Source: an optimization exercise on an open RTL-to-GDS flow (aim: small area, a short achievable clock period and few clock cycles per item). Production flows keep margins and buffers that such runs may drop.
At most, simulation tests tie the RTL to the original design; equivalence was not proved.
Not every run is shown, and edits may drop behaviour that the tests do not exercise.
Function not checked in runs 6 to 8: the RTL went through the layout flow alone.

--- flow/design.v: outline only ---
// module fa_cell: 4 lines
// module mkMACBuff: 4137 lines
module mkMACBuff (
    input  CLK,
    input  RST_N,
    input  EN_mac,
    output RDY_mac,
    input  [15:0] mac_vectA_0,
    input  [15:0] mac_vectB_0,
    input  [15:0] mac_vectA_1,
    input  [15:0] mac_vectB_1,
    input  [15:0] mac_vectA_2,
    input  [15:0] mac_vectB_2,
    input  [15:0] mac_vectA_3,
    input  [15:0] mac_vectB_3,
    output EN_writeMem,
    output [5:0] writeMem_addr,
    output [33:0] writeMem_val,
    input  EN_blockRead,
    output RDY_blockRead,
    output EN_readMem,
    output [5:0] readMem_addr,
    input  [33:0] readMem_val,
    output VALID_memVal,
    output [33:0] memVal_data
);
  // ...
==> flow/run.sh <==
#!/bin/bash
# synth_recipe.tcl (not shown) runs the flow's synth.tcl, then flattens the netlist and writes it again
# the make line also repeats each setting of config.mk as NAME=value (left out here)
make -C /OpenROAD-flow-scripts/flow DESIGN_CONFIG=/design/flow/config.mk WORK_HOME=/design/flow/orfs CLKGATE_MAP_FILE= SYNTH_SCRIPT=/design/flow/synth_recipe.tcl finish
==> flow/config.mk <==
export PLATFORM = sky130hd
export DESIGN_NAME = mkMACBuff
export DESIGN_NICKNAME = mkMACBuff
export VERILOG_FILES = /design/flow/design.v
export SDC_FILE = /design/flow/constraint.sdc
export NUM_CORES = 4
export LEC_CHECK = 0
export CAP_MARGIN = 20
export CORE_MARGIN = 2
export CORE_UTILIZATION = 40
export SLEW_MARGIN = 20
export SYNTH_HIERARCHICAL = 1
export SYNTH_MINIMUM_KEEP_SIZE = 0
==> flow/constraint.sdc <==
create_clock -name core_clock -period 4.5 [get_ports {CLK}]
set_input_delay 0.9000 -clock core_clock [delete_from_list [all_inputs] [get_ports {CLK}]]
set_output_delay 0.9000 -clock core_clock [all_outputs]
set_load 0.01 [all_outputs]
run_1/density.png
33 x 33 tiles, from black (low) to pale yellow (high), 0 to 100% covered.
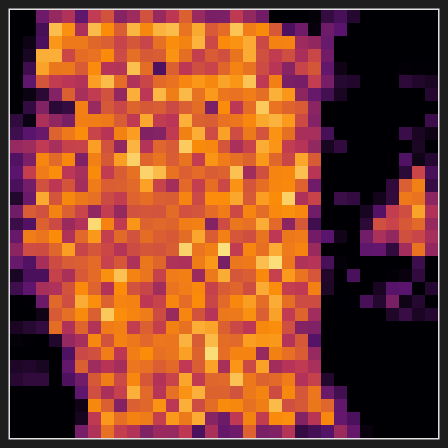
emptiest ninth of the die = top right
mean over tiles = 42%
fullest tile = 94%
Final Util: 45.4%
core area: 103000 sq um

run_1/port_nets.png
Bar = 100 um.
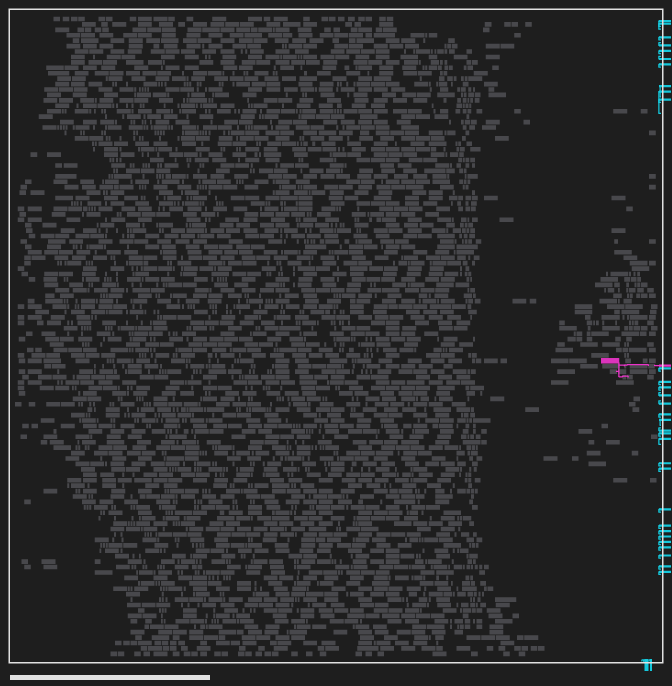
cyan -> memVal_data  # bits 34, direction output, edge 31 right, 3 bottom, end cells 0, buffers 0, wire 123 um
magenta -> EN_writeMem  # bits 1, direction output, edge right, end cells 1, buffers 1, wire 33.4 um

run_1/final_routing.png
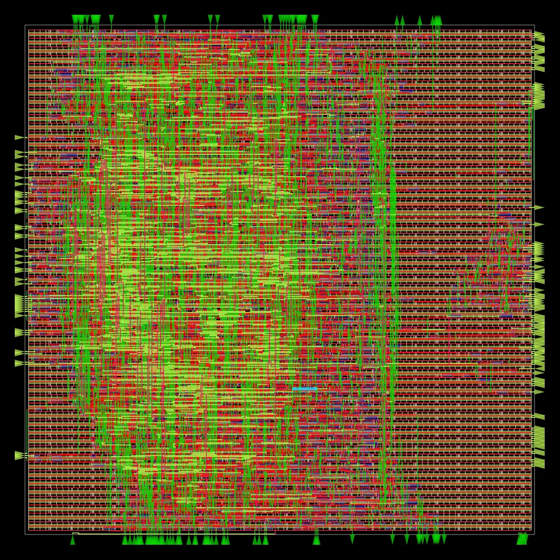
Top Layer Used: met5
gr usage total: 23.4%
WL final: 123000 um
wire length on met1: 49400 um

==> flow_summary.toml, run 1 <==
[status]
status = "complete, no violations"

[timing]
holdWs_ns = 0.321
fmax_mhz = 320
drv_slew = 0
setup_violations = 0
finalClockSkew_ns = 0.0423
rsz0062_at_grt = "false"
maxSlewHeadroom_pct = 24.3
tightestPinTransition_ns = 1.13
finalSetupTns_ns = 0
timing.final.hold_violations = 0
final.min_clock_period_ns = 3.12
min_period_over_period_pct = 69.4

[floorplanning]
initial_utilization_pct = 40.3
die-area_sq_um = 107000
chipWidth_um = 327
dieHeight_um = 327
rows = 118
io-pin-count = 251
taps = 1380

[cts]
cts.path.max_buffers = 3
cts_hold_buf = 0
clock-sinks = 722
cts_made_buffers = 81
root_buffer = "clkbuf_16"
post_cts_buffers = 0
clk_latency_ns = 0.67
post_cts_resized = 0
tritoncts = "built"
htree_levels = 3
clk_pin_slew_ns = 0.06

[logic_synthesis]
synthFlopType = "dfxtp_1"
ys_seq_area_share_pct = 35.0
synth_area_leaders = "fa_1 (46%), dfxtp_1 (33%), nand2_1 (9.5%), clkbuf_1 (2.4%), dfrtp_1 (1.6%)"
synth_fp_nets = 4613
avgSynthCellArea_sq_um = 12.1
yosysMostFrequentCell = "nand2_1"
async_flop_share_pct = 3.74
ys_seq_elements = 722
synth_warnings = 7
synth_cell_types = 59
synth_edf_count = 0
syn_area_sq_um = 41700
synth.top_cells.by_count = "nand2_1 (1050), fa_1 (961), dfxtp_1 (695)"
yosysTopAreaCell = "fa_1"
yosysTopAreaCellShare_pct = 46.2
synth_cells = 3437

[critical_path]
slowest_stage = "nor4_2"
reg2reg_depth = 10
endpoint_kind = "register"
cp_max_fo = 4
critical_path_class = "reg2reg"
crit_required_ns = 5.01
path_cells = "inv_1 -> ha_1 -> ha_1 -> a21oi_2 -> nor4_4 -> nor4_2 -> a2111oi_2 -> a2111oi_2 -> a21oi_1 -> xor2_1"
cpPeakStageDelay_ns = 0.94
start_kind = "register"
cp_num_buf_inv = 1
reg2reg_slack_ns = 1.38
worst-path-stages = 10
cp.arrival_ns = 3.64
crit_family = "compound AO/OA/AOI/OAI gates"

[layout]
clkbuf_count = 107
final_cell_mix = "nand2_1 (1050), fa_1 (961), dfxtp_1 (695), clkdlybuf4s50_1 (182), inv_1 (124)"
drive_above_1_share_pct = 4.79
final_cell_area_sq_um = 47000
antenna_cells = 1
bufAreaShareNonClock_pct = 4.18
multi_input_area_sq_um = 25400
fillers = 9260
final_common_cell = "nand2_1"
clkCellAreaFrac_pct = 6.08
seq_share_pct = 31.1
multi_input_area_share_pct = 54.0
fin_nets = 4596
multi_input_cells = 2290
seq_area_sq_um = 14600
inverters = 124
area_delta_synth_final_pct = 12.7
largest_reg_flops = 34
design.seq.count = 722
largest_class = "multi-input gates"
nNonClkBuffers = 201

[route]
firstDrtPassIters = 6
wl_per_cell_um = 25.2
via_per_inst = 5.21
vias = 25400
first_iter_violations = 2353
drcViolationCount = 0
ant_nets = 0

[global_route]
grt_max_degree = 28
grt_pass1_wl_um = 182000
grt_pass1_vias = 28200
overflow = 0
antenna_found_initial = 3

[placed_design]
finalWeightedCongestion = 0.932
postPlaceCellArea_sq_um = 44100
portBuffers = 182
dp_hpwl_um = 94300

[hold_path]
hp-class = "reg2reg"
hold_depth = 0

[job]
drv_cap = 0
Testbench counts for the RTL of run 1, summed over its fixed seeds: cycles 14,464, items 12,288.
==> run 1: metrics by stage <==
step                setup slack [ns]  utilization [%]  std cells
floorplan                       2.00                -       3437
global placement                1.37             42.6       4717
detailed placement              1.38             42.6       4717
CTS                             1.36             45.4       4863
global route                    1.15             45.4       4863
finish                          1.38             45.4       4864
==> run 1: cell families after synthesis <==
kind of cell | count (synthesis) | synth area share [%]
adders and majority gates | 1010 | 47.6
buffers and inverters | 425 | 4.14
and+or+nand+nor | 1132 | 10.6
xor gates and xnor gates | 44 | 0.925
AOI/OAI and AO/OA | 99 | 1.57
muxes | 5 | 0.126
DFF | 722 | 35.0
==> run 1: metal layers <==
metal	share of wire [%]	wire (um)	GRT usage, %
met1	40	49400	30.8
met2	43	52900	34.5
met3	13	16400	9.58
met4	3.3	4090	8.91
met5	0.011	13	0
run_1/gate_families.png
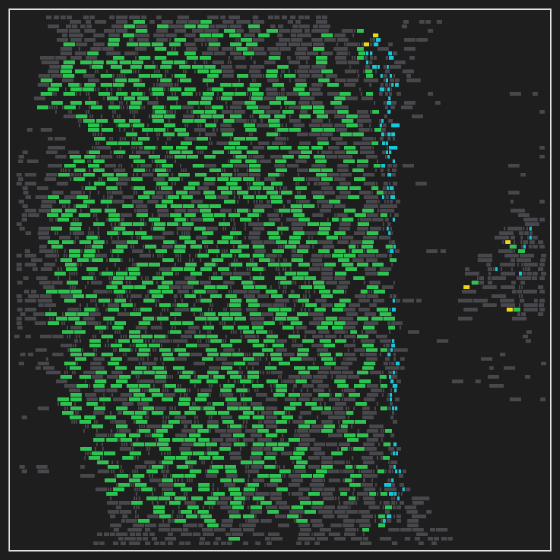

==> inputs of run 2 (changes only) <==
--- a/flow/config.mk
+++ b/flow/config.mk
@@ -8,6 +8,7 @@
 export CAP_MARGIN = 20
 export CORE_MARGIN = 2
 export CORE_UTILIZATION = 40
+export SETUP_SLACK_MARGIN = 1.9
 export SLEW_MARGIN = 20
 export SYNTH_HIERARCHICAL = 1
 export SYNTH_MINIMUM_KEEP_SIZE = 0
run_2/gate_families.png
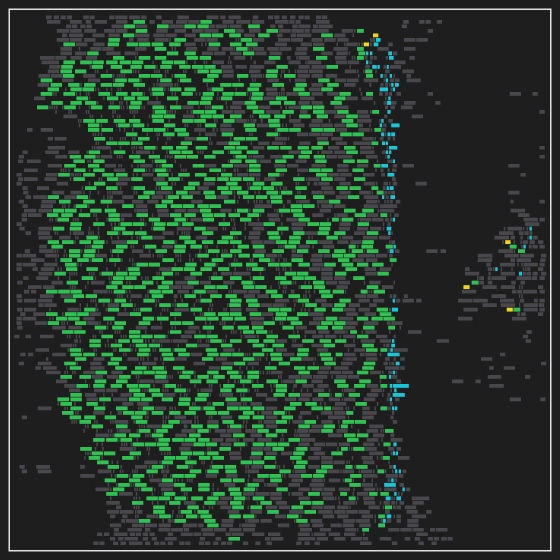
cyan -> inverting AOI/OAI gates  # cells 79, most used a21oi_1
green -> adder and majority cells  # cells 1010, most used fa_1
yellow -> multiplexers  # cells 5, most used mux2i_1

run_2/density.png
33 x 33 tiles, from black (low) to pale yellow (high), 0 to 100% covered.
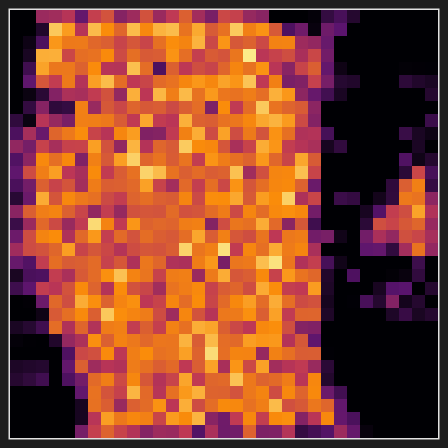
tiles over 75% full = 12%
nearly empty tiles = 22%
emptiest ninth of the die = top right
mean over tiles = 43%
fullest tile = 96%

==> run 2 against run 1 <==
Still clean. Sequential share of layout area grew 0.33 points. Sequential cell count did not move. Critical path type unchanged. Critical endpoint is now t1_c1204.
==> flow_summary.toml, run 2 <==
[timing]
drv_slew = 0
setup_violations = 0
fmax_mhz = 381
min_period_over_period_pct = 58.4
finalSetupTns_ns = 0
final.setup.worst_slack_ns = 1.87
holdWs_ns = 0.322
maxSlewHeadroom_pct = 61.2
rsz0062_at_grt = "true"
finalClockSkew_ns = 0.0439
timing.final.hold_violations = 0
tightestPinTransition_ns = 0.581
final.min_clock_period_ns = 2.63

[placed_design]
dpl.cell_count = 4717
postPlaceCellArea_sq_um = 44100
dp_hpwl_um = 94300
portBuffers = 182
finalWeightedCongestion = 0.932
post-place-ws_ns = 1.38

[route]
firstDrtPassIters = 7
met2_wirelength_um = 53000
top_layer = "met5"
first_iter_violations = 2305
wl_met1_um = 48900
vias = 25500
ant_nets = 0
via_per_inst = 5.24
wl_met3_um = 16700
drcViolationCount = 0

[logic_synthesis]
synthFlopType = "dfxtp_1"
syn_area_sq_um = 41700
synth_mux_area_share_pct = 0.126
synthSimpleGateAreaFrac_pct = 10.6
ys_seq_area_share_pct = 35.0
yosys.area_share.adder_pct = 47.6
ys_seq_elements = 722
synth_area_leaders = "fa_1 (46%), dfxtp_1 (33%), nand2_1 (9.5%), clkbuf_1 (2.4%), dfrtp_1 (1.6%)"
yosysMostFrequentCell = "nand2_1"
synth_fp_nets = 4613
avgSynthCellArea_sq_um = 12.1
yosysTopAreaCell = "fa_1"
synth_warnings = 7
yosysTopAreaCellShare_pct = 46.2
synth.top_cells.by_count = "nand2_1 (1050), fa_1 (961), dfxtp_1 (695)"
async_flop_share_pct = 3.74
synth_cells = 3437
synth_cell_types = 59
synth_top_family_by_area = "adder cells"
synth_edf_count = 0
synth_compound_area_share_pct = 1.57
synth_xor_area_share_pct = 0.925

[global_route]
met2_usage_pct = 34.7
grt_util_met3_pct = 9.56
grtUsageMet1_pct = 30.8
grt-busiest-layer = "met2"
grt_pass1_wl_um = 182000
grt_max_degree = 28
grt.total_usage_pct = 23.4
antenna_found_initial = 3
overflow = 0
grt_pass1_vias = 28100

[layout]
largest_reg_flops = 34
antenna_cells = 0
fillers = 9216
area_delta_synth_final_pct = 13.7
final_cell_mix = "nand2_1 (1050), fa_1 (961), dfxtp_1 (570), clkdlybuf4s50_1 (181), inv_1 (124)"
stdcell_count = 4865
final_util_pct = 45.8
final_common_cell = "nand2_1"
drive_above_1_share_pct = 8.90
fin_nets = 4598
final_cell_area_sq_um = 47400

[job]
drv_cap = 0

[cts]
tritoncts = "built"
cts.path.max_buffers = 3
clock-sinks = 722
clk_latency_ns = 0.67
clk_pin_slew_ns = 0.06
htree_levels = 3
cts_hold_buf = 0
cts_made_buffers = 81
root_buffer = "clkbuf_16"

[floorplanning]
rows = 118
dieHeight_um = 327
initial_utilization_pct = 40.3
chipWidth_um = 327
die-area_sq_um = 107000
io-pin-count = 251
core_sq_um = 103000

[status]
status = "complete, no violations"

[critical_path]
cpMostUsedCell = "fa_1"
path_cells = "nand2_1 -> fa_1 -> fa_1 -> fa_1"
cpPeakStageDelay_ns = 0.74
crit_required_ns = 5.01
start_kind = "register"
slowest_stage = "fa_1"
reg2reg_slack_ns = 1.87
cp_max_fo = 16
critical_path_class = "reg2reg"
endpoint_kind = "register"
cp.arrival_ns = 3.14
reg2reg_depth = 4

[hold_path]
hp-class = "reg2reg"
hold_depth = 0
run_2/final_routing.png
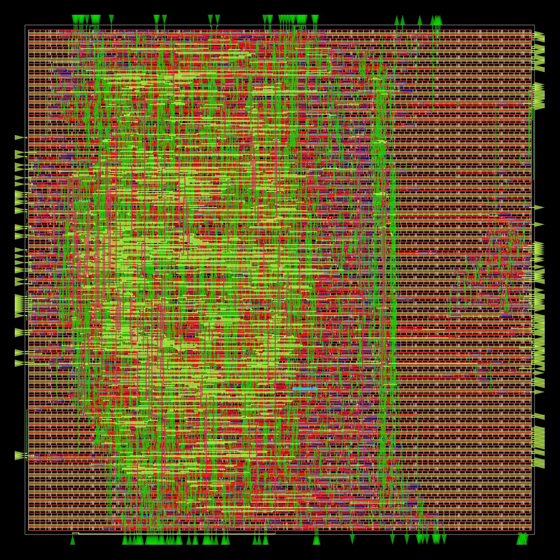
WL final: 123000 um
DR WL/cell: 25.3 um

## run 2: cell counts after synthesis
No cell type changed its count.
## run 2: kinds of logic (layout without fill, tap and decap cells)
logic type | after synthesis | after routing
flops | 722 | 722
simple gates | 1132 | 1132
mux | 5 | 5
buf+inv | 425 | 473
fa+ha+maj | 1010 | 1010
xor+xnor | 44 | 44
compound gates | 99 | 99
## run 2: area by class of cell
type	instances	area, sq um	share of cell area (%)
multi-input combinational	2290	25500	53.8
tap	1380	1730	3.64
inverter	124	465	0.982
sequential	722	14900	31.4
timing repair buffer	203	1990	4.20
clock buffer	107	2330	4.92
clock inverter	39	526	1.11
## run 2: repair_timing
item                                    4_1_cts  5_1_grt
resized for setup                           141       63
endpoints found under the setup margin      306       67
buffers inserted                              1        1
pin swaps                                     1        4
## run 2: worst max-delay path, delay by kind of cell (launching register included)
| family | cells | cell delay, ns |
|---|---|---|
| flops | 1 | 0.64 |
| fa+ha+maj | 3 | 1.69 |
| simple gates | 1 | 0.15 |
run_2/port_nets.png
Bar = 100 um.
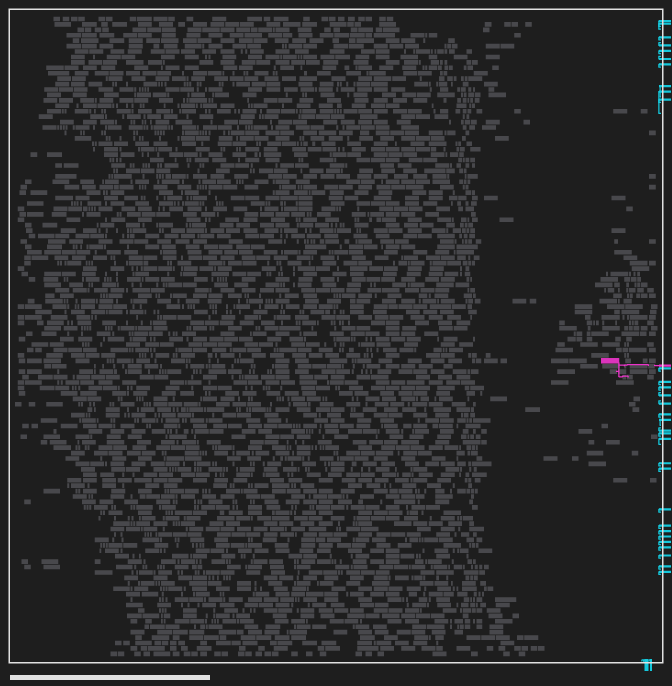

==> inputs of run 3 (changes only) <==
--- a/flow/config.mk
+++ b/flow/config.mk
@@ -8,7 +8,7 @@
 export CAP_MARGIN = 20
 export CORE_MARGIN = 2
 export CORE_UTILIZATION = 40
-export SETUP_SLACK_MARGIN = 1.9
+export SETUP_SLACK_MARGIN = 2.1
 export SLEW_MARGIN = 20
 export SYNTH_HIERARCHICAL = 1
 export SYNTH_MINIMUM_KEEP_SIZE = 0
run_3/port_nets.png
Bar = 100 um.
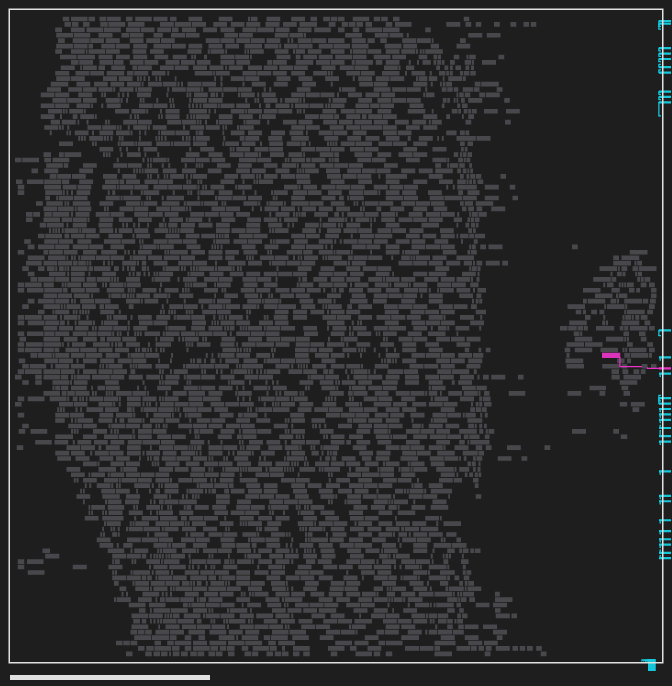
cyan -> memVal_data  # bits 34, direction output, edge 30 right, 4 bottom, end cells 0, buffers 0, wire 105 um
magenta -> EN_writeMem  # bits 1, direction output, edge right, end cells 1, buffers 1, wire 22.6 um
io pins: 251
port buffer count: 182

run_3/gate_families.png
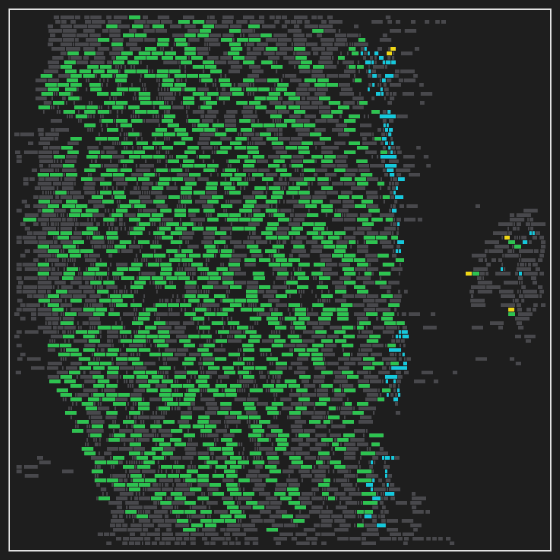
cyan -> inverting AOI/OAI gates  # cells 79, most used a21oi_1
green -> adder and majority cells  # cells 1010, most used fa_1
yellow -> multiplexers  # cells 5, most used mux2i_1

run_3/density.png
33 x 33 tiles, from black (low) to pale yellow (high), 0 to 100% covered.
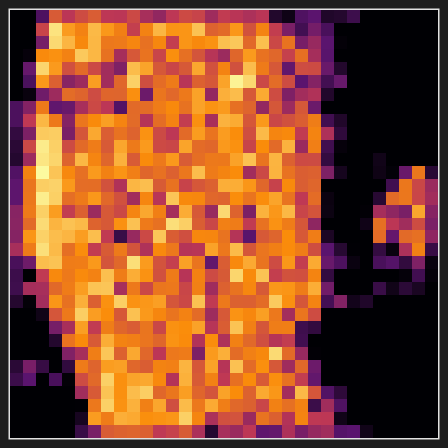
tiles over 75% full = 19%
nearly empty tiles = 24%
mean over tiles = 45%
fullest tile = 99%
starting density of the core: 40.3%
Final Util: 48.4%

==> run 3 against run 2 <==
Still clean. Synthesized cell count did not move. Die area did not move. Critical path depth did not move. Hold slack got worse by 0.079 ns. Global-route usage rose by 0.79 points.
==> flow_summary.toml, run 3 <==
[status]
status = "complete, no violations"

[logic_synthesis]
syn_area_sq_um = 41700
yosysMostFrequentCell = "nand2_1"
synth_cells = 3437
async_flop_share_pct = 3.74
synth.top_cells.by_count = "nand2_1 (1050), fa_1 (961), dfxtp_1 (695)"
ys_seq_elements = 722
yosysTopAreaCell = "fa_1"
synth_warnings = 7
yosysTopAreaCellShare_pct = 46.2
synth_fp_nets = 4613
avgSynthCellArea_sq_um = 12.1
synthFlopType = "dfxtp_1"
ys_seq_area_share_pct = 35.0
synth_area_leaders = "fa_1 (46%), dfxtp_1 (33%), nand2_1 (9.5%), clkbuf_1 (2.4%), dfrtp_1 (1.6%)"
synth_edf_count = 0
synth_cell_types = 59

[cts]
tritoncts = "built"
root_buffer = "clkbuf_16"
cts_hold_buf = 0
post_cts_resized = 343
htree_levels = 3
post_cts_buffers = 54
clock-sinks = 722
clk_latency_ns = 0.66
cts_made_buffers = 81
cts.path.max_buffers = 3
clk_pin_slew_ns = 0.06

[route]
firstDrtPassIters = 6
wl_um = 135000
via_per_inst = 5.30
vias = 26700
first_iter_violations = 2587
wl_per_cell_um = 26.8
drcViolationCount = 0
ant_nets = 0

[layout]
final_cell_area_sq_um = 50100
largest_reg_flops = 34
final_cell_mix = "nand2_1 (1050), fa_1 (934), dfxtp_1 (568), clkdlybuf4s50_1 (130), dfxtp_4 (125)"
area_delta_synth_final_pct = 20.1
drive_above_1_share_pct = 15.0
seq_area_sq_um = 15100
multi_input_area_sq_um = 25800
fin_nets = 4783
fillers = 8950
final_common_cell = "nand2_1"

[critical_path]
critical_path_class = "reg2reg"
worst-path-stages = 4
crit_family = "adder cells"
endpoint_kind = "register"
reg2reg_slack_ns = 2.05
cp.arrival_ns = 2.96
cpPeakStageDelay_ns = 0.67
path_cells = "nand2_1 -> fa_1 -> fa_1 -> fa_1"
slowest_stage = "fa_1"
start_kind = "register"
reg2reg_depth = 4
cp_max_fo = 16
cpMostUsedCell = "fa_1"
cp_num_buf_inv = 0
crit_required_ns = 5.01

[timing]
rsz0062_at_grt = "true"
finalClockSkew_ns = 0.0403
holdWs_ns = 0.243
final.min_clock_period_ns = 2.45
timing.final.hold_violations = 0
finalSetupTns_ns = 0
final.setup.worst_slack_ns = 2.05
setup_violations = 0
min_period_over_period_pct = 54.4
fmax_mhz = 409
maxSlewHeadroom_pct = 63.9
tightestPinTransition_ns = 0.541
drv_slew = 0

[global_route]
antenna_found_initial = 7
grt_pass1_wl_um = 188000
grt_pass1_vias = 28200
grt_max_degree = 26
overflow = 0
grt.total_usage_pct = 24.2

[floorplanning]
chipWidth_um = 327
die-area_sq_um = 107000
core_sq_um = 103000
dieHeight_um = 327
rows = 118

[placed_design]
postPlaceCellArea_sq_um = 44200
dp_hpwl_um = 96200
finalWeightedCongestion = 0.955
post-place-ws_ns = 1.45

[job]
drv_cap = 0

[hold_path]
hp-class = "in2async"
[run 3: cell counts after synthesis]
No cell type changed its count.
[run 3: kinds of logic after synthesis]
group                    count (synthesis)  synth area share, %
adder cells (fa/ha/maj)               1010                 47.6
XOR/XNOR                                44                0.925
buffers and inverters                  425                 4.14
AND/OR/NAND/NOR                       1132                 10.6
flip-flops                             722                 35.0
multiplexers                             5                0.126
AO/OA/AOI/OAI                           99                 1.57
[run 3: cell type report]
class / count / share of cell area (%)
clock buffer: 110 / 4.67
antenna: 1 / 0.00500
sequential: 722 / 30.1
timing repair buffer: 388 / 8.73
inverter: 124 / 0.930
multi-input combinational: 2290 / 51.5
clock inverter: 30 / 0.670
tap: 1380 / 3.45
[run 3: per-stage QoR]
step	utilization, %	cells
2_1_floorplan	-	3437
3_3_place_gp	42.7	4726
3_5_place_dp	42.7	4726
4_1_cts	46.5	4920
5_1_grt	48.4	5044
6_report	48.4	5045
[run 3: metal layers]
layer	track usage, %	vias to the layer above	wire (um)
met2	36.0	1838	58200
met1	32.0	13800	50500
met4	9.08	10	7110
met3	9.42	504	19200
li1	-	10600	-
met5	0	-	64
run_3/cell_classes.png
Bar = 100 um.
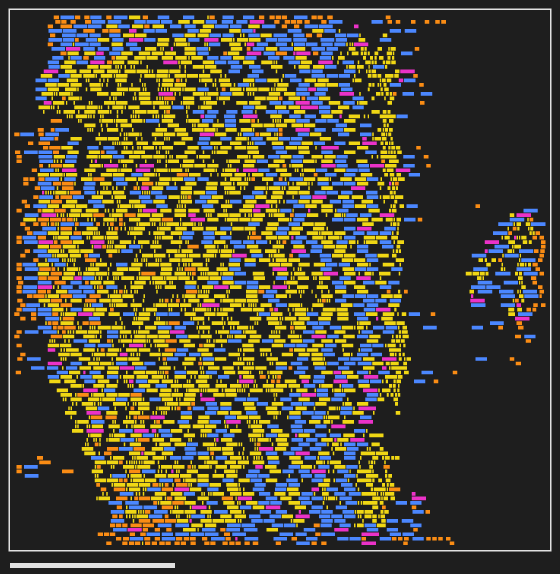

==> inputs of run 4 (changes only) <==
--- a/flow/config.mk
+++ b/flow/config.mk
@@ -8,7 +8,8 @@
 export CAP_MARGIN = 20
 export CORE_MARGIN = 2
 export CORE_UTILIZATION = 40
-export SETUP_SLACK_MARGIN = 2.1
+export SETUP_SLACK_MARGIN = 2.2
 export SLEW_MARGIN = 20
 export SYNTH_HIERARCHICAL = 1
 export SYNTH_MINIMUM_KEEP_SIZE = 0
+export TNS_END_PERCENT = 10
run_4/cell_classes.png
Bar = 100 um.
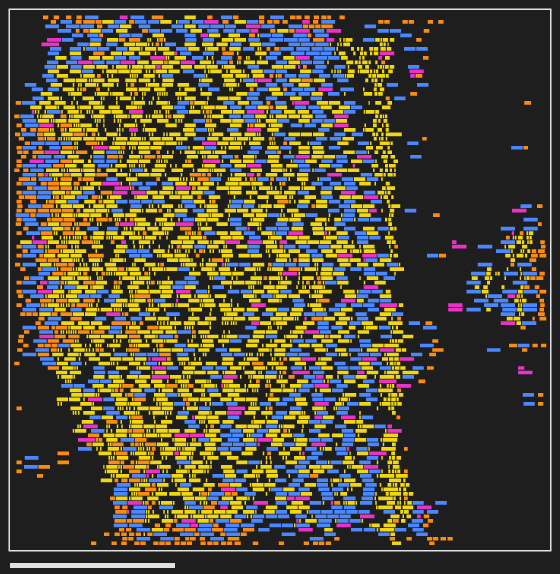
blue -> flip-flops  # cells 722
yellow -> all other logic  # cells 2414
magenta -> clock drivers and dummy loads  # cells 151
orange -> other buffers and delay cells  # cells 497
Final Util: 50.2%
Std-Cell Rows: 118
post-route cell area: 52000 sq um
Seq area share: 29.0%

run_4/port_nets.png
Bar = 100 um.
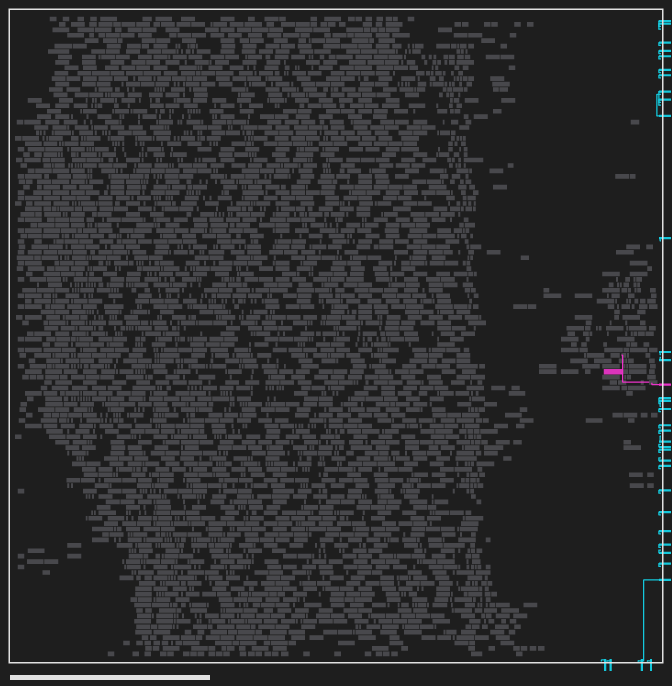
magenta -> EN_writeMem  # bits 1, direction output, edge right, end cells 1, buffers 1, wire 33.1 um
cyan -> memVal_data  # bits 34, direction output, edge 30 right, 4 bottom, end cells 0, buffers 0, wire 169 um

==> run 4 against run 3 <==
Final cell count rose by 2.4%. Final area is 3.8% higher. Wire length up 3.8%. Clock skew is 0.00061 ns higher. Hold slack worse by 0.030 ns. Die area unchanged. Maximum frequency decreased by 2.4%.
==> flow_summary.toml, run 4 <==
[route]
firstDrtPassIters = 6
vias = 27300
drcViolationCount = 0
ant_nets = 0
wl_per_cell_um = 27.1
wl_um = 140000
via_per_inst = 5.29
first_iter_violations = 2696

[critical_path]
worst-path-stages = 5
crit_required_ns = 5.05
endpoint_kind = "register"
path_cells = "buf_4 -> nand2_1 -> fa_1 -> fa_1 -> fa_1"
reg2reg_depth = 5
critical_path_class = "reg2reg"
reg2reg_slack_ns = 1.99
cp.arrival_ns = 3.06
cp_num_buf_inv = 1
start_kind = "register"
cpMostUsedCell = "fa_1"
cp_max_fo = 7
slowest_stage = "fa_1"

[timing]
finalSetupTns_ns = 0
min_period_over_period_pct = 55.7
maxSlewHeadroom_pct = 63.2
final.setup.worst_slack_ns = 1.99
tightestPinTransition_ns = 0.552
rsz0062_at_grt = "true"
final.min_clock_period_ns = 2.51
fmax_mhz = 399
timing.final.hold_violations = 0
drv_slew = 0
holdWs_ns = 0.213
finalClockSkew_ns = 0.0409

[layout]
final_cell_mix = "nand2_1 (1046), fa_1 (941), dfxtp_1 (567), clkdlybuf4s50_1 (154), buf_4 (152)"
fillers = 8711
fin_nets = 4893
area_delta_synth_final_pct = 24.7
drive_above_1_share_pct = 17.8
stdcell_count = 5164
seq_area_sq_um = 15100
multi_input_area_sq_um = 25900
final_common_cell = "nand2_1"

[cts]
clk_latency_ns = 0.69
cts_hold_buf = 0
clock-sinks = 722
cts.path.max_buffers = 3
cts_made_buffers = 82
clk_pin_slew_ns = 0.06
tritoncts = "built"
root_buffer = "clkbuf_16"

[floorplanning]
initial_utilization_pct = 40.3
io-pin-count = 251
chipWidth_um = 327
dieHeight_um = 327
die-area_sq_um = 107000
core_sq_um = 103000

[placed_design]
post-place-ws_ns = 1.50
dp_hpwl_um = 95300
finalWeightedCongestion = 0.926
portBuffers = 182
postPlaceCellArea_sq_um = 44200

[logic_synthesis]
synth_area_leaders = "fa_1 (46%), dfxtp_1 (33%), nand2_1 (9.5%), clkbuf_1 (2.4%), dfrtp_1 (1.6%)"
syn_area_sq_um = 41700
ys_seq_elements = 722
async_flop_share_pct = 3.74
synth_fp_nets = 4613
synth_edf_count = 0
synth.top_cells.by_count = "nand2_1 (1050), fa_1 (961), dfxtp_1 (695)"
synthFlopType = "dfxtp_1"
avgSynthCellArea_sq_um = 12.1
synth_warnings = 7
yosysMostFrequentCell = "nand2_1"
synth_cell_types = 59
yosysTopAreaCellShare_pct = 46.2
synth_cells = 3437

[status]
status = "complete, no violations"

[global_route]
grt.total_usage_pct = 26.5
grt_pass1_wl_um = 202000
overflow = 0
antenna_found_initial = 6
grt_pass1_vias = 29800
grt_max_degree = 26

[job]
drv_cap = 0

[hold_path]
hp-class = "in2async"
run_4/gate_families.png
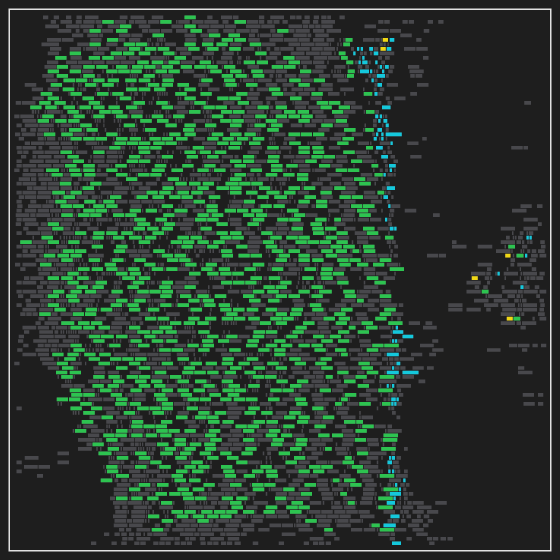
yellow -> multiplexers  # cells 5, most used mux2i_1
cyan -> inverting AOI/OAI gates  # cells 79, most used a21oi_1
green -> adder and majority cells  # cells 1010, most used fa_1

[run 4: per-layer routing]
| layer | part of all wire, % | global-route usage, % | vias up | wire, um |
|---|---|---|---|---|
| li1 | - | - | 10800 | - |
| met1 | 37 | 33.7 | 14000 | 52100 |
| met2 | 43 | 39.7 | 1923 | 60300 |
| met3 | 13 | 9.61 | 561 | 18500 |
| met4 | 6.6 | 14.2 | 8 | 9230 |
| met5 | 0.032 | 0 | - | 45 |
[run 4: what timing repair did]
action / CTS / global route
endpoints found under the setup margin: 375 / 272
buffers inserted: 275 / 11
pin swaps: 39 / 16
gates resized for setup: 365 / 74
cloned: 3 / 0
[run 4: logic make-up (layout without fill, tap and decap cells)]
logic type               Yosys count  count (layout)  synth area share, %
XOR/XNOR                          44              44                0.925
flip-flops                       722             722                 35.0
buffers and inverters            425             772                 4.14
AND/OR/NAND/NOR                 1132            1132                 10.6
adder cells (fa/ha/maj)         1010            1010                 47.6
multiplexers                       5               5                0.126
AO/OA/AOI/OAI                     99              99                 1.57
[run 4: area by class of cell]
type	instances	share of cell area [%]
tap	1380	3.32
timing repair buffer	497	11.3
multi-input combinational	2290	49.8
clock buffer	116	4.69
inverter	124	0.896
sequential	722	29.0
clock inverter	35	1.01
run_4/density.png
33 x 33 tiles, from black (low) to pale yellow (high), 0 to 100% covered.
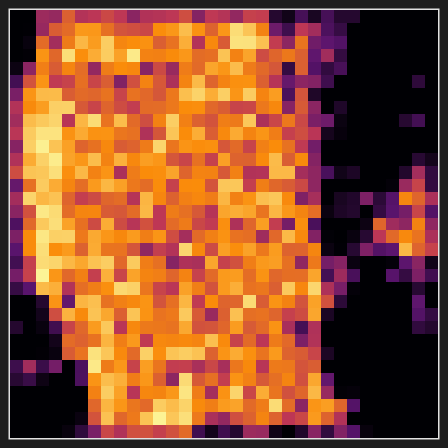

==> inputs of run 5 (changes only) <==
--- a/flow/config.mk
+++ b/flow/config.mk
@@ -7,7 +7,7 @@
 export LEC_CHECK = 0
 export CAP_MARGIN = 20
 export CORE_MARGIN = 2
-export CORE_UTILIZATION = 40
+export CORE_UTILIZATION = 60
 export SETUP_SLACK_MARGIN = 2.2
 export SLEW_MARGIN = 20
 export SYNTH_HIERARCHICAL = 1
run_5/density.png
27 x 27 tiles, from black (low) to pale yellow (high), 0 to 100% covered.
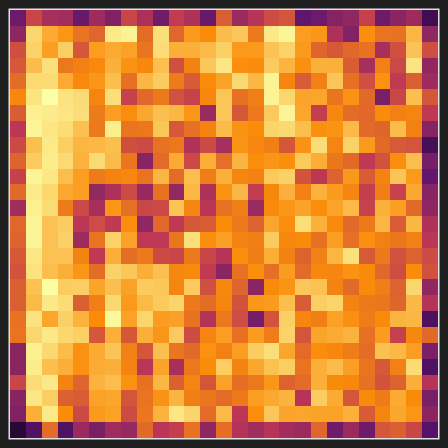
tiles over 75% full = 45%
fullest tile = 100%
mean over tiles = 71%
Final Util: 75.4%
core area: 68700 sq um

run_5/gate_families.png
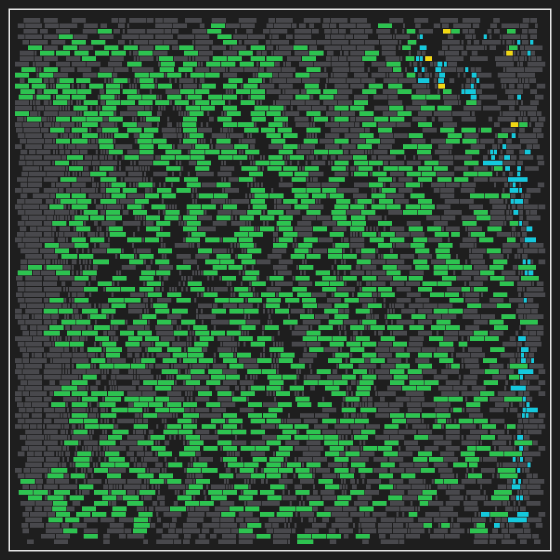
green -> adder and majority cells  # cells 1010, most used fa_1, where spread over the die
cyan -> inverting AOI/OAI gates  # cells 79, most used a21oi_1, where a vertical strip on the right
yellow -> multiplexers  # cells 5, most used mux2i_1, where top right

run_5/port_nets.png
Bar = 100 um.
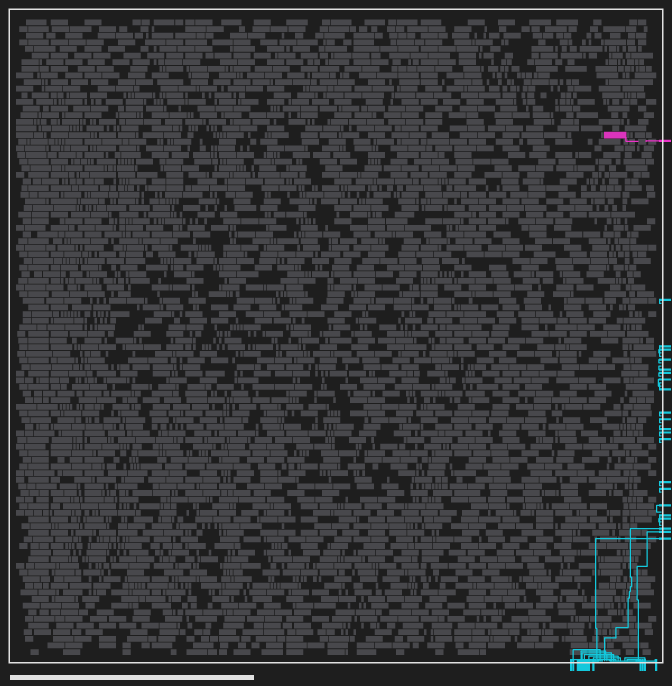
magenta -> EN_writeMem  # bits 1, direction output, edge right, end cells 1, buffers 1, wire 13.1 um
cyan -> memVal_data  # bits 34, direction output, edge 21 right, 13 bottom, end cells 0, buffers 0, wire 470 um

==> run 5 against run 4 <==
Via count rose by 2.7%. Largest cell class unchanged. Critical endpoint is now t1_s1153. Final cell count fell by 7.7%. Critical path depth rose by 3. Global-route usage rose by 13 points. Highest routed layer unchanged. Synthesized cell count did not move.
==> flow_summary.toml, run 5 <==
[logic_synthesis]
synth_cells = 3437
yosysTopAreaCell = "fa_1"
synthFlopType = "dfxtp_1"
yosysTopAreaCellShare_pct = 46.2
synth.top_cells.by_count = "nand2_1 (1050), fa_1 (961), dfxtp_1 (695)"
ys_seq_elements = 722
ys_seq_area_share_pct = 35.0
synth_fp_nets = 4613
synth_area_leaders = "fa_1 (46%), dfxtp_1 (33%), nand2_1 (9.5%), clkbuf_1 (2.4%), dfrtp_1 (1.6%)"
synth_edf_count = 0

[route]
first_iter_violations = 3244
top_layer = "met5"
wl_per_cell_um = 29.5
drcViolationCount = 0
met2_wirelength_um = 58000
via_per_inst = 5.89
ant_nets = 0
vias = 28000

[timing]
drv_slew = 0
final.min_clock_period_ns = 2.52
rsz0062_at_grt = "true"
setup_violations = 0
fmax_mhz = 396
min_period_over_period_pct = 56.1
holdWs_ns = 0.279
timing.final.hold_violations = 0
tightestPinTransition_ns = 0.601

[global_route]
grt_pass1_vias = 30100
grtUsageMet1_pct = 53.2
grt_util_met3_pct = 19.8
overflow = 0
grt_max_degree = 28
met2_usage_pct = 56.2
antenna_found_initial = 8
grt.total_usage_pct = 39.8
grt_pass1_wl_um = 199000

[critical_path]
reg2reg_slack_ns = 1.98
reg2reg_depth = 8
crit_required_ns = 5.01
cp.arrival_ns = 3.03
critical_path_class = "reg2reg"
endpoint_kind = "register"

[job]
drv_cap = 0

[status]
status = "complete, no violations"

[placed_design]
dp_hpwl_um = 96900
post-place-ws_ns = 1.50
finalWeightedCongestion = 1.00
dpl.cell_count = 4260
postPlaceCellArea_sq_um = 43500

[layout]
final_cell_area_sq_um = 51800
area_delta_synth_final_pct = 24.3
drive_above_1_share_pct = 21.1
fillers = 4316
final_common_cell = "nand2_1"
final_cell_mix = "nand2_1 (1009), fa_1 (879), dfxtp_1 (567), buf_4 (195), clkdlybuf4s50_1 (171)"

[cts]
tritoncts = "built"
cts_hold_buf = 0
root_buffer = "clkbuf_16"
cts.path.max_buffers = 3
clk_pin_slew_ns = 0.06
clock-sinks = 722
cts_made_buffers = 77
post_cts_buffers = 308

[floorplanning]
initial_utilization_pct = 60.7
die-area_sq_um = 71600
rows = 96
io-pin-count = 251
chipWidth_um = 268

[hold_path]
hp-class = "in2async"
-- run 5: cell families (layout without fill, tap and decap cells) --
group	after synthesis	count (layout)	share of synthesized area [%]
and+or+nand+nor	1132	1132	10.6
adders and majority gates	1010	1010	47.6
DFF	722	722	35.0
buffers and inverters	425	819	4.14
AOI/OAI and AO/OA	99	99	1.57
xor gates and xnor gates	44	44	0.925
muxes	5	5	0.126
other	0	2	0
-- run 5: critical path, stage by stage (launching register included) --
cell      delay (ns)
dfxtp_4         0.38
buf_12          0.10
buf_12          0.11
clkbuf_4        0.20
buf_4           0.13
nand2_2         0.05
fa_1            0.50
fa_1            0.44
fa_1            0.47
-- run 5: area by class of cell --
| class | instances | area, sq um | share of cell area, % |
|---|---|---|---|
| Timing Repair Buffer | 560 | 6320 | 12.2 |
| Clock inverter | 33 | 485 | 0.937 |
| Tap cell | 931 | 1160 | 2.25 |
| Multi-Input combinational cell | 2290 | 26100 | 50.5 |
| Clock buffer | 102 | 2140 | 4.14 |
| Antenna cell | 2 | 5.00 | 0.00966 |
| Inverter | 124 | 465 | 0.899 |
| Sequential cell | 722 | 15100 | 29.1 |
run_5/cell_classes.png
Bar = 100 um.
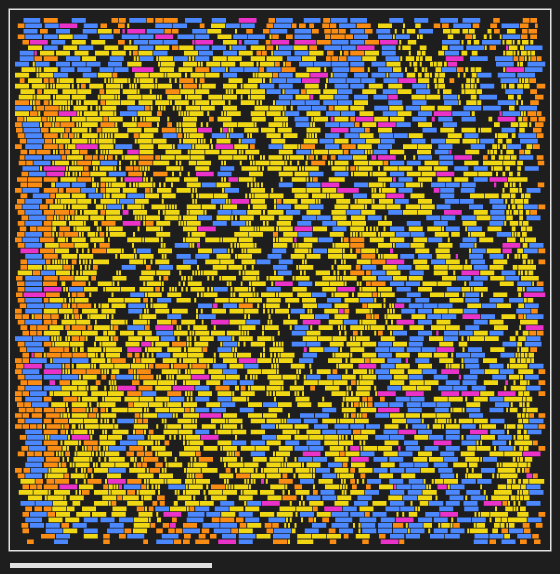

==> run 6: too many edits to list; what changed since run 5 <==
flow/design.v: 4141 -> 4134 lines; modules unchanged: 1
  mkMACBuff: edited, 4137 -> 4130 lines
--- a/flow/config.mk
+++ b/flow/config.mk
@@ -8,8 +8,6 @@
 export CAP_MARGIN = 20
 export CORE_MARGIN = 2
-export CORE_UTILIZATION = 60
-export SETUP_SLACK_MARGIN = 2.2
+export CORE_UTILIZATION = 40
 export SLEW_MARGIN = 20
 export SYNTH_HIERARCHICAL = 1
 export SYNTH_MINIMUM_KEEP_SIZE = 0
-export TNS_END_PERCENT = 10
run_6/cell_classes.png
Bar = 100 um.
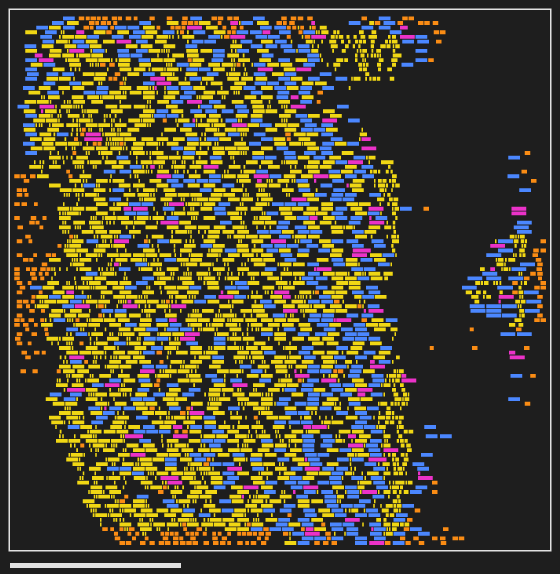
magenta -> clock drivers and dummy loads  # cells 124
blue -> flip-flops  # cells 593
orange -> other buffers and delay cells  # cells 312
yellow -> all other logic  # cells 2394

run_6/final_routing.png
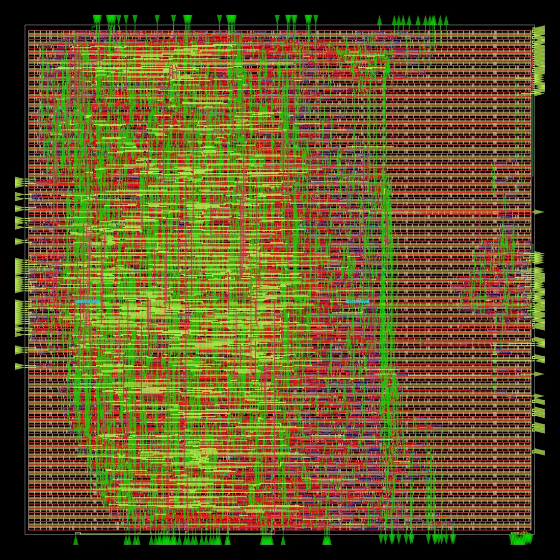
Met3 Wirelength: 16500 um
WL final: 120000 um

run_6/port_nets.png
Bar = 100 um.
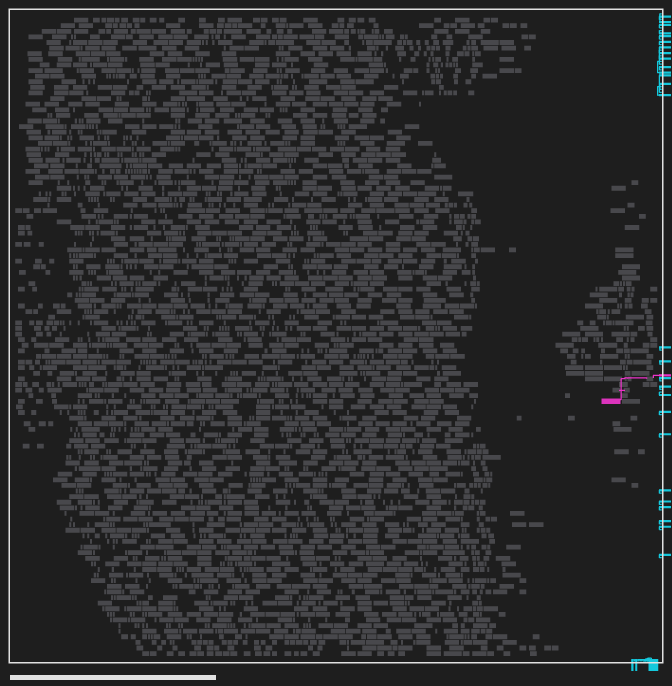
magenta -> EN_writeMem  # bits 1, direction output, edge right, end cells 1, buffers 1, wire 32.0 um
cyan -> memVal_data  # bits 34, direction output, edge 27 right, 7 bottom, end cells 0, buffers 0, wire 153 um

==> run 6 against run 5 <==
Hold slack improved by 0.046 ns. Highest routed layer unchanged. Via count decreased by 12%. Core utilization down 29 points. Wire length shrank 14%. Die area is 40% higher. Register-to-register slack worse by 0.27 ns. Critical endpoint is now t1_s1371. Non-clock buffer count shrank 248. Global-route usage decreased by 15 points. Critical path depth is 2 lower. Worst setup slack worse by 0.76 ns. Largest cell class unchanged.
==> flow_summary.toml, run 6 <==
[status]
status = "complete, no violations"

[timing]
tightestPinTransition_ns = 0.831
finalSetupTns_ns = 0
setup_violations = 0
drv_slew = 0
min_period_over_period_pct = 72.8
fmax_mhz = 305
finalClockSkew_ns = 0.0386
rsz0062_at_grt = "false"
maxSlewHeadroom_pct = 44.4

[logic_synthesis]
avgSynthCellArea_sq_um = 11.9
synth.top_cells.by_count = "nand2_1 (1051), fa_1 (961), dfxtp_1 (567)"
synth_area_leaders = "fa_1 (49%), dfxtp_1 (29%), nand2_1 (10%), clkbuf_1 (2.3%), dfrtp_1 (1.6%)"
syn_area_sq_um = 39000
synth_cell_types = 59
synth_fp_nets = 4461
async_flop_share_pct = 4.38
synthSimpleGateAreaFrac_pct = 11.0
yosysTopAreaCell = "fa_1"
yosys.area_share.adder_pct = 50.9
synthFlopType = "dfxtp_1"
yosysMostFrequentCell = "nand2_1"
synth_warnings = 7
ys_seq_area_share_pct = 30.8
synth_xor_area_share_pct = 0.965
synth_cells = 3285
yosysTopAreaCellShare_pct = 49.3
synth_edf_count = 0

[floorplanning]
io-pin-count = 251
die-area_sq_um = 100000
rows = 114
dieHeight_um = 316
core_sq_um = 96700
initial_utilization_pct = 40.3

[layout]
final_util_pct = 46.1
stdcell_count = 4704
fin_nets = 4547
largest_reg_flops = 34
final_cell_mix = "nand2_1 (1051), fa_1 (961), dfxtp_1 (567), clkdlybuf4s50_1 (182), buf_4 (130)"
final_common_cell = "nand2_1"
fillers = 8754
area_delta_synth_final_pct = 14.3
drive_above_1_share_pct = 7.65

[placed_design]
portBuffers = 182
finalWeightedCongestion = 0.918
dpl.cell_count = 4575
dp_hpwl_um = 95000

[route]
firstDrtPassIters = 6
via_per_inst = 5.24
ant_nets = 0
wl_met1_um = 48400
drcViolationCount = 0
wl_per_cell_um = 25.6
top_layer = "met5"
vias = 24600
first_iter_violations = 2481
met2_wirelength_um = 51200

[cts]
clock-sinks = 593
post_cts_buffers = 0
clk_latency_ns = 0.64
cts_hold_buf = 0
root_buffer = "clkbuf_16"
clk_pin_slew_ns = 0.06
post_cts_resized = 0
cts_made_buffers = 70
tritoncts = "built"

[hold_path]
hold_depth = 0

[critical_path]
reg2reg_slack_ns = 1.71
cpMostUsedCell = "fa_1"
cp_num_buf_inv = 2
reg2reg_depth = 9
cpPeakStageDelay_ns = 1.01
endpoint_kind = "register"
crit_required_ns = 5.01
worst-path-stages = 6
cp_max_fo = 14
crit_family = "adder cells"
cp.arrival_ns = 3.78
start_kind = "input port"

[global_route]
grt_pass1_wl_um = 178000
antenna_found_initial = 4
grtUsageMet1_pct = 33.2
met2_usage_pct = 36.1
grt-busiest-layer = "met2"
grt_max_degree = 27
grt.total_usage_pct = 24.6
overflow = 0

[job]
drv_cap = 0
run 6: through the flow:
stage / hold WS [ns] / instance area [sq um] / worst slack [ns]
finish: 0.325 / 44600 / 1.22
global placement: 0.310 / 42200 / 0.644
global route: 0.332 / 44600 / 1.20
CTS: 0.326 / 44600 / 1.30
floorplan: 0.310 / 39000 / 1.39
detailed placement: 0.312 / 42200 / 0.637
run 6: cell type report:
class / count / area (sq um) / area share, %
diodes: 5 / 12.5 / 0.0281
clock buffers: 97 / 2050 / 4.59
flip-flops and latches: 593 / 12000 / 26.9
inverters: 122 / 458 / 1.03
well taps: 1276 / 1600 / 3.58
clock inverters: 27 / 367 / 0.822
multi-input cells: 2272 / 25300 / 56.8
repair buffers: 312 / 2800 / 6.28
run_6/gate_families.png
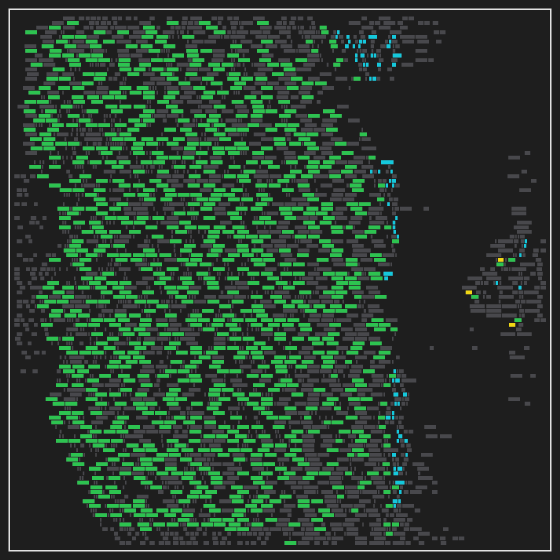

==> run 7: too many edits to list; what changed since run 6 <==
flow/design.v: 4134 -> 3944 lines; modules unchanged: 1
  mkMACBuff: edited, 4130 -> 3940 lines
run_7/gate_families.png
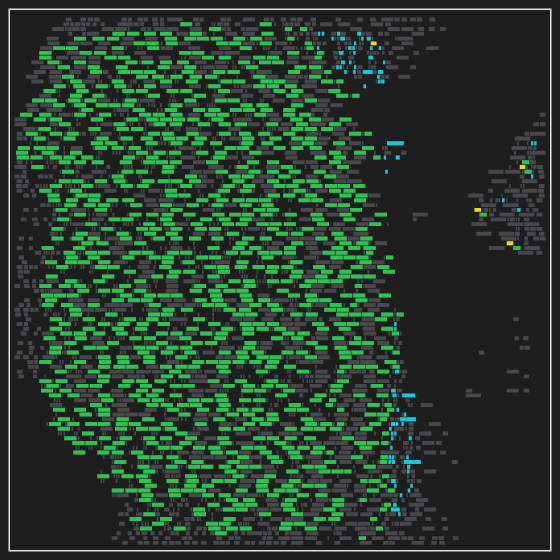
yellow -> multiplexers  # cells 4
green -> adder and majority cells  # cells 1010, most used fa_1
cyan -> inverting AOI/OAI gates  # cells 74, most used a21oi_1
fraction of area in multi-input gates: 60.0%
Layout Cells excl Fill: 4568
commonest non-fill, non-tap cell in the layout: nand2_1

run_7/port_nets.png
Bar = 100 um.
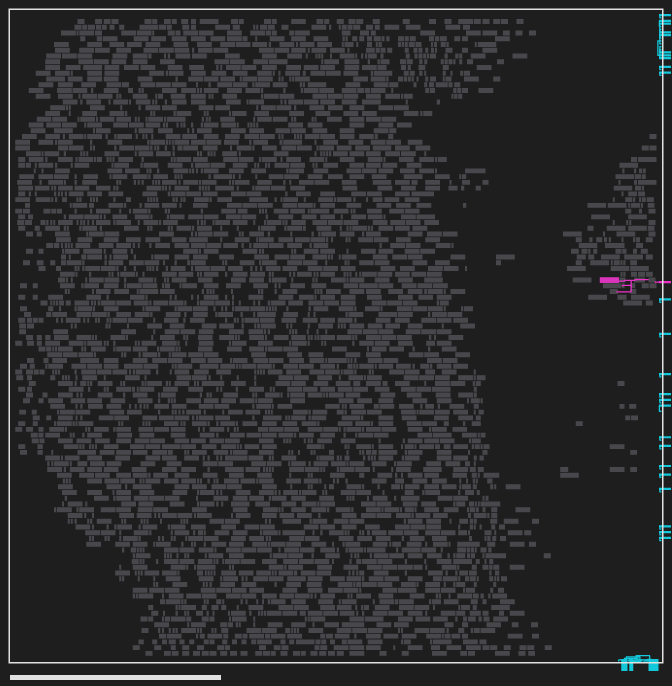
cyan -> memVal_data  # bits 34, direction output, edge 24 right, 10 bottom, end cells 0, buffers 0, wire 156 um
magenta -> EN_writeMem  # bits 1, direction output, edge right, end cells 1, buffers 1, wire 35.0 um

==> run 7 against run 6 <==
Hold slack improved by 0.0022 ns. Area after synthesis fell by 4.8%. Synthesized cell count fell by 2.6%. First-iteration DRC count rose by 5.3%. Largest cell class unchanged.
==> flow_summary.toml, run 7 <==
[logic_synthesis]
ys_seq_area_share_pct = 27.1
yosysTopAreaCell = "fa_1"
syn_area_sq_um = 37200
synth.top_cells.by_count = "nand2_1 (1055), fa_1 (961), dfxtp_1 (472)"
async_flop_share_pct = 5.03
synth_edf_count = 0
synth_fp_nets = 4375
ys_seq_elements = 497
synth_area_leaders = "fa_1 (52%), dfxtp_1 (25%), nand2_1 (11%), clkbuf_1 (2.5%), ha_1 (1.7%)"
yosysTopAreaCellShare_pct = 51.8
yosysMostFrequentCell = "nand2_1"
synthFlopType = "dfxtp_1"
synth_cell_types = 64
synth_warnings = 7
avgSynthCellArea_sq_um = 11.6
synth_cells = 3199

[route]
wl_per_cell_um = 26.8
firstDrtPassIters = 5
ant_nets = 0
via_per_inst = 5.41
vias = 24700
met2_wirelength_um = 52400
wl_met3_um = 18300
first_iter_violations = 2612
drcViolationCount = 0
top_layer = "met5"

[cts]
post_cts_resized = 0
clk_pin_slew_ns = 0.06
cts_hold_buf = 0
clock-sinks = 497
tritoncts = "built"
post_cts_buffers = 0
htree_levels = 2
clk_latency_ns = 0.66
root_buffer = "clkbuf_16"
cts_made_buffers = 57
cts.path.max_buffers = 3

[global_route]
grt_pass1_wl_um = 181000
overflow = 0
grt_pass1_vias = 27400
grt_max_degree = 17
antenna_found_initial = 5

[floorplanning]
core_sq_um = 91800
io-pin-count = 251
initial_utilization_pct = 40.5
chipWidth_um = 309
rows = 111
dieHeight_um = 309
die-area_sq_um = 95300
taps = 1243

[timing]
setup_violations = 0
timing.final.hold_violations = 0
maxSlewHeadroom_pct = 41.8
drv_slew = 0
min_period_over_period_pct = 79.9
fmax_mhz = 278
holdWs_ns = 0.327
final.setup.worst_slack_ns = 0.903
tightestPinTransition_ns = 0.871
finalSetupTns_ns = 0
final.min_clock_period_ns = 3.60
finalClockSkew_ns = 0.0457
rsz0062_at_grt = "false"

[layout]
area_delta_synth_final_pct = 13.7
multi_input_area_sq_um = 25400
final_util_pct = 46.0
final_cell_mix = "nand2_1 (1055), fa_1 (961), dfxtp_1 (472), clkdlybuf4s50_1 (182), buf_4 (137)"
final_cell_area_sq_um = 42300
seq_share_pct = 23.8
clkCellAreaFrac_pct = 4.54
bufAreaShareNonClock_pct = 6.83
drive_above_1_share_pct = 7.58
fin_nets = 4456
fillers = 8367
multi_input_cells = 2283
inverters = 120
seq_area_sq_um = 10100
largest_reg_flops = 34
design.seq.count = 497
largest_class = "multi-input gates"
antenna_cells = 0
nNonClkBuffers = 321
clkbuf_count = 74

[critical_path]
crit_required_ns = 5.00
cp.arrival_ns = 4.09
reg2reg_slack_ns = 0.90
endpoint_kind = "register"
critical_path_class = "reg2reg"
start_kind = "register"
cp_max_fo = 7
reg2reg_depth = 11

[placed_design]
finalWeightedCongestion = 0.964
portBuffers = 182
postPlaceCellArea_sq_um = 40300
dpl.cell_count = 4464
dp_hpwl_um = 94400
post-place-ws_ns = 0.607

[hold_path]
hold_depth = 0
hp-class = "reg2reg"

[status]
status = "complete, no violations"

[job]
drv_cap = 0
run_7/final_routing.png
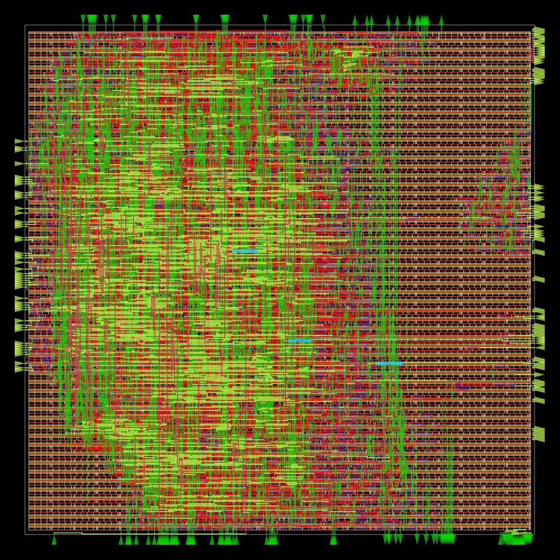
wire length on met1: 47100 um
WL final: 123000 um
gr usage total: 26.4%

## run 7: changes by cell type after synthesis, sizes merged, moves of 4 or more
cell | before | now
buf | 57 | 52
a31oi | 4 | 8
nor2 | 17 | 24
a21oi | 30 | 35
clkbuf | 241 | 247
a21o | 25 | 12
o21ai | 17 | 13
dfxtp | 567 | 472
nand3 | 7 | 12
nand2 | 1051 | 1055
## run 7: worst max-delay path, cell delays in order (launching register included)
cell and delay (ns):
dfxtp_1 0.32, fa_1 0.50, fa_1 0.49, inv_1 0.05
ha_1 0.37, a21o_1 0.21, a21o_1 0.23, a21oi_1 0.41
o22a_1 0.27, o21ai_4 0.08, a311o_1 0.38, xor2_1 0.16
## run 7: logic make-up after synthesis
kind of cell / count (synthesis) / share of synthesized area (%)
AOI/OAI and AO/OA: 100 / 2.02
muxes: 4 / 0.115
and+or+nand+nor: 1127 / 11.7
DFF: 497 / 27.1
xor gates and xnor gates: 42 / 0.990
adders and majority gates: 1010 / 53.4
buffers and inverters: 419 / 4.59
## run 7: layer usage
metal,GRT usage (%),vias to the layer above
met3,10.5,372
li1,-,9669
met5,0,-
met1,35.2,12800
met2,38.8,1886
met4,9.88,6
run_7/density.png
31 x 31 tiles, from black (low) to pale yellow (high), 0 to 100% covered.
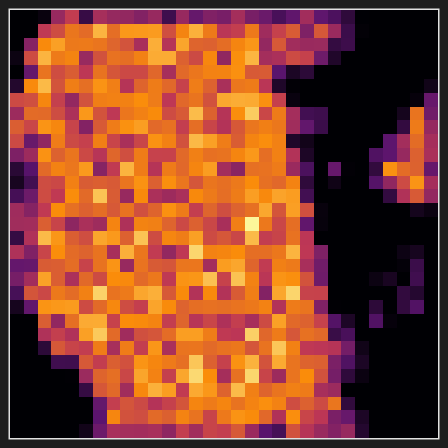

==> inputs of run 8 (changes only) <==
--- a/flow/config.mk
+++ b/flow/config.mk
@@ -8,6 +8,7 @@
 export CAP_MARGIN = 20
 export CORE_MARGIN = 2
 export CORE_UTILIZATION = 40
+export SETUP_SLACK_MARGIN = 1.5
 export SLEW_MARGIN = 20
 export SYNTH_HIERARCHICAL = 1
 export SYNTH_MINIMUM_KEEP_SIZE = 0
run_8/density.png
31 x 31 tiles, from black (low) to pale yellow (high), 0 to 100% covered.
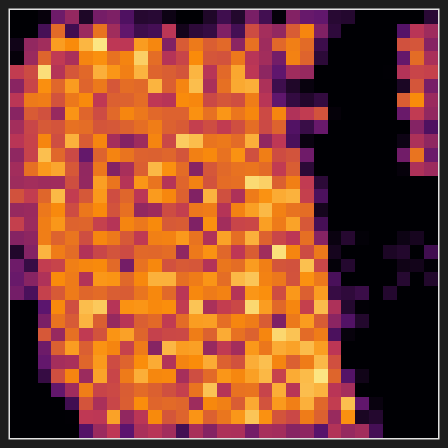
mean over tiles = 44%
emptiest ninth of the die = right middle
nearly empty tiles = 22%
fullest tile = 95%
tiles over 75% full = 13%

run_8/cell_classes.png
Bar = 100 um.
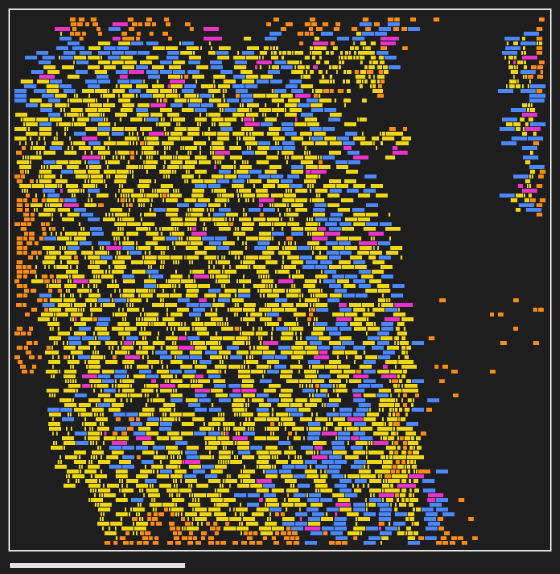
yellow -> all other logic  # cells 2403
blue -> flip-flops  # cells 497
magenta -> clock drivers and dummy loads  # cells 104
orange -> other buffers and delay cells  # cells 354
core area: 91800 sq um
Std-Cell Rows: 111
Seq area share: 23.4%

==> run 8 against run 7 <==
Still clean on timing, DRC and antenna. Maximum frequency up 10%. Synthesized cell count did not move. Largest cell class unchanged.
==> flow_summary.toml, run 8 <==
[status]
status = "complete, no violations"

[cts]
htree_levels = 2
root_buffer = "clkbuf_16"
cts.path.max_buffers = 3
cts_made_buffers = 56
post_cts_buffers = 18
tritoncts = "built"
cts_hold_buf = 0
clk_pin_slew_ns = 0.06

[logic_synthesis]
async_flop_share_pct = 5.03
synth_xor_area_share_pct = 0.990
yosysMostFrequentCell = "nand2_1"
yosysTopAreaCell = "fa_1"
synth_cells = 3199
syn_area_sq_um = 37200
synth_edf_count = 0
avgSynthCellArea_sq_um = 11.6
synth_top_family_by_area = "adder cells"
yosys.area_share.adder_pct = 53.4
ys_seq_area_share_pct = 27.1
synthFlopType = "dfxtp_1"

[timing]
maxSlewHeadroom_pct = 45.0
timing.final.hold_violations = 0
finalSetupTns_ns = 0
holdWs_ns = 0.231
finalClockSkew_ns = 0.0347
rsz0062_at_grt = "true"
setup_violations = 0
fmax_mhz = 307
final.min_clock_period_ns = 3.26
drv_slew = 0

[placed_design]
portBuffers = 182
dpl.cell_count = 4468
postPlaceCellArea_sq_um = 40400

[floorplanning]
io-pin-count = 251
dieHeight_um = 309
die-area_sq_um = 95300

[route]
drcViolationCount = 0
wl_met3_um = 17800
ant_nets = 0
top_layer = "met5"

[critical_path]
cp.arrival_ns = 3.80
reg2reg_depth = 11
endpoint_kind = "register"
critical_path_class = "reg2reg"
reg2reg_slack_ns = 1.24

[layout]
design.seq.count = 497
final_common_cell = "nand2_1"
fillers = 8219
stdcell_count = 4604
clkCellAreaFrac_pct = 4.64
final_cell_area_sq_um = 43100
multi_input_area_sq_um = 25900
inverters = 120
area_delta_synth_final_pct = 16.1
antenna_cells = 3
multi_input_cells = 2283
final_cell_mix = "nand2_1 (1050), fa_1 (953), dfxtp_1 (466), clkdlybuf4s50_1 (165), buf_4 (156)"

[global_route]
grt_pass1_wl_um = 185000
antenna_found_initial = 7
overflow = 0

[hold_path]
hp-class = "in2async"
run_8/final_routing.png
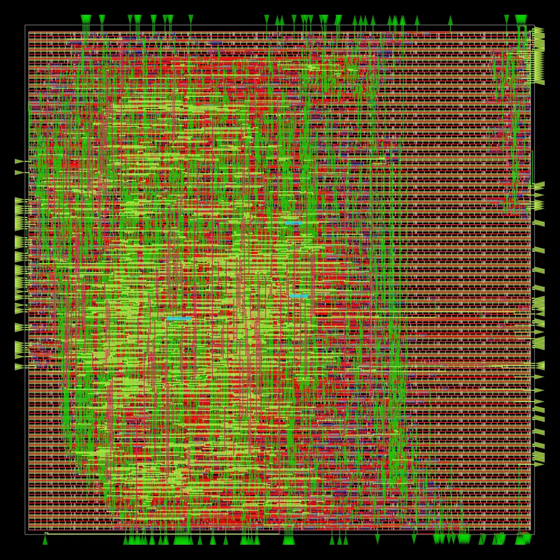
wire length on met1: 47100 um
via count: 24900
DR WL/cell: 27.4 um
met2 wire len: 55300 um

run 8: cell counts after synthesis:
Identical to the previous run, type by type.
run 8: critical path, stage by stage, from the launching register on:
cell and delay (ns):
dfxtp_2 0.32, fa_1 0.49, fa_1 0.52, inv_2 0.05, ha_4 0.24, a21oi_4 0.17, o211a_1 0.21, o311ai_4 0.11
o211ai_4 0.37, o21ai_4 0.11, or2_4 0.27, o311a_1 0.29
run 8: logic make-up (layout without fill, tap and decap cells):
logic type | after synthesis | after routing
buf+inv | 419 | 578
simple gates | 1127 | 1127
mux | 4 | 4
xor+xnor | 42 | 42
compound gates | 100 | 100
fa+ha+maj | 1010 | 1010
other cells | 0 | 3
flops | 497 | 497
run 8: layer usage:
metal / vias up / global-route usage, %
li1: 9732 / -
met1: 13000 / 35.0
met2: 1781 / 41.2
met3: 438 / 10.4
met4: 6 / 12.2
met5: - / 0
run_8/port_nets.png
Bar = 100 um.
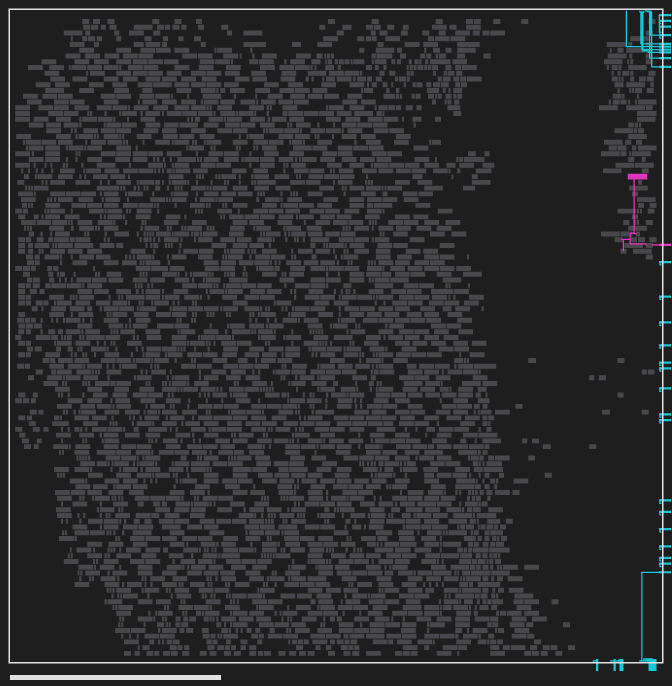

## Run 9: large edit since run 8, in outline
flow/design.v: 3944 -> 4083 lines; modules unchanged: 1
  mkMACBuff: edited, 3940 -> 4079 lines
--- a/flow/config.mk
+++ b/flow/config.mk
@@ -9,5 +9,5 @@
 export CORE_MARGIN = 2
 export CORE_UTILIZATION = 40
-export SETUP_SLACK_MARGIN = 1.5
+export SETUP_SLACK_MARGIN = 2.1
 export SLEW_MARGIN = 20
 export SYNTH_HIERARCHICAL = 1
run_9/port_nets.png
Bar = 100 um.
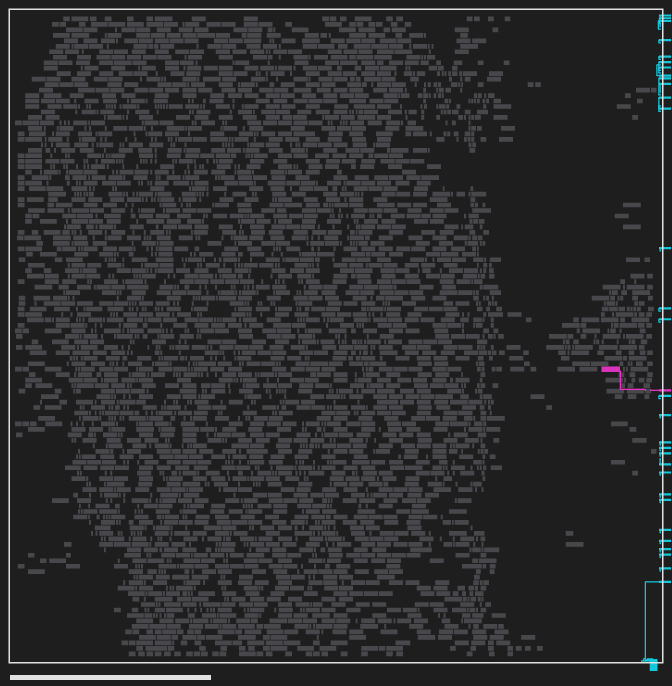
cyan -> memVal_data  # bits 34, direction output, edge 30 right, 4 bottom, end cells 0, buffers 0, wire 174 um
magenta -> EN_writeMem  # bits 1, direction output, edge right, end cells 1, buffers 1, wire 27.7 um

run_9/density.png
32 x 32 tiles, from black (low) to pale yellow (high), 0 to 100% covered.
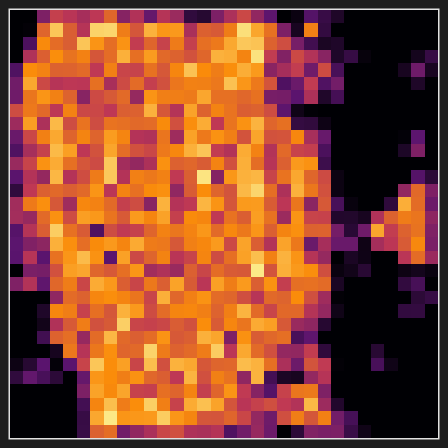
fullest tile = 95%
nearly empty tiles = 22%
tiles over 75% full = 16%
emptiest ninth of the die = top right
mean over tiles = 44%
starting density of the core: 40.3%
Final Util: 47.2%

==> run 9 against run 8 <==
Die area up 10%. Sequential share of layout area rose by 6.8 points. Sequential cell count increased by 196. Clock skew increased by 0.015 ns. Critical path depth down 7. Clock-buffer cell count up 25. Maximum frequency up 31%. Final area grew 11%. Final cell count is 6.5% higher. Critical path type unchanged. Critical endpoint is now t1_s1205.
==> flow_summary.toml, run 9 <==
[cts]
post_cts_resized = 323
cts_made_buffers = 81
cts_hold_buf = 0
root_buffer = "clkbuf_16"
tritoncts = "built"
clk_latency_ns = 0.68
clk_pin_slew_ns = 0.06
post_cts_buffers = 57
clock-sinks = 693
cts.path.max_buffers = 3
htree_levels = 3

[layout]
drive_above_1_share_pct = 12.3
final_cell_mix = "nand2_1 (1059), fa_1 (943), dfxtp_1 (540), clkdlybuf4s50_1 (131), dfxtp_4 (125)"
antenna_cells = 0
fin_nets = 4647
final_cell_area_sq_um = 48000
area_delta_synth_final_pct = 17.1
final_common_cell = "nand2_1"
fillers = 8970
largest_reg_flops = 34

[timing]
tightestPinTransition_ns = 0.916
final.min_clock_period_ns = 2.50
min_period_over_period_pct = 55.5
finalSetupTns_ns = 0
holdWs_ns = 0.326
drv_slew = 0
maxSlewHeadroom_pct = 38.7
finalClockSkew_ns = 0.0494
setup_violations = 0
fmax_mhz = 400
rsz0062_at_grt = "true"
timing.final.hold_violations = 0

[logic_synthesis]
yosysTopAreaCell = "fa_1"
yosysTopAreaCellShare_pct = 47.2
syn_area_sq_um = 41000
synth_cells = 3389
avgSynthCellArea_sq_um = 12.1
synth_fp_nets = 4561
synth_warnings = 7
ys_seq_area_share_pct = 34.2
synth_edf_count = 0
synthFlopType = "dfxtp_1"
synth_cell_types = 58
synth.top_cells.by_count = "nand2_1 (1059), fa_1 (965), dfxtp_1 (666)"
yosysMostFrequentCell = "nand2_1"
async_flop_share_pct = 3.90
synth_area_leaders = "fa_1 (47%), dfxtp_1 (33%), nand2_1 (9.7%), clkbuf_1 (2.3%), dfrtp_1 (1.6%)"
ys_seq_elements = 693

[global_route]
overflow = 0
antenna_found_initial = 1
grt_pass1_wl_um = 183000
grt_pass1_vias = 28000
grt_max_degree = 22
grt.total_usage_pct = 24.3

[route]
firstDrtPassIters = 5
via_per_inst = 5.21
vias = 25600
first_iter_violations = 2400
wl_um = 125000
ant_nets = 0
drcViolationCount = 0
wl_per_cell_um = 25.5

[placed_design]
portBuffers = 182
finalWeightedCongestion = 0.936
dp_hpwl_um = 94700
postPlaceCellArea_sq_um = 43400

[critical_path]
crit_required_ns = 5.01
reg2reg_slack_ns = 2.00
endpoint_kind = "register"
critical_path_class = "reg2reg"
reg2reg_depth = 4
cp.arrival_ns = 3.01
start_kind = "register"
cp_max_fo = 16

[floorplanning]
io-pin-count = 251
core_sq_um = 102000
chipWidth_um = 324
dieHeight_um = 324
die-area_sq_um = 105000
rows = 117

[hold_path]
hp-class = "reg2reg"
hold_depth = 0

[job]
drv_cap = 0

[status]
status = "complete, no violations"
Testbench counts for the RTL of run 9, summed over its fixed seeds: cycles 14,464, items 12,288.
run_9/gate_families.png
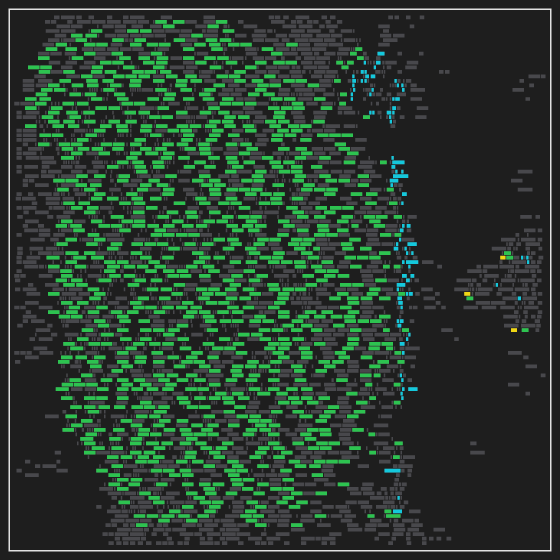
yellow -> multiplexers  # cells 3, most used mux2_2
green -> adder and majority cells  # cells 1006, most used fa_1
cyan -> inverting AOI/OAI gates  # cells 85, most used a21oi_1
Layout Cells excl Fill: 4905
fraction of area in multi-input gates: 53.2%

[run 9: stage by stage]
stage	setup WS [ns]	std cells
final	2.00	4905
after global routing	2.03	4905
after CTS	2.10	4861
after detailed placement	1.52	4659
after global placement	1.54	4659
after floorplan	2.08	3389
[run 9: cell families after synthesis]
group                    Yosys count  share of synthesized area [%]
XOR/XNOR                          41                          0.876
adder cells (fa/ha/maj)         1006                           48.4
AO/OA/AOI/OAI                    103                           1.69
flip-flops                       693                           34.2
multiplexers                       3                         0.0794
buffers and inverters            408                           4.05
AND/OR/NAND/NOR                 1135                           10.7
[run 9: cell type report]
cell class                      count  area, sq um  area share (%)
Clock buffer                      107         2320            4.83
Clock inverter                     38          418           0.871
Timing Repair Buffer              305         3140            6.54
Inverter                          106          398           0.829
Multi-Input combinational cell   2288        25500            53.2
Sequential cell                   693        14500            30.2
Tap cell                         1368         1710            3.57
[run 9: routing by layer]
layer,wire length [um],global-route usage [%]
met1,48900,32.1
met2,54500,36.7
met3,16900,8.88
met4,4990,9.17
met5,0,0
[run 9: worst max-delay path, stage by stage, from the launching register on]
cell	delay, ns
dfxtp_4	0.51
nand2_1	0.13
fa_1	0.52
fa_1	0.71
fa_1	0.48
run_9/final_routing.png
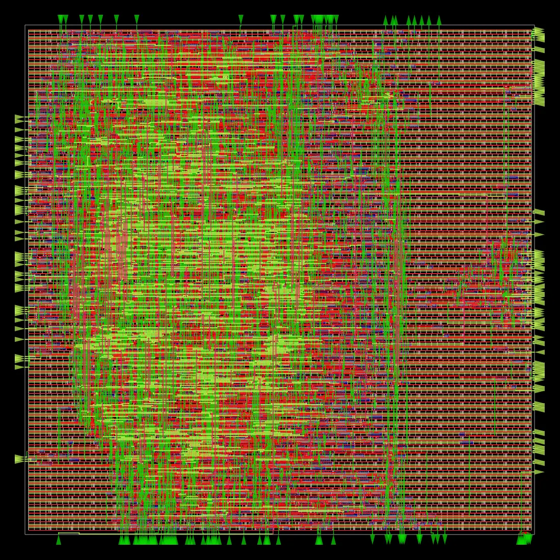

==> inputs of run 10 (changes only) <==
--- a/flow/config.mk
+++ b/flow/config.mk
@@ -8,6 +8,7 @@
 export CAP_MARGIN = 20
 export CORE_MARGIN = 2
 export CORE_UTILIZATION = 40
+export CTS_BUF_LIST = sky130_fd_sc_hd__clkbuf_4 sky130_fd_sc_hd__clkbuf_8
 export SETUP_SLACK_MARGIN = 2.1
 export SLEW_MARGIN = 20
 export SYNTH_HIERARCHICAL = 1
run_10/final_routing.png
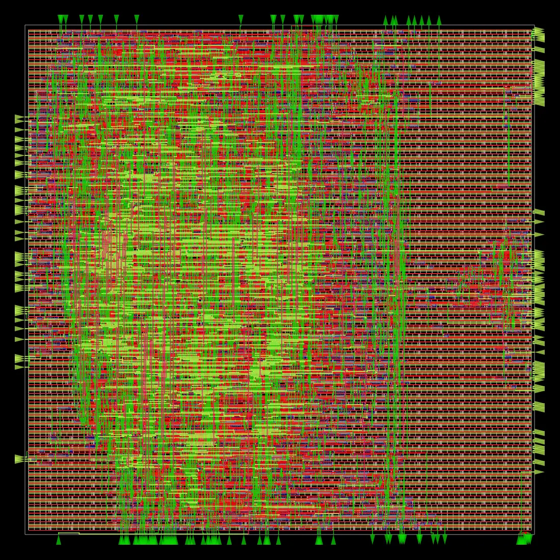
Top Layer Used: met4
DR WL/cell: 25.1 um
wire length on met1: 49000 um
WL final: 126000 um

run_10/cell_classes.png
Bar = 100 um.
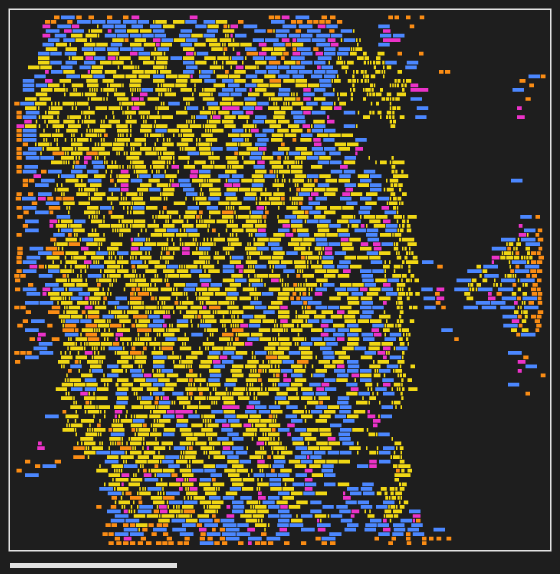
yellow -> all other logic  # cells 2394
magenta -> clock drivers and dummy loads  # cells 220
orange -> other buffers and delay cells  # cells 333
blue -> flip-flops  # cells 693

run_10/gate_families.png
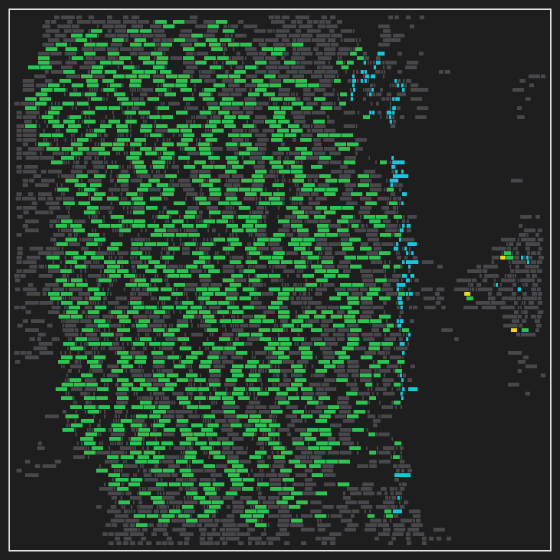
yellow -> multiplexers  # cells 3, most used mux2_2
green -> adder and majority cells  # cells 1006, most used fa_1
cyan -> inverting AOI/OAI gates  # cells 85, most used a21oi_1

==> run 10 against run 9 <==
Global-route usage barely moved. Maximum frequency rose by 1.4%. Non-clock buffer count rose by 28. Sequential cell count did not move. Final area rose by 0.63%. Worst setup slack improved by 0.034 ns.
==> flow_summary.toml, run 10 <==
[critical_path]
reg2reg_depth = 5
endpoint_kind = "register"
crit_required_ns = 5.17
cp.arrival_ns = 3.13
start_kind = "register"
reg2reg_slack_ns = 2.04
cp_max_fo = 16
critical_path_class = "reg2reg"

[timing]
fmax_mhz = 406
final.min_clock_period_ns = 2.46
min_period_over_period_pct = 54.7
drv_slew = 0
finalClockSkew_ns = 0.0649
setup_violations = 0
finalSetupTns_ns = 0
tightestPinTransition_ns = 0.936
holdWs_ns = 0.325
final.setup.worst_slack_ns = 2.04
rsz0062_at_grt = "true"
timing.final.hold_violations = 0
maxSlewHeadroom_pct = 37.4

[route]
drcViolationCount = 0
vias = 26000
firstDrtPassIters = 6
via_per_inst = 5.18
ant_nets = 0
first_iter_violations = 2277

[floorplanning]
chipWidth_um = 324
dieHeight_um = 324
io-pin-count = 251
rows = 117
core_sq_um = 102000
initial_utilization_pct = 40.3
die-area_sq_um = 105000

[layout]
fillers = 8954
drive_above_1_share_pct = 15.4
final_common_cell = "nand2_1"
fin_nets = 4712
area_delta_synth_final_pct = 17.8
final_cell_area_sq_um = 48300
final_cell_mix = "nand2_1 (1057), fa_1 (937), dfxtp_1 (538), clkbuf_8 (163), clkdlybuf4s50_1 (131)"
seq_area_sq_um = 14500
stdcell_count = 5010
multi_input_area_sq_um = 25500
final_util_pct = 47.5
largest_reg_flops = 34

[job]
drv_cap = 0

[cts]
cts.path.max_buffers = 3
cts_hold_buf = 0
clk_latency_ns = 0.80
clk_pin_slew_ns = 0.07
root_buffer = "clkbuf_8"
tritoncts = "built"
clock-sinks = 693
htree_levels = 3
cts_made_buffers = 118

[logic_synthesis]
synth_cell_types = 58
yosysTopAreaCell = "fa_1"
avgSynthCellArea_sq_um = 12.1
syn_area_sq_um = 41000
synth_edf_count = 0
yosysTopAreaCellShare_pct = 47.2
synth.top_cells.by_count = "nand2_1 (1059), fa_1 (965), dfxtp_1 (666)"
synthFlopType = "dfxtp_1"
synth_fp_nets = 4561
ys_seq_area_share_pct = 34.2
synth_area_leaders = "fa_1 (47%), dfxtp_1 (33%), nand2_1 (9.7%), clkbuf_1 (2.3%), dfrtp_1 (1.6%)"
ys_seq_elements = 693
synth_warnings = 7
synth_cells = 3389
yosysMostFrequentCell = "nand2_1"
async_flop_share_pct = 3.90

[global_route]
grt_pass1_vias = 28400
grt_pass1_wl_um = 183000
grt_max_degree = 22
antenna_found_initial = 2
grt.total_usage_pct = 24.3
overflow = 0

[status]
status = "complete, no violations"

[placed_design]
portBuffers = 182
finalWeightedCongestion = 0.936
dpl.cell_count = 4659
postPlaceCellArea_sq_um = 43400
dp_hpwl_um = 94700
post-place-ws_ns = 1.52

[hold_path]
hp-class = "reg2reg"
hold_depth = 0
[run 10: logic make-up after synthesis]
logic type / share of synthesized area (%)
multiplexers: 0.0794
AO/OA/AOI/OAI: 1.69
flip-flops: 34.2
buffers and inverters: 4.05
AND/OR/NAND/NOR: 10.7
adder cells (fa/ha/maj): 48.4
XOR/XNOR: 0.876
[run 10: critical path, cell delays in order, from the launching register on]
cell and delay, ns:
dfxtp_4 0.52, buf_4 0.17, nand2_1 0.06, fa_1 0.48, fa_2 0.41, fa_1 0.69
[run 10: cell type report]
type	instances	area share (%)
flip-flops and latches	693	30.0
diodes	2	0.0104
multi-input cells	2288	52.9
repair buffers	333	7.07
clock buffers	191	5.07
clock inverters	29	0.609
inverters	106	0.824
well taps	1368	3.55
[run 10: routing by layer]
| metal | wire [um] | global-route usage [%] |
|---|---|---|
| met4 | 5400 | 10.0 |
| met2 | 54900 | 36.4 |
| met5 | 0 | 0 |
| met1 | 49000 | 31.7 |
| met3 | 16700 | 9.22 |
[run 10: timing repair]
item                                    4_1_cts  5_1_grt
cloned                                        0        2
resized for setup                           336       59
setup buffers                                69       58
hold endpoints to repair                      0        0
pin swaps                                     0        9
endpoints found under the setup margin      360       98
==> inputs of run 11 (changes only) <==
==> flow/flow/run.sh (new file) <==
#!/bin/bash
# Standard layout, unchanged; tool output goes to standard.log.
bash standard.sh > standard.log 2>&1
==> flow/standard.sh (new file) <==
#!/bin/bash
# synth_recipe.tcl (not shown) runs the flow's synth.tcl, then flattens the netlist and writes it again
# the make line also repeats each setting of config.mk as NAME=value (left out here)
make -C /OpenROAD-flow-scripts/flow DESIGN_CONFIG=/design/flow/config.mk WORK_HOME=/design/flow/orfs CLKGATE_MAP_FILE= SYNTH_SCRIPT=/design/flow/synth_recipe.tcl "${@:-finish}"
--- a/flow/config.mk
+++ b/flow/config.mk
@@ -8,7 +8,6 @@
 export CAP_MARGIN = 20
 export CORE_MARGIN = 2
 export CORE_UTILIZATION = 40
-export CTS_BUF_LIST = sky130_fd_sc_hd__clkbuf_4 sky130_fd_sc_hd__clkbuf_8
 export SETUP_SLACK_MARGIN = 2.1
 export SLEW_MARGIN = 20
 export SYNTH_HIERARCHICAL = 1
removed: flow/run.sh
run_11/cell_classes.png
Bar = 100 um.
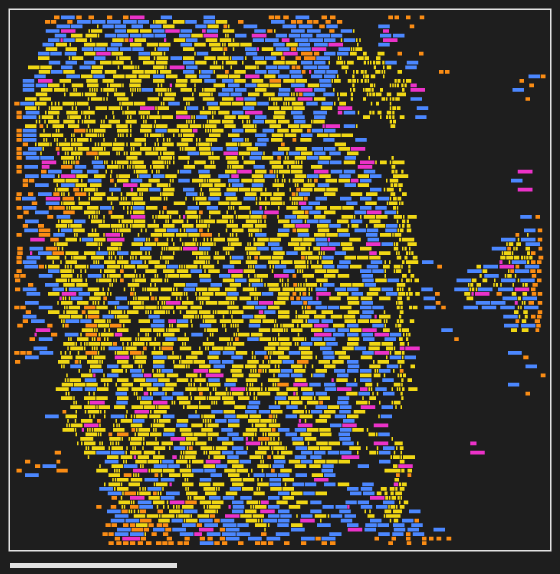
magenta -> clock drivers and dummy loads  # cells 145
blue -> flip-flops  # cells 693
yellow -> all other logic  # cells 2394
orange -> other buffers and delay cells  # cells 305

==> run 11 against run 10 <==
Register-to-register slack worse by 0.03 ns. Largest cell class unchanged. Still clean on timing, DRC and antenna. Die area unchanged. Wire length fell by 0.58%. Highest routed layer unchanged.
==> flow_summary.toml, run 11 <==
[critical_path]
cpMostUsedCell = "fa_1"
path_cells = "nand2_1 -> fa_1 -> fa_1 -> fa_1"
worst-path-stages = 4
crit_required_ns = 5.01
crit_family = "adder cells"
slowest_stage = "fa_1"
cp_max_fo = 16
cp_num_buf_inv = 0
reg2reg_slack_ns = 2.00
start_kind = "register"
cpPeakStageDelay_ns = 0.71
critical_path_class = "reg2reg"

[timing]
min_period_over_period_pct = 55.5
timing.final.hold_violations = 0
final.min_clock_period_ns = 2.50
drv_slew = 0
holdWs_ns = 0.326
finalSetupTns_ns = 0
final.setup.worst_slack_ns = 2.00
setup_violations = 0
tightestPinTransition_ns = 0.916

[logic_synthesis]
synth_cell_types = 58
synth_warnings = 7
yosysTopAreaCell = "fa_1"
synth_edf_count = 0
synthFlopType = "dfxtp_1"
synth_area_leaders = "fa_1 (47%), dfxtp_1 (33%), nand2_1 (9.7%), clkbuf_1 (2.3%), dfrtp_1 (1.6%)"
yosysTopAreaCellShare_pct = 47.2
synth.top_cells.by_count = "nand2_1 (1059), fa_1 (965), dfxtp_1 (666)"
syn_area_sq_um = 41000
ys_seq_area_share_pct = 34.2
synth_fp_nets = 4561
yosysMostFrequentCell = "nand2_1"
avgSynthCellArea_sq_um = 12.1
synth_compound_area_share_pct = 1.69
synth_xor_area_share_pct = 0.876
async_flop_share_pct = 3.90
synth_cells = 3389

[route]
via_per_inst = 5.21
firstDrtPassIters = 5
wl_per_cell_um = 25.5
vias = 25600
wl_um = 125000
ant_nets = 0

[floorplanning]
core_sq_um = 102000
initial_utilization_pct = 40.3
dieHeight_um = 324
chipWidth_um = 324
die-area_sq_um = 105000
rows = 117

[layout]
area_delta_synth_final_pct = 17.1
largest_reg_flops = 34
antenna_cells = 0
final_common_cell = "nand2_1"
final_cell_mix = "nand2_1 (1059), fa_1 (943), dfxtp_1 (540), clkdlybuf4s50_1 (131), dfxtp_4 (125)"
final_util_pct = 47.2
fin_nets = 4647
stdcell_count = 4905
drive_above_1_share_pct = 12.3
final_cell_area_sq_um = 48000

[global_route]
grt_max_degree = 22
grt_pass1_vias = 28000
grt.total_usage_pct = 24.3
overflow = 0
grt_pass1_wl_um = 183000
antenna_found_initial = 1

[cts]
clk_pin_slew_ns = 0.06
cts_hold_buf = 0
cts.path.max_buffers = 3
htree_levels = 3
root_buffer = "clkbuf_16"
cts_made_buffers = 81

[hold_path]
hold_depth = 0
hp-class = "reg2reg"

[placed_design]
portBuffers = 182
post-place-ws_ns = 1.52
finalWeightedCongestion = 0.936
postPlaceCellArea_sq_um = 43400
dpl.cell_count = 4659

[status]
status = "complete, no violations"

[job]
drv_cap = 0
## run 11: what timing repair did
action                     4_1_cts  5_1_grt
cloned                           0        0
setup endpoints to repair      358       82
gates resized for setup        323       43
buffers inserted                57       44
pin swaps                        2        6
## run 11: area by class of cell
type	count	area, sq um
fillers	8970	53800
multi-input cells	2288	25500
flip-flops and latches	693	14500
repair buffers	305	3140
clock buffers	107	2320
well taps	1368	1710
clock inverters	38	418
inverters	106	398
## run 11: metal layers
layer | track usage [%] | up-vias | routed length (um)
li1 | - | 10300 | -
met1 | 32.1 | 13300 | 48900
met2 | 36.7 | 1631 | 54500
met3 | 8.88 | 365 | 16900
met4 | 9.17 | 0 | 4990
met5 | 0 | - | 0
==> inputs of run 12 (changes only) <==
==> flow/run.sh (new file) <==
#!/bin/bash
# synth_recipe.tcl (not shown) runs the flow's synth.tcl, then flattens the netlist and writes it again
# the make line also repeats each setting of config.mk as NAME=value (left out here)
make -C /OpenROAD-flow-scripts/flow DESIGN_CONFIG=/design/flow/config.mk WORK_HOME=/design/flow/orfs CLKGATE_MAP_FILE= SYNTH_SCRIPT=/design/flow/synth_recipe.tcl finish
--- a/flow/config.mk
+++ b/flow/config.mk
@@ -8,7 +8,7 @@
 export CAP_MARGIN = 20
 export CORE_MARGIN = 2
 export CORE_UTILIZATION = 40
-export SETUP_SLACK_MARGIN = 2.1
+export SETUP_SLACK_MARGIN = 2.25
 export SLEW_MARGIN = 20
 export SYNTH_HIERARCHICAL = 1
 export SYNTH_MINIMUM_KEEP_SIZE = 0
removed: flow/flow/run.sh
removed: flow/standard.sh
run_12/density.png
32 x 32 tiles, from black (low) to pale yellow (high), 0 to 100% covered.
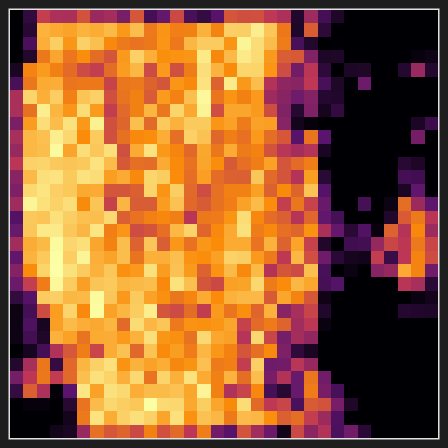
tiles over 75% full = 35%
mean over tiles = 51%
emptiest ninth of the die = top right
fullest tile = 100%
nearly empty tiles = 20%

run_12/final_routing.png
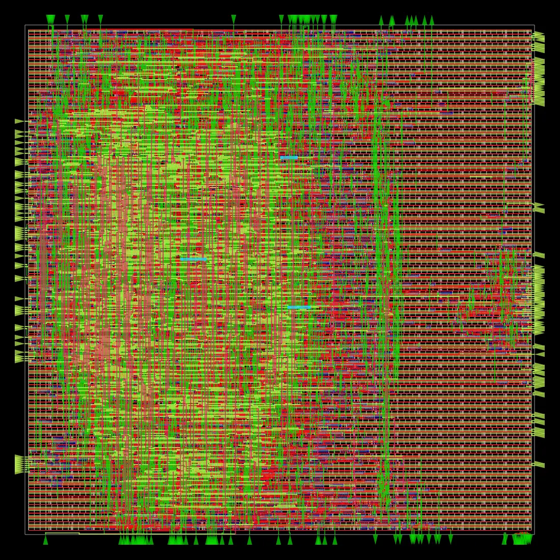
Met3 Wirelength: 21900 um
met2 wire len: 66500 um
DR WL/cell: 29.2 um

run_12/port_nets.png
Bar = 100 um.
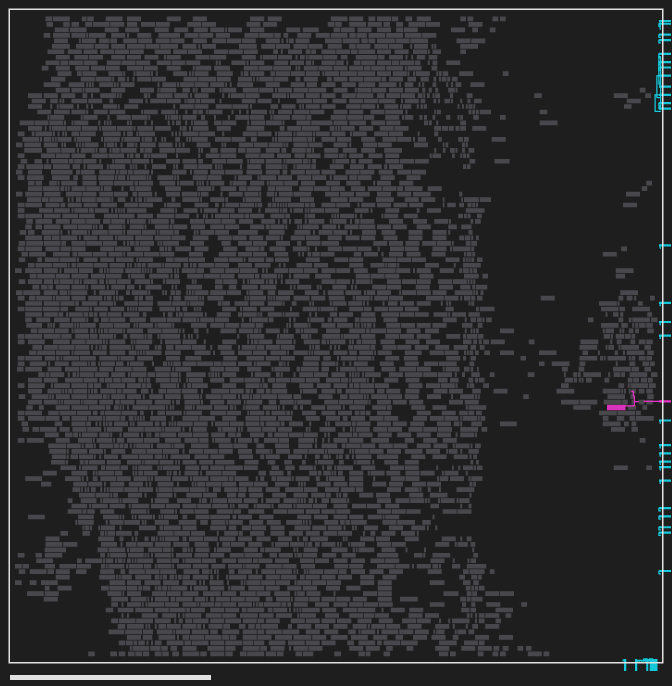
magenta -> EN_writeMem  # bits 1, direction output, edge right, end cells 1, buffers 1, wire 23.6 um
cyan -> memVal_data  # bits 34, direction output, edge 27 right, 7 bottom, end cells 0, buffers 0, wire 170 um

==> run 12 against run 11 <==
Still clean on timing, DRC and antenna. Sequential cell count stayed put. Worst setup slack better by 0.067 ns. Wire length is 23% higher. Clock-buffer cell count stayed put. First-iteration DRC count is 42% higher. Synthesized cell count stayed put. Maximum frequency is 2.7% higher. Sequential share of layout area is 4.1 points lower. Largest cell class unchanged.
==> flow_summary.toml, run 12 <==
[layout]
fillers = 8000
multi_input_area_share_pct = 49.0
design.seq.count = 693
multi_input_area_sq_um = 27200
seq_area_sq_um = 14500
area_delta_synth_final_pct = 35.6
clkbuf_count = 107
clkCellAreaFrac_pct = 4.96
inverters = 106
largest_reg_flops = 34
final_util_pct = 54.6
multi_input_cells = 2288
antenna_cells = 1
final_common_cell = "nand2_1"

[logic_synthesis]
synth_edf_count = 0
async_flop_share_pct = 3.90
yosysTopAreaCellShare_pct = 47.2
ys_seq_elements = 693
syn_area_sq_um = 41000
synth_area_leaders = "fa_1 (47%), dfxtp_1 (33%), nand2_1 (9.7%), clkbuf_1 (2.3%), dfrtp_1 (1.6%)"
synth.top_cells.by_count = "nand2_1 (1059), fa_1 (965), dfxtp_1 (666)"
ys_seq_area_share_pct = 34.2
synthFlopType = "dfxtp_1"
synth_warnings = 7

[route]
wl_um = 154000
drcViolationCount = 0
first_iter_violations = 3411
wl_met1_um = 53100
top_layer = "met5"
via_per_inst = 5.48
firstDrtPassIters = 6

[timing]
finalSetupTns_ns = 0
finalClockSkew_ns = 0.0385
maxSlewHeadroom_pct = 64.0
rsz0062_at_grt = "true"
tightestPinTransition_ns = 0.539
drv_slew = 0
final.min_clock_period_ns = 2.43
fmax_mhz = 411
timing.final.hold_violations = 0
min_period_over_period_pct = 54.0

[global_route]
grt_pass1_vias = 31300
met2_usage_pct = 44.8
overflow = 0
grt_util_met3_pct = 11.3
grtUsageMet1_pct = 35.7
antenna_found_initial = 7
grt-busiest-layer = "met2"
grt_pass1_wl_um = 217000

[placed_design]
portBuffers = 182
finalWeightedCongestion = 0.929
dp_hpwl_um = 95000

[critical_path]
endpoint_kind = "register"
crit_family = "adder cells"
cpPeakStageDelay_ns = 0.59
reg2reg_depth = 6
cpMostUsedCell = "fa_2"
worst-path-stages = 6
cp_max_fo = 6

[cts]
cts_hold_buf = 0
cts_made_buffers = 80
clk_pin_slew_ns = 0.06
cts.path.max_buffers = 3
root_buffer = "clkbuf_16"
tritoncts = "built"

[hold_path]
hp-class = "reg2reg"

[status]
status = "complete, no violations"

[floorplanning]
core_sq_um = 102000
[run 12: cell counts after synthesis]
Identical to the previous run, type by type.
[run 12: timing repair]
item | CTS | global route
resized for setup | 787 | 423
setup buffers | 434 | 44
pin swaps | 277 | 323
endpoints found under the setup margin | 374 | 219
gates cloned | 10 | 3
[run 12: stage by stage]
| stage | instances | area [sq um] | hold WS, ns |
|---|---|---|---|
| 2_1_floorplan | 3389 | 42700 | 0.310 |
| 3_3_place_gp | 4657 | 43400 | 0.313 |
| 3_5_place_dp | 4657 | 43400 | 0.312 |
| 4_1_cts | 5247 | 53700 | 0.324 |
| 5_1_grt | 5294 | 55500 | 0.334 |
| 6_report | 5295 | 55500 | 0.327 |
[run 12: cells by family (layout without fill, tap and decap cells)]
family                     after synthesis  count (layout)  share of synthesized area (%)
and+or+nand+nor                       1135            1135                           10.7
adders and majority gates             1006            1006                           48.4
buffers and inverters                  408             945                           4.05
muxes                                    3               3                         0.0794
xor gates and xnor gates                41              41                          0.876
other                                    0               1                              0
AOI/OAI and AO/OA                      103             103                           1.69
DFF                                    693             693                           34.2
run_12/cell_classes.png
Bar = 100 um.
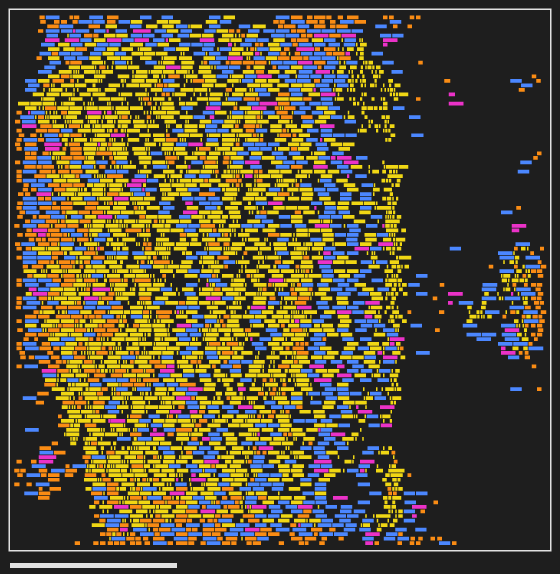

==> inputs of run 13 (changes only) <==
--- a/flow/config.mk
+++ b/flow/config.mk
@@ -8,7 +8,7 @@
 export CAP_MARGIN = 20
 export CORE_MARGIN = 2
 export CORE_UTILIZATION = 40
-export SETUP_SLACK_MARGIN = 2.25
+export SETUP_SLACK_MARGIN = 2.0
 export SLEW_MARGIN = 20
 export SYNTH_HIERARCHICAL = 1
 export SYNTH_MINIMUM_KEEP_SIZE = 0
run_13/cell_classes.png
Bar = 100 um.
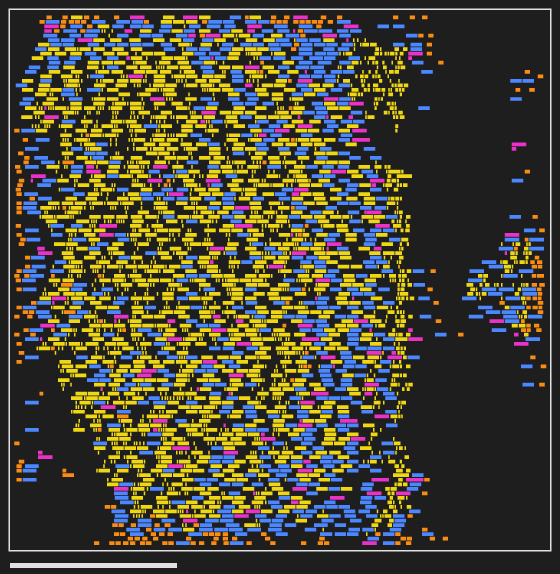
orange -> other buffers and delay cells  # cells 225
yellow -> all other logic  # cells 2394
blue -> flip-flops  # cells 693
magenta -> clock drivers and dummy loads  # cells 146

run_13/port_nets.png
Bar = 100 um.
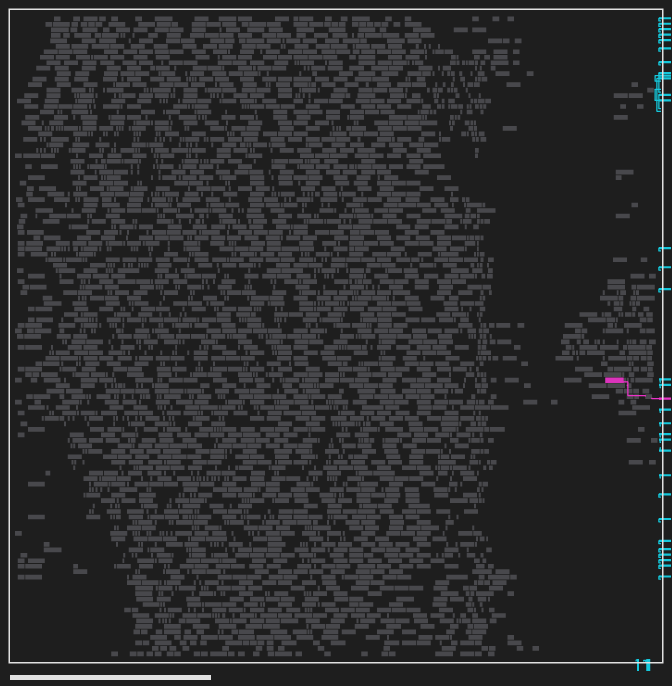
cyan -> memVal_data  # bits 34, direction output, edge 31 right, 3 bottom, end cells 0, buffers 0, wire 139 um
magenta -> EN_writeMem  # bits 1, direction output, edge right, end cells 1, buffers 1, wire 23.2 um

==> run 13 against run 12 <==
Clock skew grew 0.0035 ns. Sequential cell count unchanged. Still clean on timing, DRC and antenna. Critical path type unchanged. Worst setup slack got worse by 0.081 ns.
==> flow_summary.toml, run 13 <==
[status]
status = "complete, no violations"

[logic_synthesis]
ys_seq_area_share_pct = 34.2
syn_area_sq_um = 41000
yosysTopAreaCell = "fa_1"
synth.top_cells.by_count = "nand2_1 (1059), fa_1 (965), dfxtp_1 (666)"
synthFlopType = "dfxtp_1"
synth_warnings = 7
avgSynthCellArea_sq_um = 12.1
synth_fp_nets = 4561
synth_area_leaders = "fa_1 (47%), dfxtp_1 (33%), nand2_1 (9.7%), clkbuf_1 (2.3%), dfrtp_1 (1.6%)"
synth_edf_count = 0
yosysTopAreaCellShare_pct = 47.2
async_flop_share_pct = 3.90
ys_seq_elements = 693
synth_cells = 3389
synth_cell_types = 58
yosysMostFrequentCell = "nand2_1"

[layout]
fin_nets = 4566
fillers = 9089
final_cell_mix = "nand2_1 (1059), fa_1 (959), dfxtp_1 (539), clkdlybuf4s50_1 (170), dfxtp_4 (112)"
clkbuf_count = 108
multi_input_cells = 2288
seq_share_pct = 30.8
nNonClkBuffers = 225
inverters = 106
final_cell_area_sq_um = 46900
final_common_cell = "nand2_1"
largest_class = "multi-input gates"
design.seq.count = 693
area_delta_synth_final_pct = 14.4
bufAreaShareNonClock_pct = 4.69
antenna_cells = 1
multi_input_area_share_pct = 54.1
drive_above_1_share_pct = 9.46
largest_reg_flops = 34
multi_input_area_sq_um = 25400
seq_area_sq_um = 14400
clkCellAreaFrac_pct = 5.85
final_util_pct = 46.1

[floorplanning]
core_sq_um = 102000
die-area_sq_um = 105000
io-pin-count = 251
rows = 117
dieHeight_um = 324
initial_utilization_pct = 40.3
chipWidth_um = 324
taps = 1368

[timing]
setup_violations = 0
min_period_over_period_pct = 55.8
fmax_mhz = 398
final.min_clock_period_ns = 2.51
finalSetupTns_ns = 0
drv_slew = 0
tightestPinTransition_ns = 0.622
rsz0062_at_grt = "true"
maxSlewHeadroom_pct = 58.2
finalClockSkew_ns = 0.0420
timing.final.hold_violations = 0
holdWs_ns = 0.325

[critical_path]
reg2reg_slack_ns = 1.99
crit_family = "adder cells"
crit_required_ns = 5.01
worst-path-stages = 4
cp.arrival_ns = 3.02
endpoint_kind = "register"
cp_max_fo = 16
slowest_stage = "fa_1"
cpPeakStageDelay_ns = 0.69
cp_num_buf_inv = 0
cpMostUsedCell = "fa_1"
reg2reg_depth = 4
path_cells = "nand2_1 -> fa_1 -> fa_1 -> fa_1"
start_kind = "register"
critical_path_class = "reg2reg"

[cts]
htree_levels = 3
cts_made_buffers = 80
tritoncts = "built"
clock-sinks = 693
clk_latency_ns = 0.66
clk_pin_slew_ns = 0.06
root_buffer = "clkbuf_16"
cts.path.max_buffers = 3

[global_route]
overflow = 0
grt_max_degree = 28
grt_pass1_wl_um = 181000
antenna_found_initial = 1
grt_pass1_vias = 27700

[placed_design]
portBuffers = 182
finalWeightedCongestion = 0.947
dp_hpwl_um = 95300
postPlaceCellArea_sq_um = 43400

[job]
drv_cap = 0

[route]
vias = 25100
drcViolationCount = 0
firstDrtPassIters = 5
via_per_inst = 5.20
wl_per_cell_um = 25.6
ant_nets = 0
first_iter_violations = 2069
wl_um = 124000

[hold_path]
hp-class = "reg2reg"
hold_depth = 0
run_13/final_routing.png
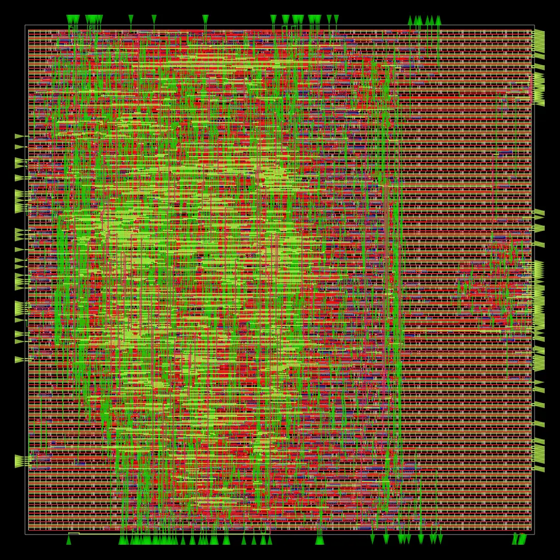
wire length on met1: 49400 um
gr usage total: 24.1%
met2 wire len: 53900 um

==> run 13: worst reg2reg max path, cell delays in order, from the launching register on <==
cell and delay [ns]:
dfxtp_4 0.55, nand2_1 0.15, fa_1 0.55, fa_1 0.69, fa_1 0.45
==> run 13: cell families after synthesis <==
logic type,share of synthesized area (%)
simple gates,10.7
compound gates,1.69
mux,0.0794
xor+xnor,0.876
fa+ha+maj,48.4
buf+inv,4.05
flops,34.2
==> run 13: timing repair <==
item	4_1_cts	5_1_grt
buffers inserted	5	13
endpoints found under the setup margin	318	83
hold buffers	0	0
pin swaps	0	2
resized for setup	220	51
==> run 13: stage by stage <==
| stage | cells | worst slack (ns) |
|---|---|---|
| after floorplan | 3389 | 2.00 |
| after global placement | 4662 | 1.50 |
| after detailed placement | 4662 | 1.45 |
| after CTS | 4813 | 1.93 |
| after global routing | 4826 | 1.96 |
| final | 4827 | 1.99 |
==> run 13: metal layers <==
metal	vias to the layer above	global-route usage, %	part of all wire (%)
li1	10100	-	-
met1	13200	32.4	40
met2	1519	36.1	44
met3	261	7.93	13
met4	0	9.24	3.5
met5	-	0	0
run_13/density.png
32 x 32 tiles, from black (low) to pale yellow (high), 0 to 100% covered.
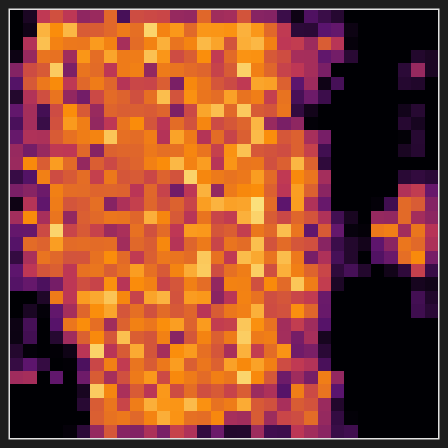

==> inputs of run 14 (changes only) <==
--- a/flow/config.mk
+++ b/flow/config.mk
@@ -8,6 +8,8 @@
 export CAP_MARGIN = 20
 export CORE_MARGIN = 2
 export CORE_UTILIZATION = 40
+export CTS_CLUSTER_DIAMETER = 100
+export CTS_CLUSTER_SIZE = 20
 export SETUP_SLACK_MARGIN = 2.0
 export SLEW_MARGIN = 20
 export SYNTH_HIERARCHICAL = 1
run_14/density.png
32 x 32 tiles, from black (low) to pale yellow (high), 0 to 100% covered.
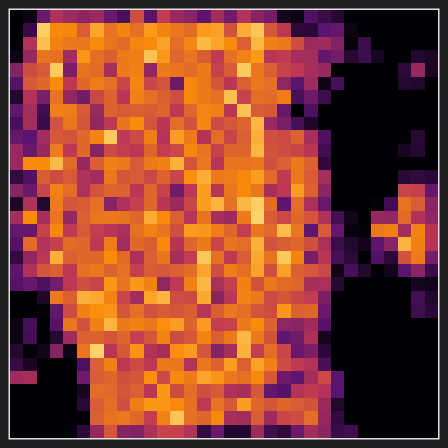
emptiest ninth of the die = top right
mean over tiles = 42%
tiles over 75% full = 8.0%
nearly empty tiles = 21%
core area: 102000 sq um
Final Util: 44.6%

run_14/gate_families.png
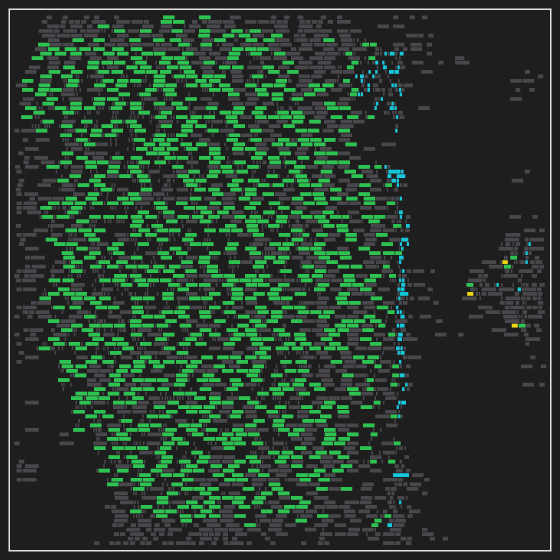
green -> adder and majority cells  # cells 1006, most used fa_1
cyan -> inverting AOI/OAI gates  # cells 85, most used a21oi_1
yellow -> multiplexers  # cells 3, most used mux2_2

==> run 14 against run 13 <==
Still clean. Critical path depth unchanged. Global-route usage down 0.20 points. Synthesized cell count unchanged. Maximum frequency down 1.1%. Register-to-register slack worse by 0.03 ns. Non-clock buffer count up 4. Sequential cell count unchanged. Clock-buffer cell count down 57. Sequential share of layout area up 1.0 points. Largest cell class unchanged. Highest routed layer is now met5.
==> flow_summary.toml, run 14 <==
[cts]
cts.path.max_buffers = 3
htree_levels = 2
cts_made_buffers = 43
clk_pin_slew_ns = 0.09
clock-sinks = 693
tritoncts = "built"
cts_hold_buf = 0
clk_latency_ns = 0.66

[layout]
final_common_cell = "nand2_1"
fin_nets = 4533
antenna_cells = 0
largest_reg_flops = 34
final_cell_mix = "nand2_1 (1059), fa_1 (957), dfxtp_1 (539), clkdlybuf4s50_1 (167), dfxtp_4 (114)"
drive_above_1_share_pct = 7.59

[logic_synthesis]
synth_warnings = 7
synth_fp_nets = 4561
yosysMostFrequentCell = "nand2_1"
ys_seq_area_share_pct = 34.2
synth_cells = 3389
synthFlopType = "dfxtp_1"
avgSynthCellArea_sq_um = 12.1
async_flop_share_pct = 3.90
synth_area_leaders = "fa_1 (47%), dfxtp_1 (33%), nand2_1 (9.7%), clkbuf_1 (2.3%), dfrtp_1 (1.6%)"
yosysTopAreaCell = "fa_1"
synth_edf_count = 0
syn_area_sq_um = 41000
synth.top_cells.by_count = "nand2_1 (1059), fa_1 (965), dfxtp_1 (666)"

[placed_design]
post-place-ws_ns = 1.45
finalWeightedCongestion = 0.947
dpl.cell_count = 4662

[global_route]
grtUsageMet1_pct = 32.0
grt_pass1_vias = 27200
overflow = 0
grt_pass1_wl_um = 180000

[timing]
min_period_over_period_pct = 56.5
setup_violations = 0
timing.final.hold_violations = 0
holdWs_ns = 0.327
rsz0062_at_grt = "true"
maxSlewHeadroom_pct = 56.8
tightestPinTransition_ns = 0.643

[route]
top_layer = "met5"
wl_met3_um = 16100
wl_per_cell_um = 25.9
vias = 24800
wl_um = 123000
wl_met1_um = 49100
drcViolationCount = 0
via_per_inst = 5.23

[floorplanning]
io-pin-count = 251
dieHeight_um = 324
initial_utilization_pct = 40.3
chipWidth_um = 324

[critical_path]
cp_num_buf_inv = 0
endpoint_kind = "register"
slowest_stage = "fa_1"
reg2reg_depth = 4
cp_max_fo = 16
start_kind = "register"
worst-path-stages = 4

[status]
status = "complete, no violations"

[job]
drv_cap = 0
run_14/cell_classes.png
Bar = 100 um.
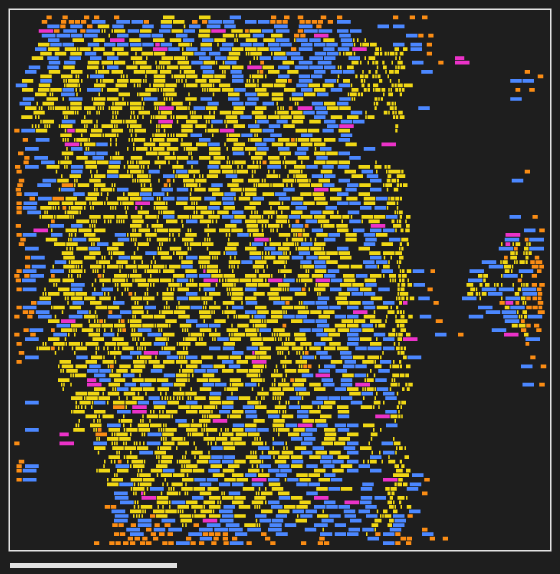
orange -> other buffers and delay cells  # cells 229
blue -> flip-flops  # cells 693
magenta -> clock drivers and dummy loads  # cells 57
yellow -> all other logic  # cells 2394
post-route cell area: 45400 sq um
Std-Cell Rows: 117
Seq area share: 31.8%

[run 14: cell counts after synthesis]
Identical to the previous run, type by type.
[run 14: cells by family (layout without fill, tap and decap cells)]
family | after synthesis | count (layout) | share of synthesized area [%]
and+or+nand+nor | 1135 | 1135 | 10.7
buffers and inverters | 408 | 392 | 4.05
DFF | 693 | 693 | 34.2
AOI/OAI and AO/OA | 103 | 103 | 1.69
adders and majority gates | 1006 | 1006 | 48.4
muxes | 3 | 3 | 0.0794
xor gates and xnor gates | 41 | 41 | 0.876
[run 14: timing repair]
action,CTS,global route
pin swaps,0,2
endpoints found under the setup margin,320,84
gates cloned,0,0
resized for setup,219,60
buffers inserted,11,11
[run 14: layout make-up]
class | count | area [sq um]
flip-flops and latches | 693 | 14500
multi-input cells | 2288 | 25400
clock buffers | 51 | 1170
well taps | 1368 | 1710
repair buffers | 229 | 2220
clock inverters | 6 | 75.1
fillers | 9205 | 56300
inverters | 106 | 398

-- afterwards: timing with drivers on the ports --
In the flow no input, the clock included, has a driving cell. The finished layouts below were timed again as built, in two steps. Step 1 sets driving cells, clkbuf_16 on the clock port and buf_2 on the other inputs (assumed; they add their load-dependent delay and slew). Step 2 moves the port delays by t, midway between the first and last clock arrival at a register: inputs arrive t later, outputs are due t later. That takes back most of the time a late clock gives input paths. Slacks: ideal ports / drivers / drivers and shift; pairs: ideal ports / drivers.
run	t, ns	setup slack, ns	hold slack, ns	clock arrival spread, ns	worst data-port slew with drivers (ns)
run 1	0.704	1.379 / 1.379 / 1.379	0.321 / 0.321 / 0.321	0.048 / 0.047	0.07
run 2	0.704	1.873 / 1.873 / 1.873	0.322 / 0.322 / 0.322	0.048 / 0.049	0.07
run 3	0.709	2.053 / 2.053 / 2.053	0.243 / 0.198 / 0.326	0.042 / 0.042	0.07
run 4	0.744	1.992 / 1.992 / 1.992	0.213 / 0.162 / 0.321	0.045 / 0.045	0.08
run 5	0.699	1.978 / 1.978 / 1.978	0.279 / 0.237 / 0.328	0.029 / 0.029	0.11
run 6	0.687	1.222 / 1.260 / 0.573	0.325 / 0.325 / 0.325	0.040 / 0.040	0.12
run 7	0.701	0.903 / 0.903 / 0.494	0.327 / 0.327 / 0.327	0.047 / 0.046	0.12
run 8	0.729	1.238 / 1.238 / 0.759	0.231 / 0.188 / 0.327	0.040 / 0.040	0.10
run 9	0.716	2.003 / 2.003 / 2.003	0.326 / 0.326 / 0.326	0.056 / 0.057	0.08
run 10	0.829	2.037 / 2.037 / 2.037	0.325 / 0.325 / 0.325	0.066 / 0.066	0.08
run 11	0.716	2.003 / 2.003 / 2.003	0.326 / 0.326 / 0.326	0.056 / 0.057	0.08
run 12	0.723	2.069 / 2.069 / 2.069	0.327 / 0.327 / 0.327	0.043 / 0.044	0.08
run 13	0.709	1.988 / 1.988 / 1.988	0.325 / 0.325 / 0.325	0.042 / 0.043	0.07
run 14	0.705	1.960 / 1.960 / 1.960	0.327 / 0.327 / 0.327	0.041 / 0.041	0.07
After both steps setup and hold are still met in every run listed. The setup slack of run 6, which loses most, moves by +0.038 ns with the drivers and by -0.649 ns with both steps.
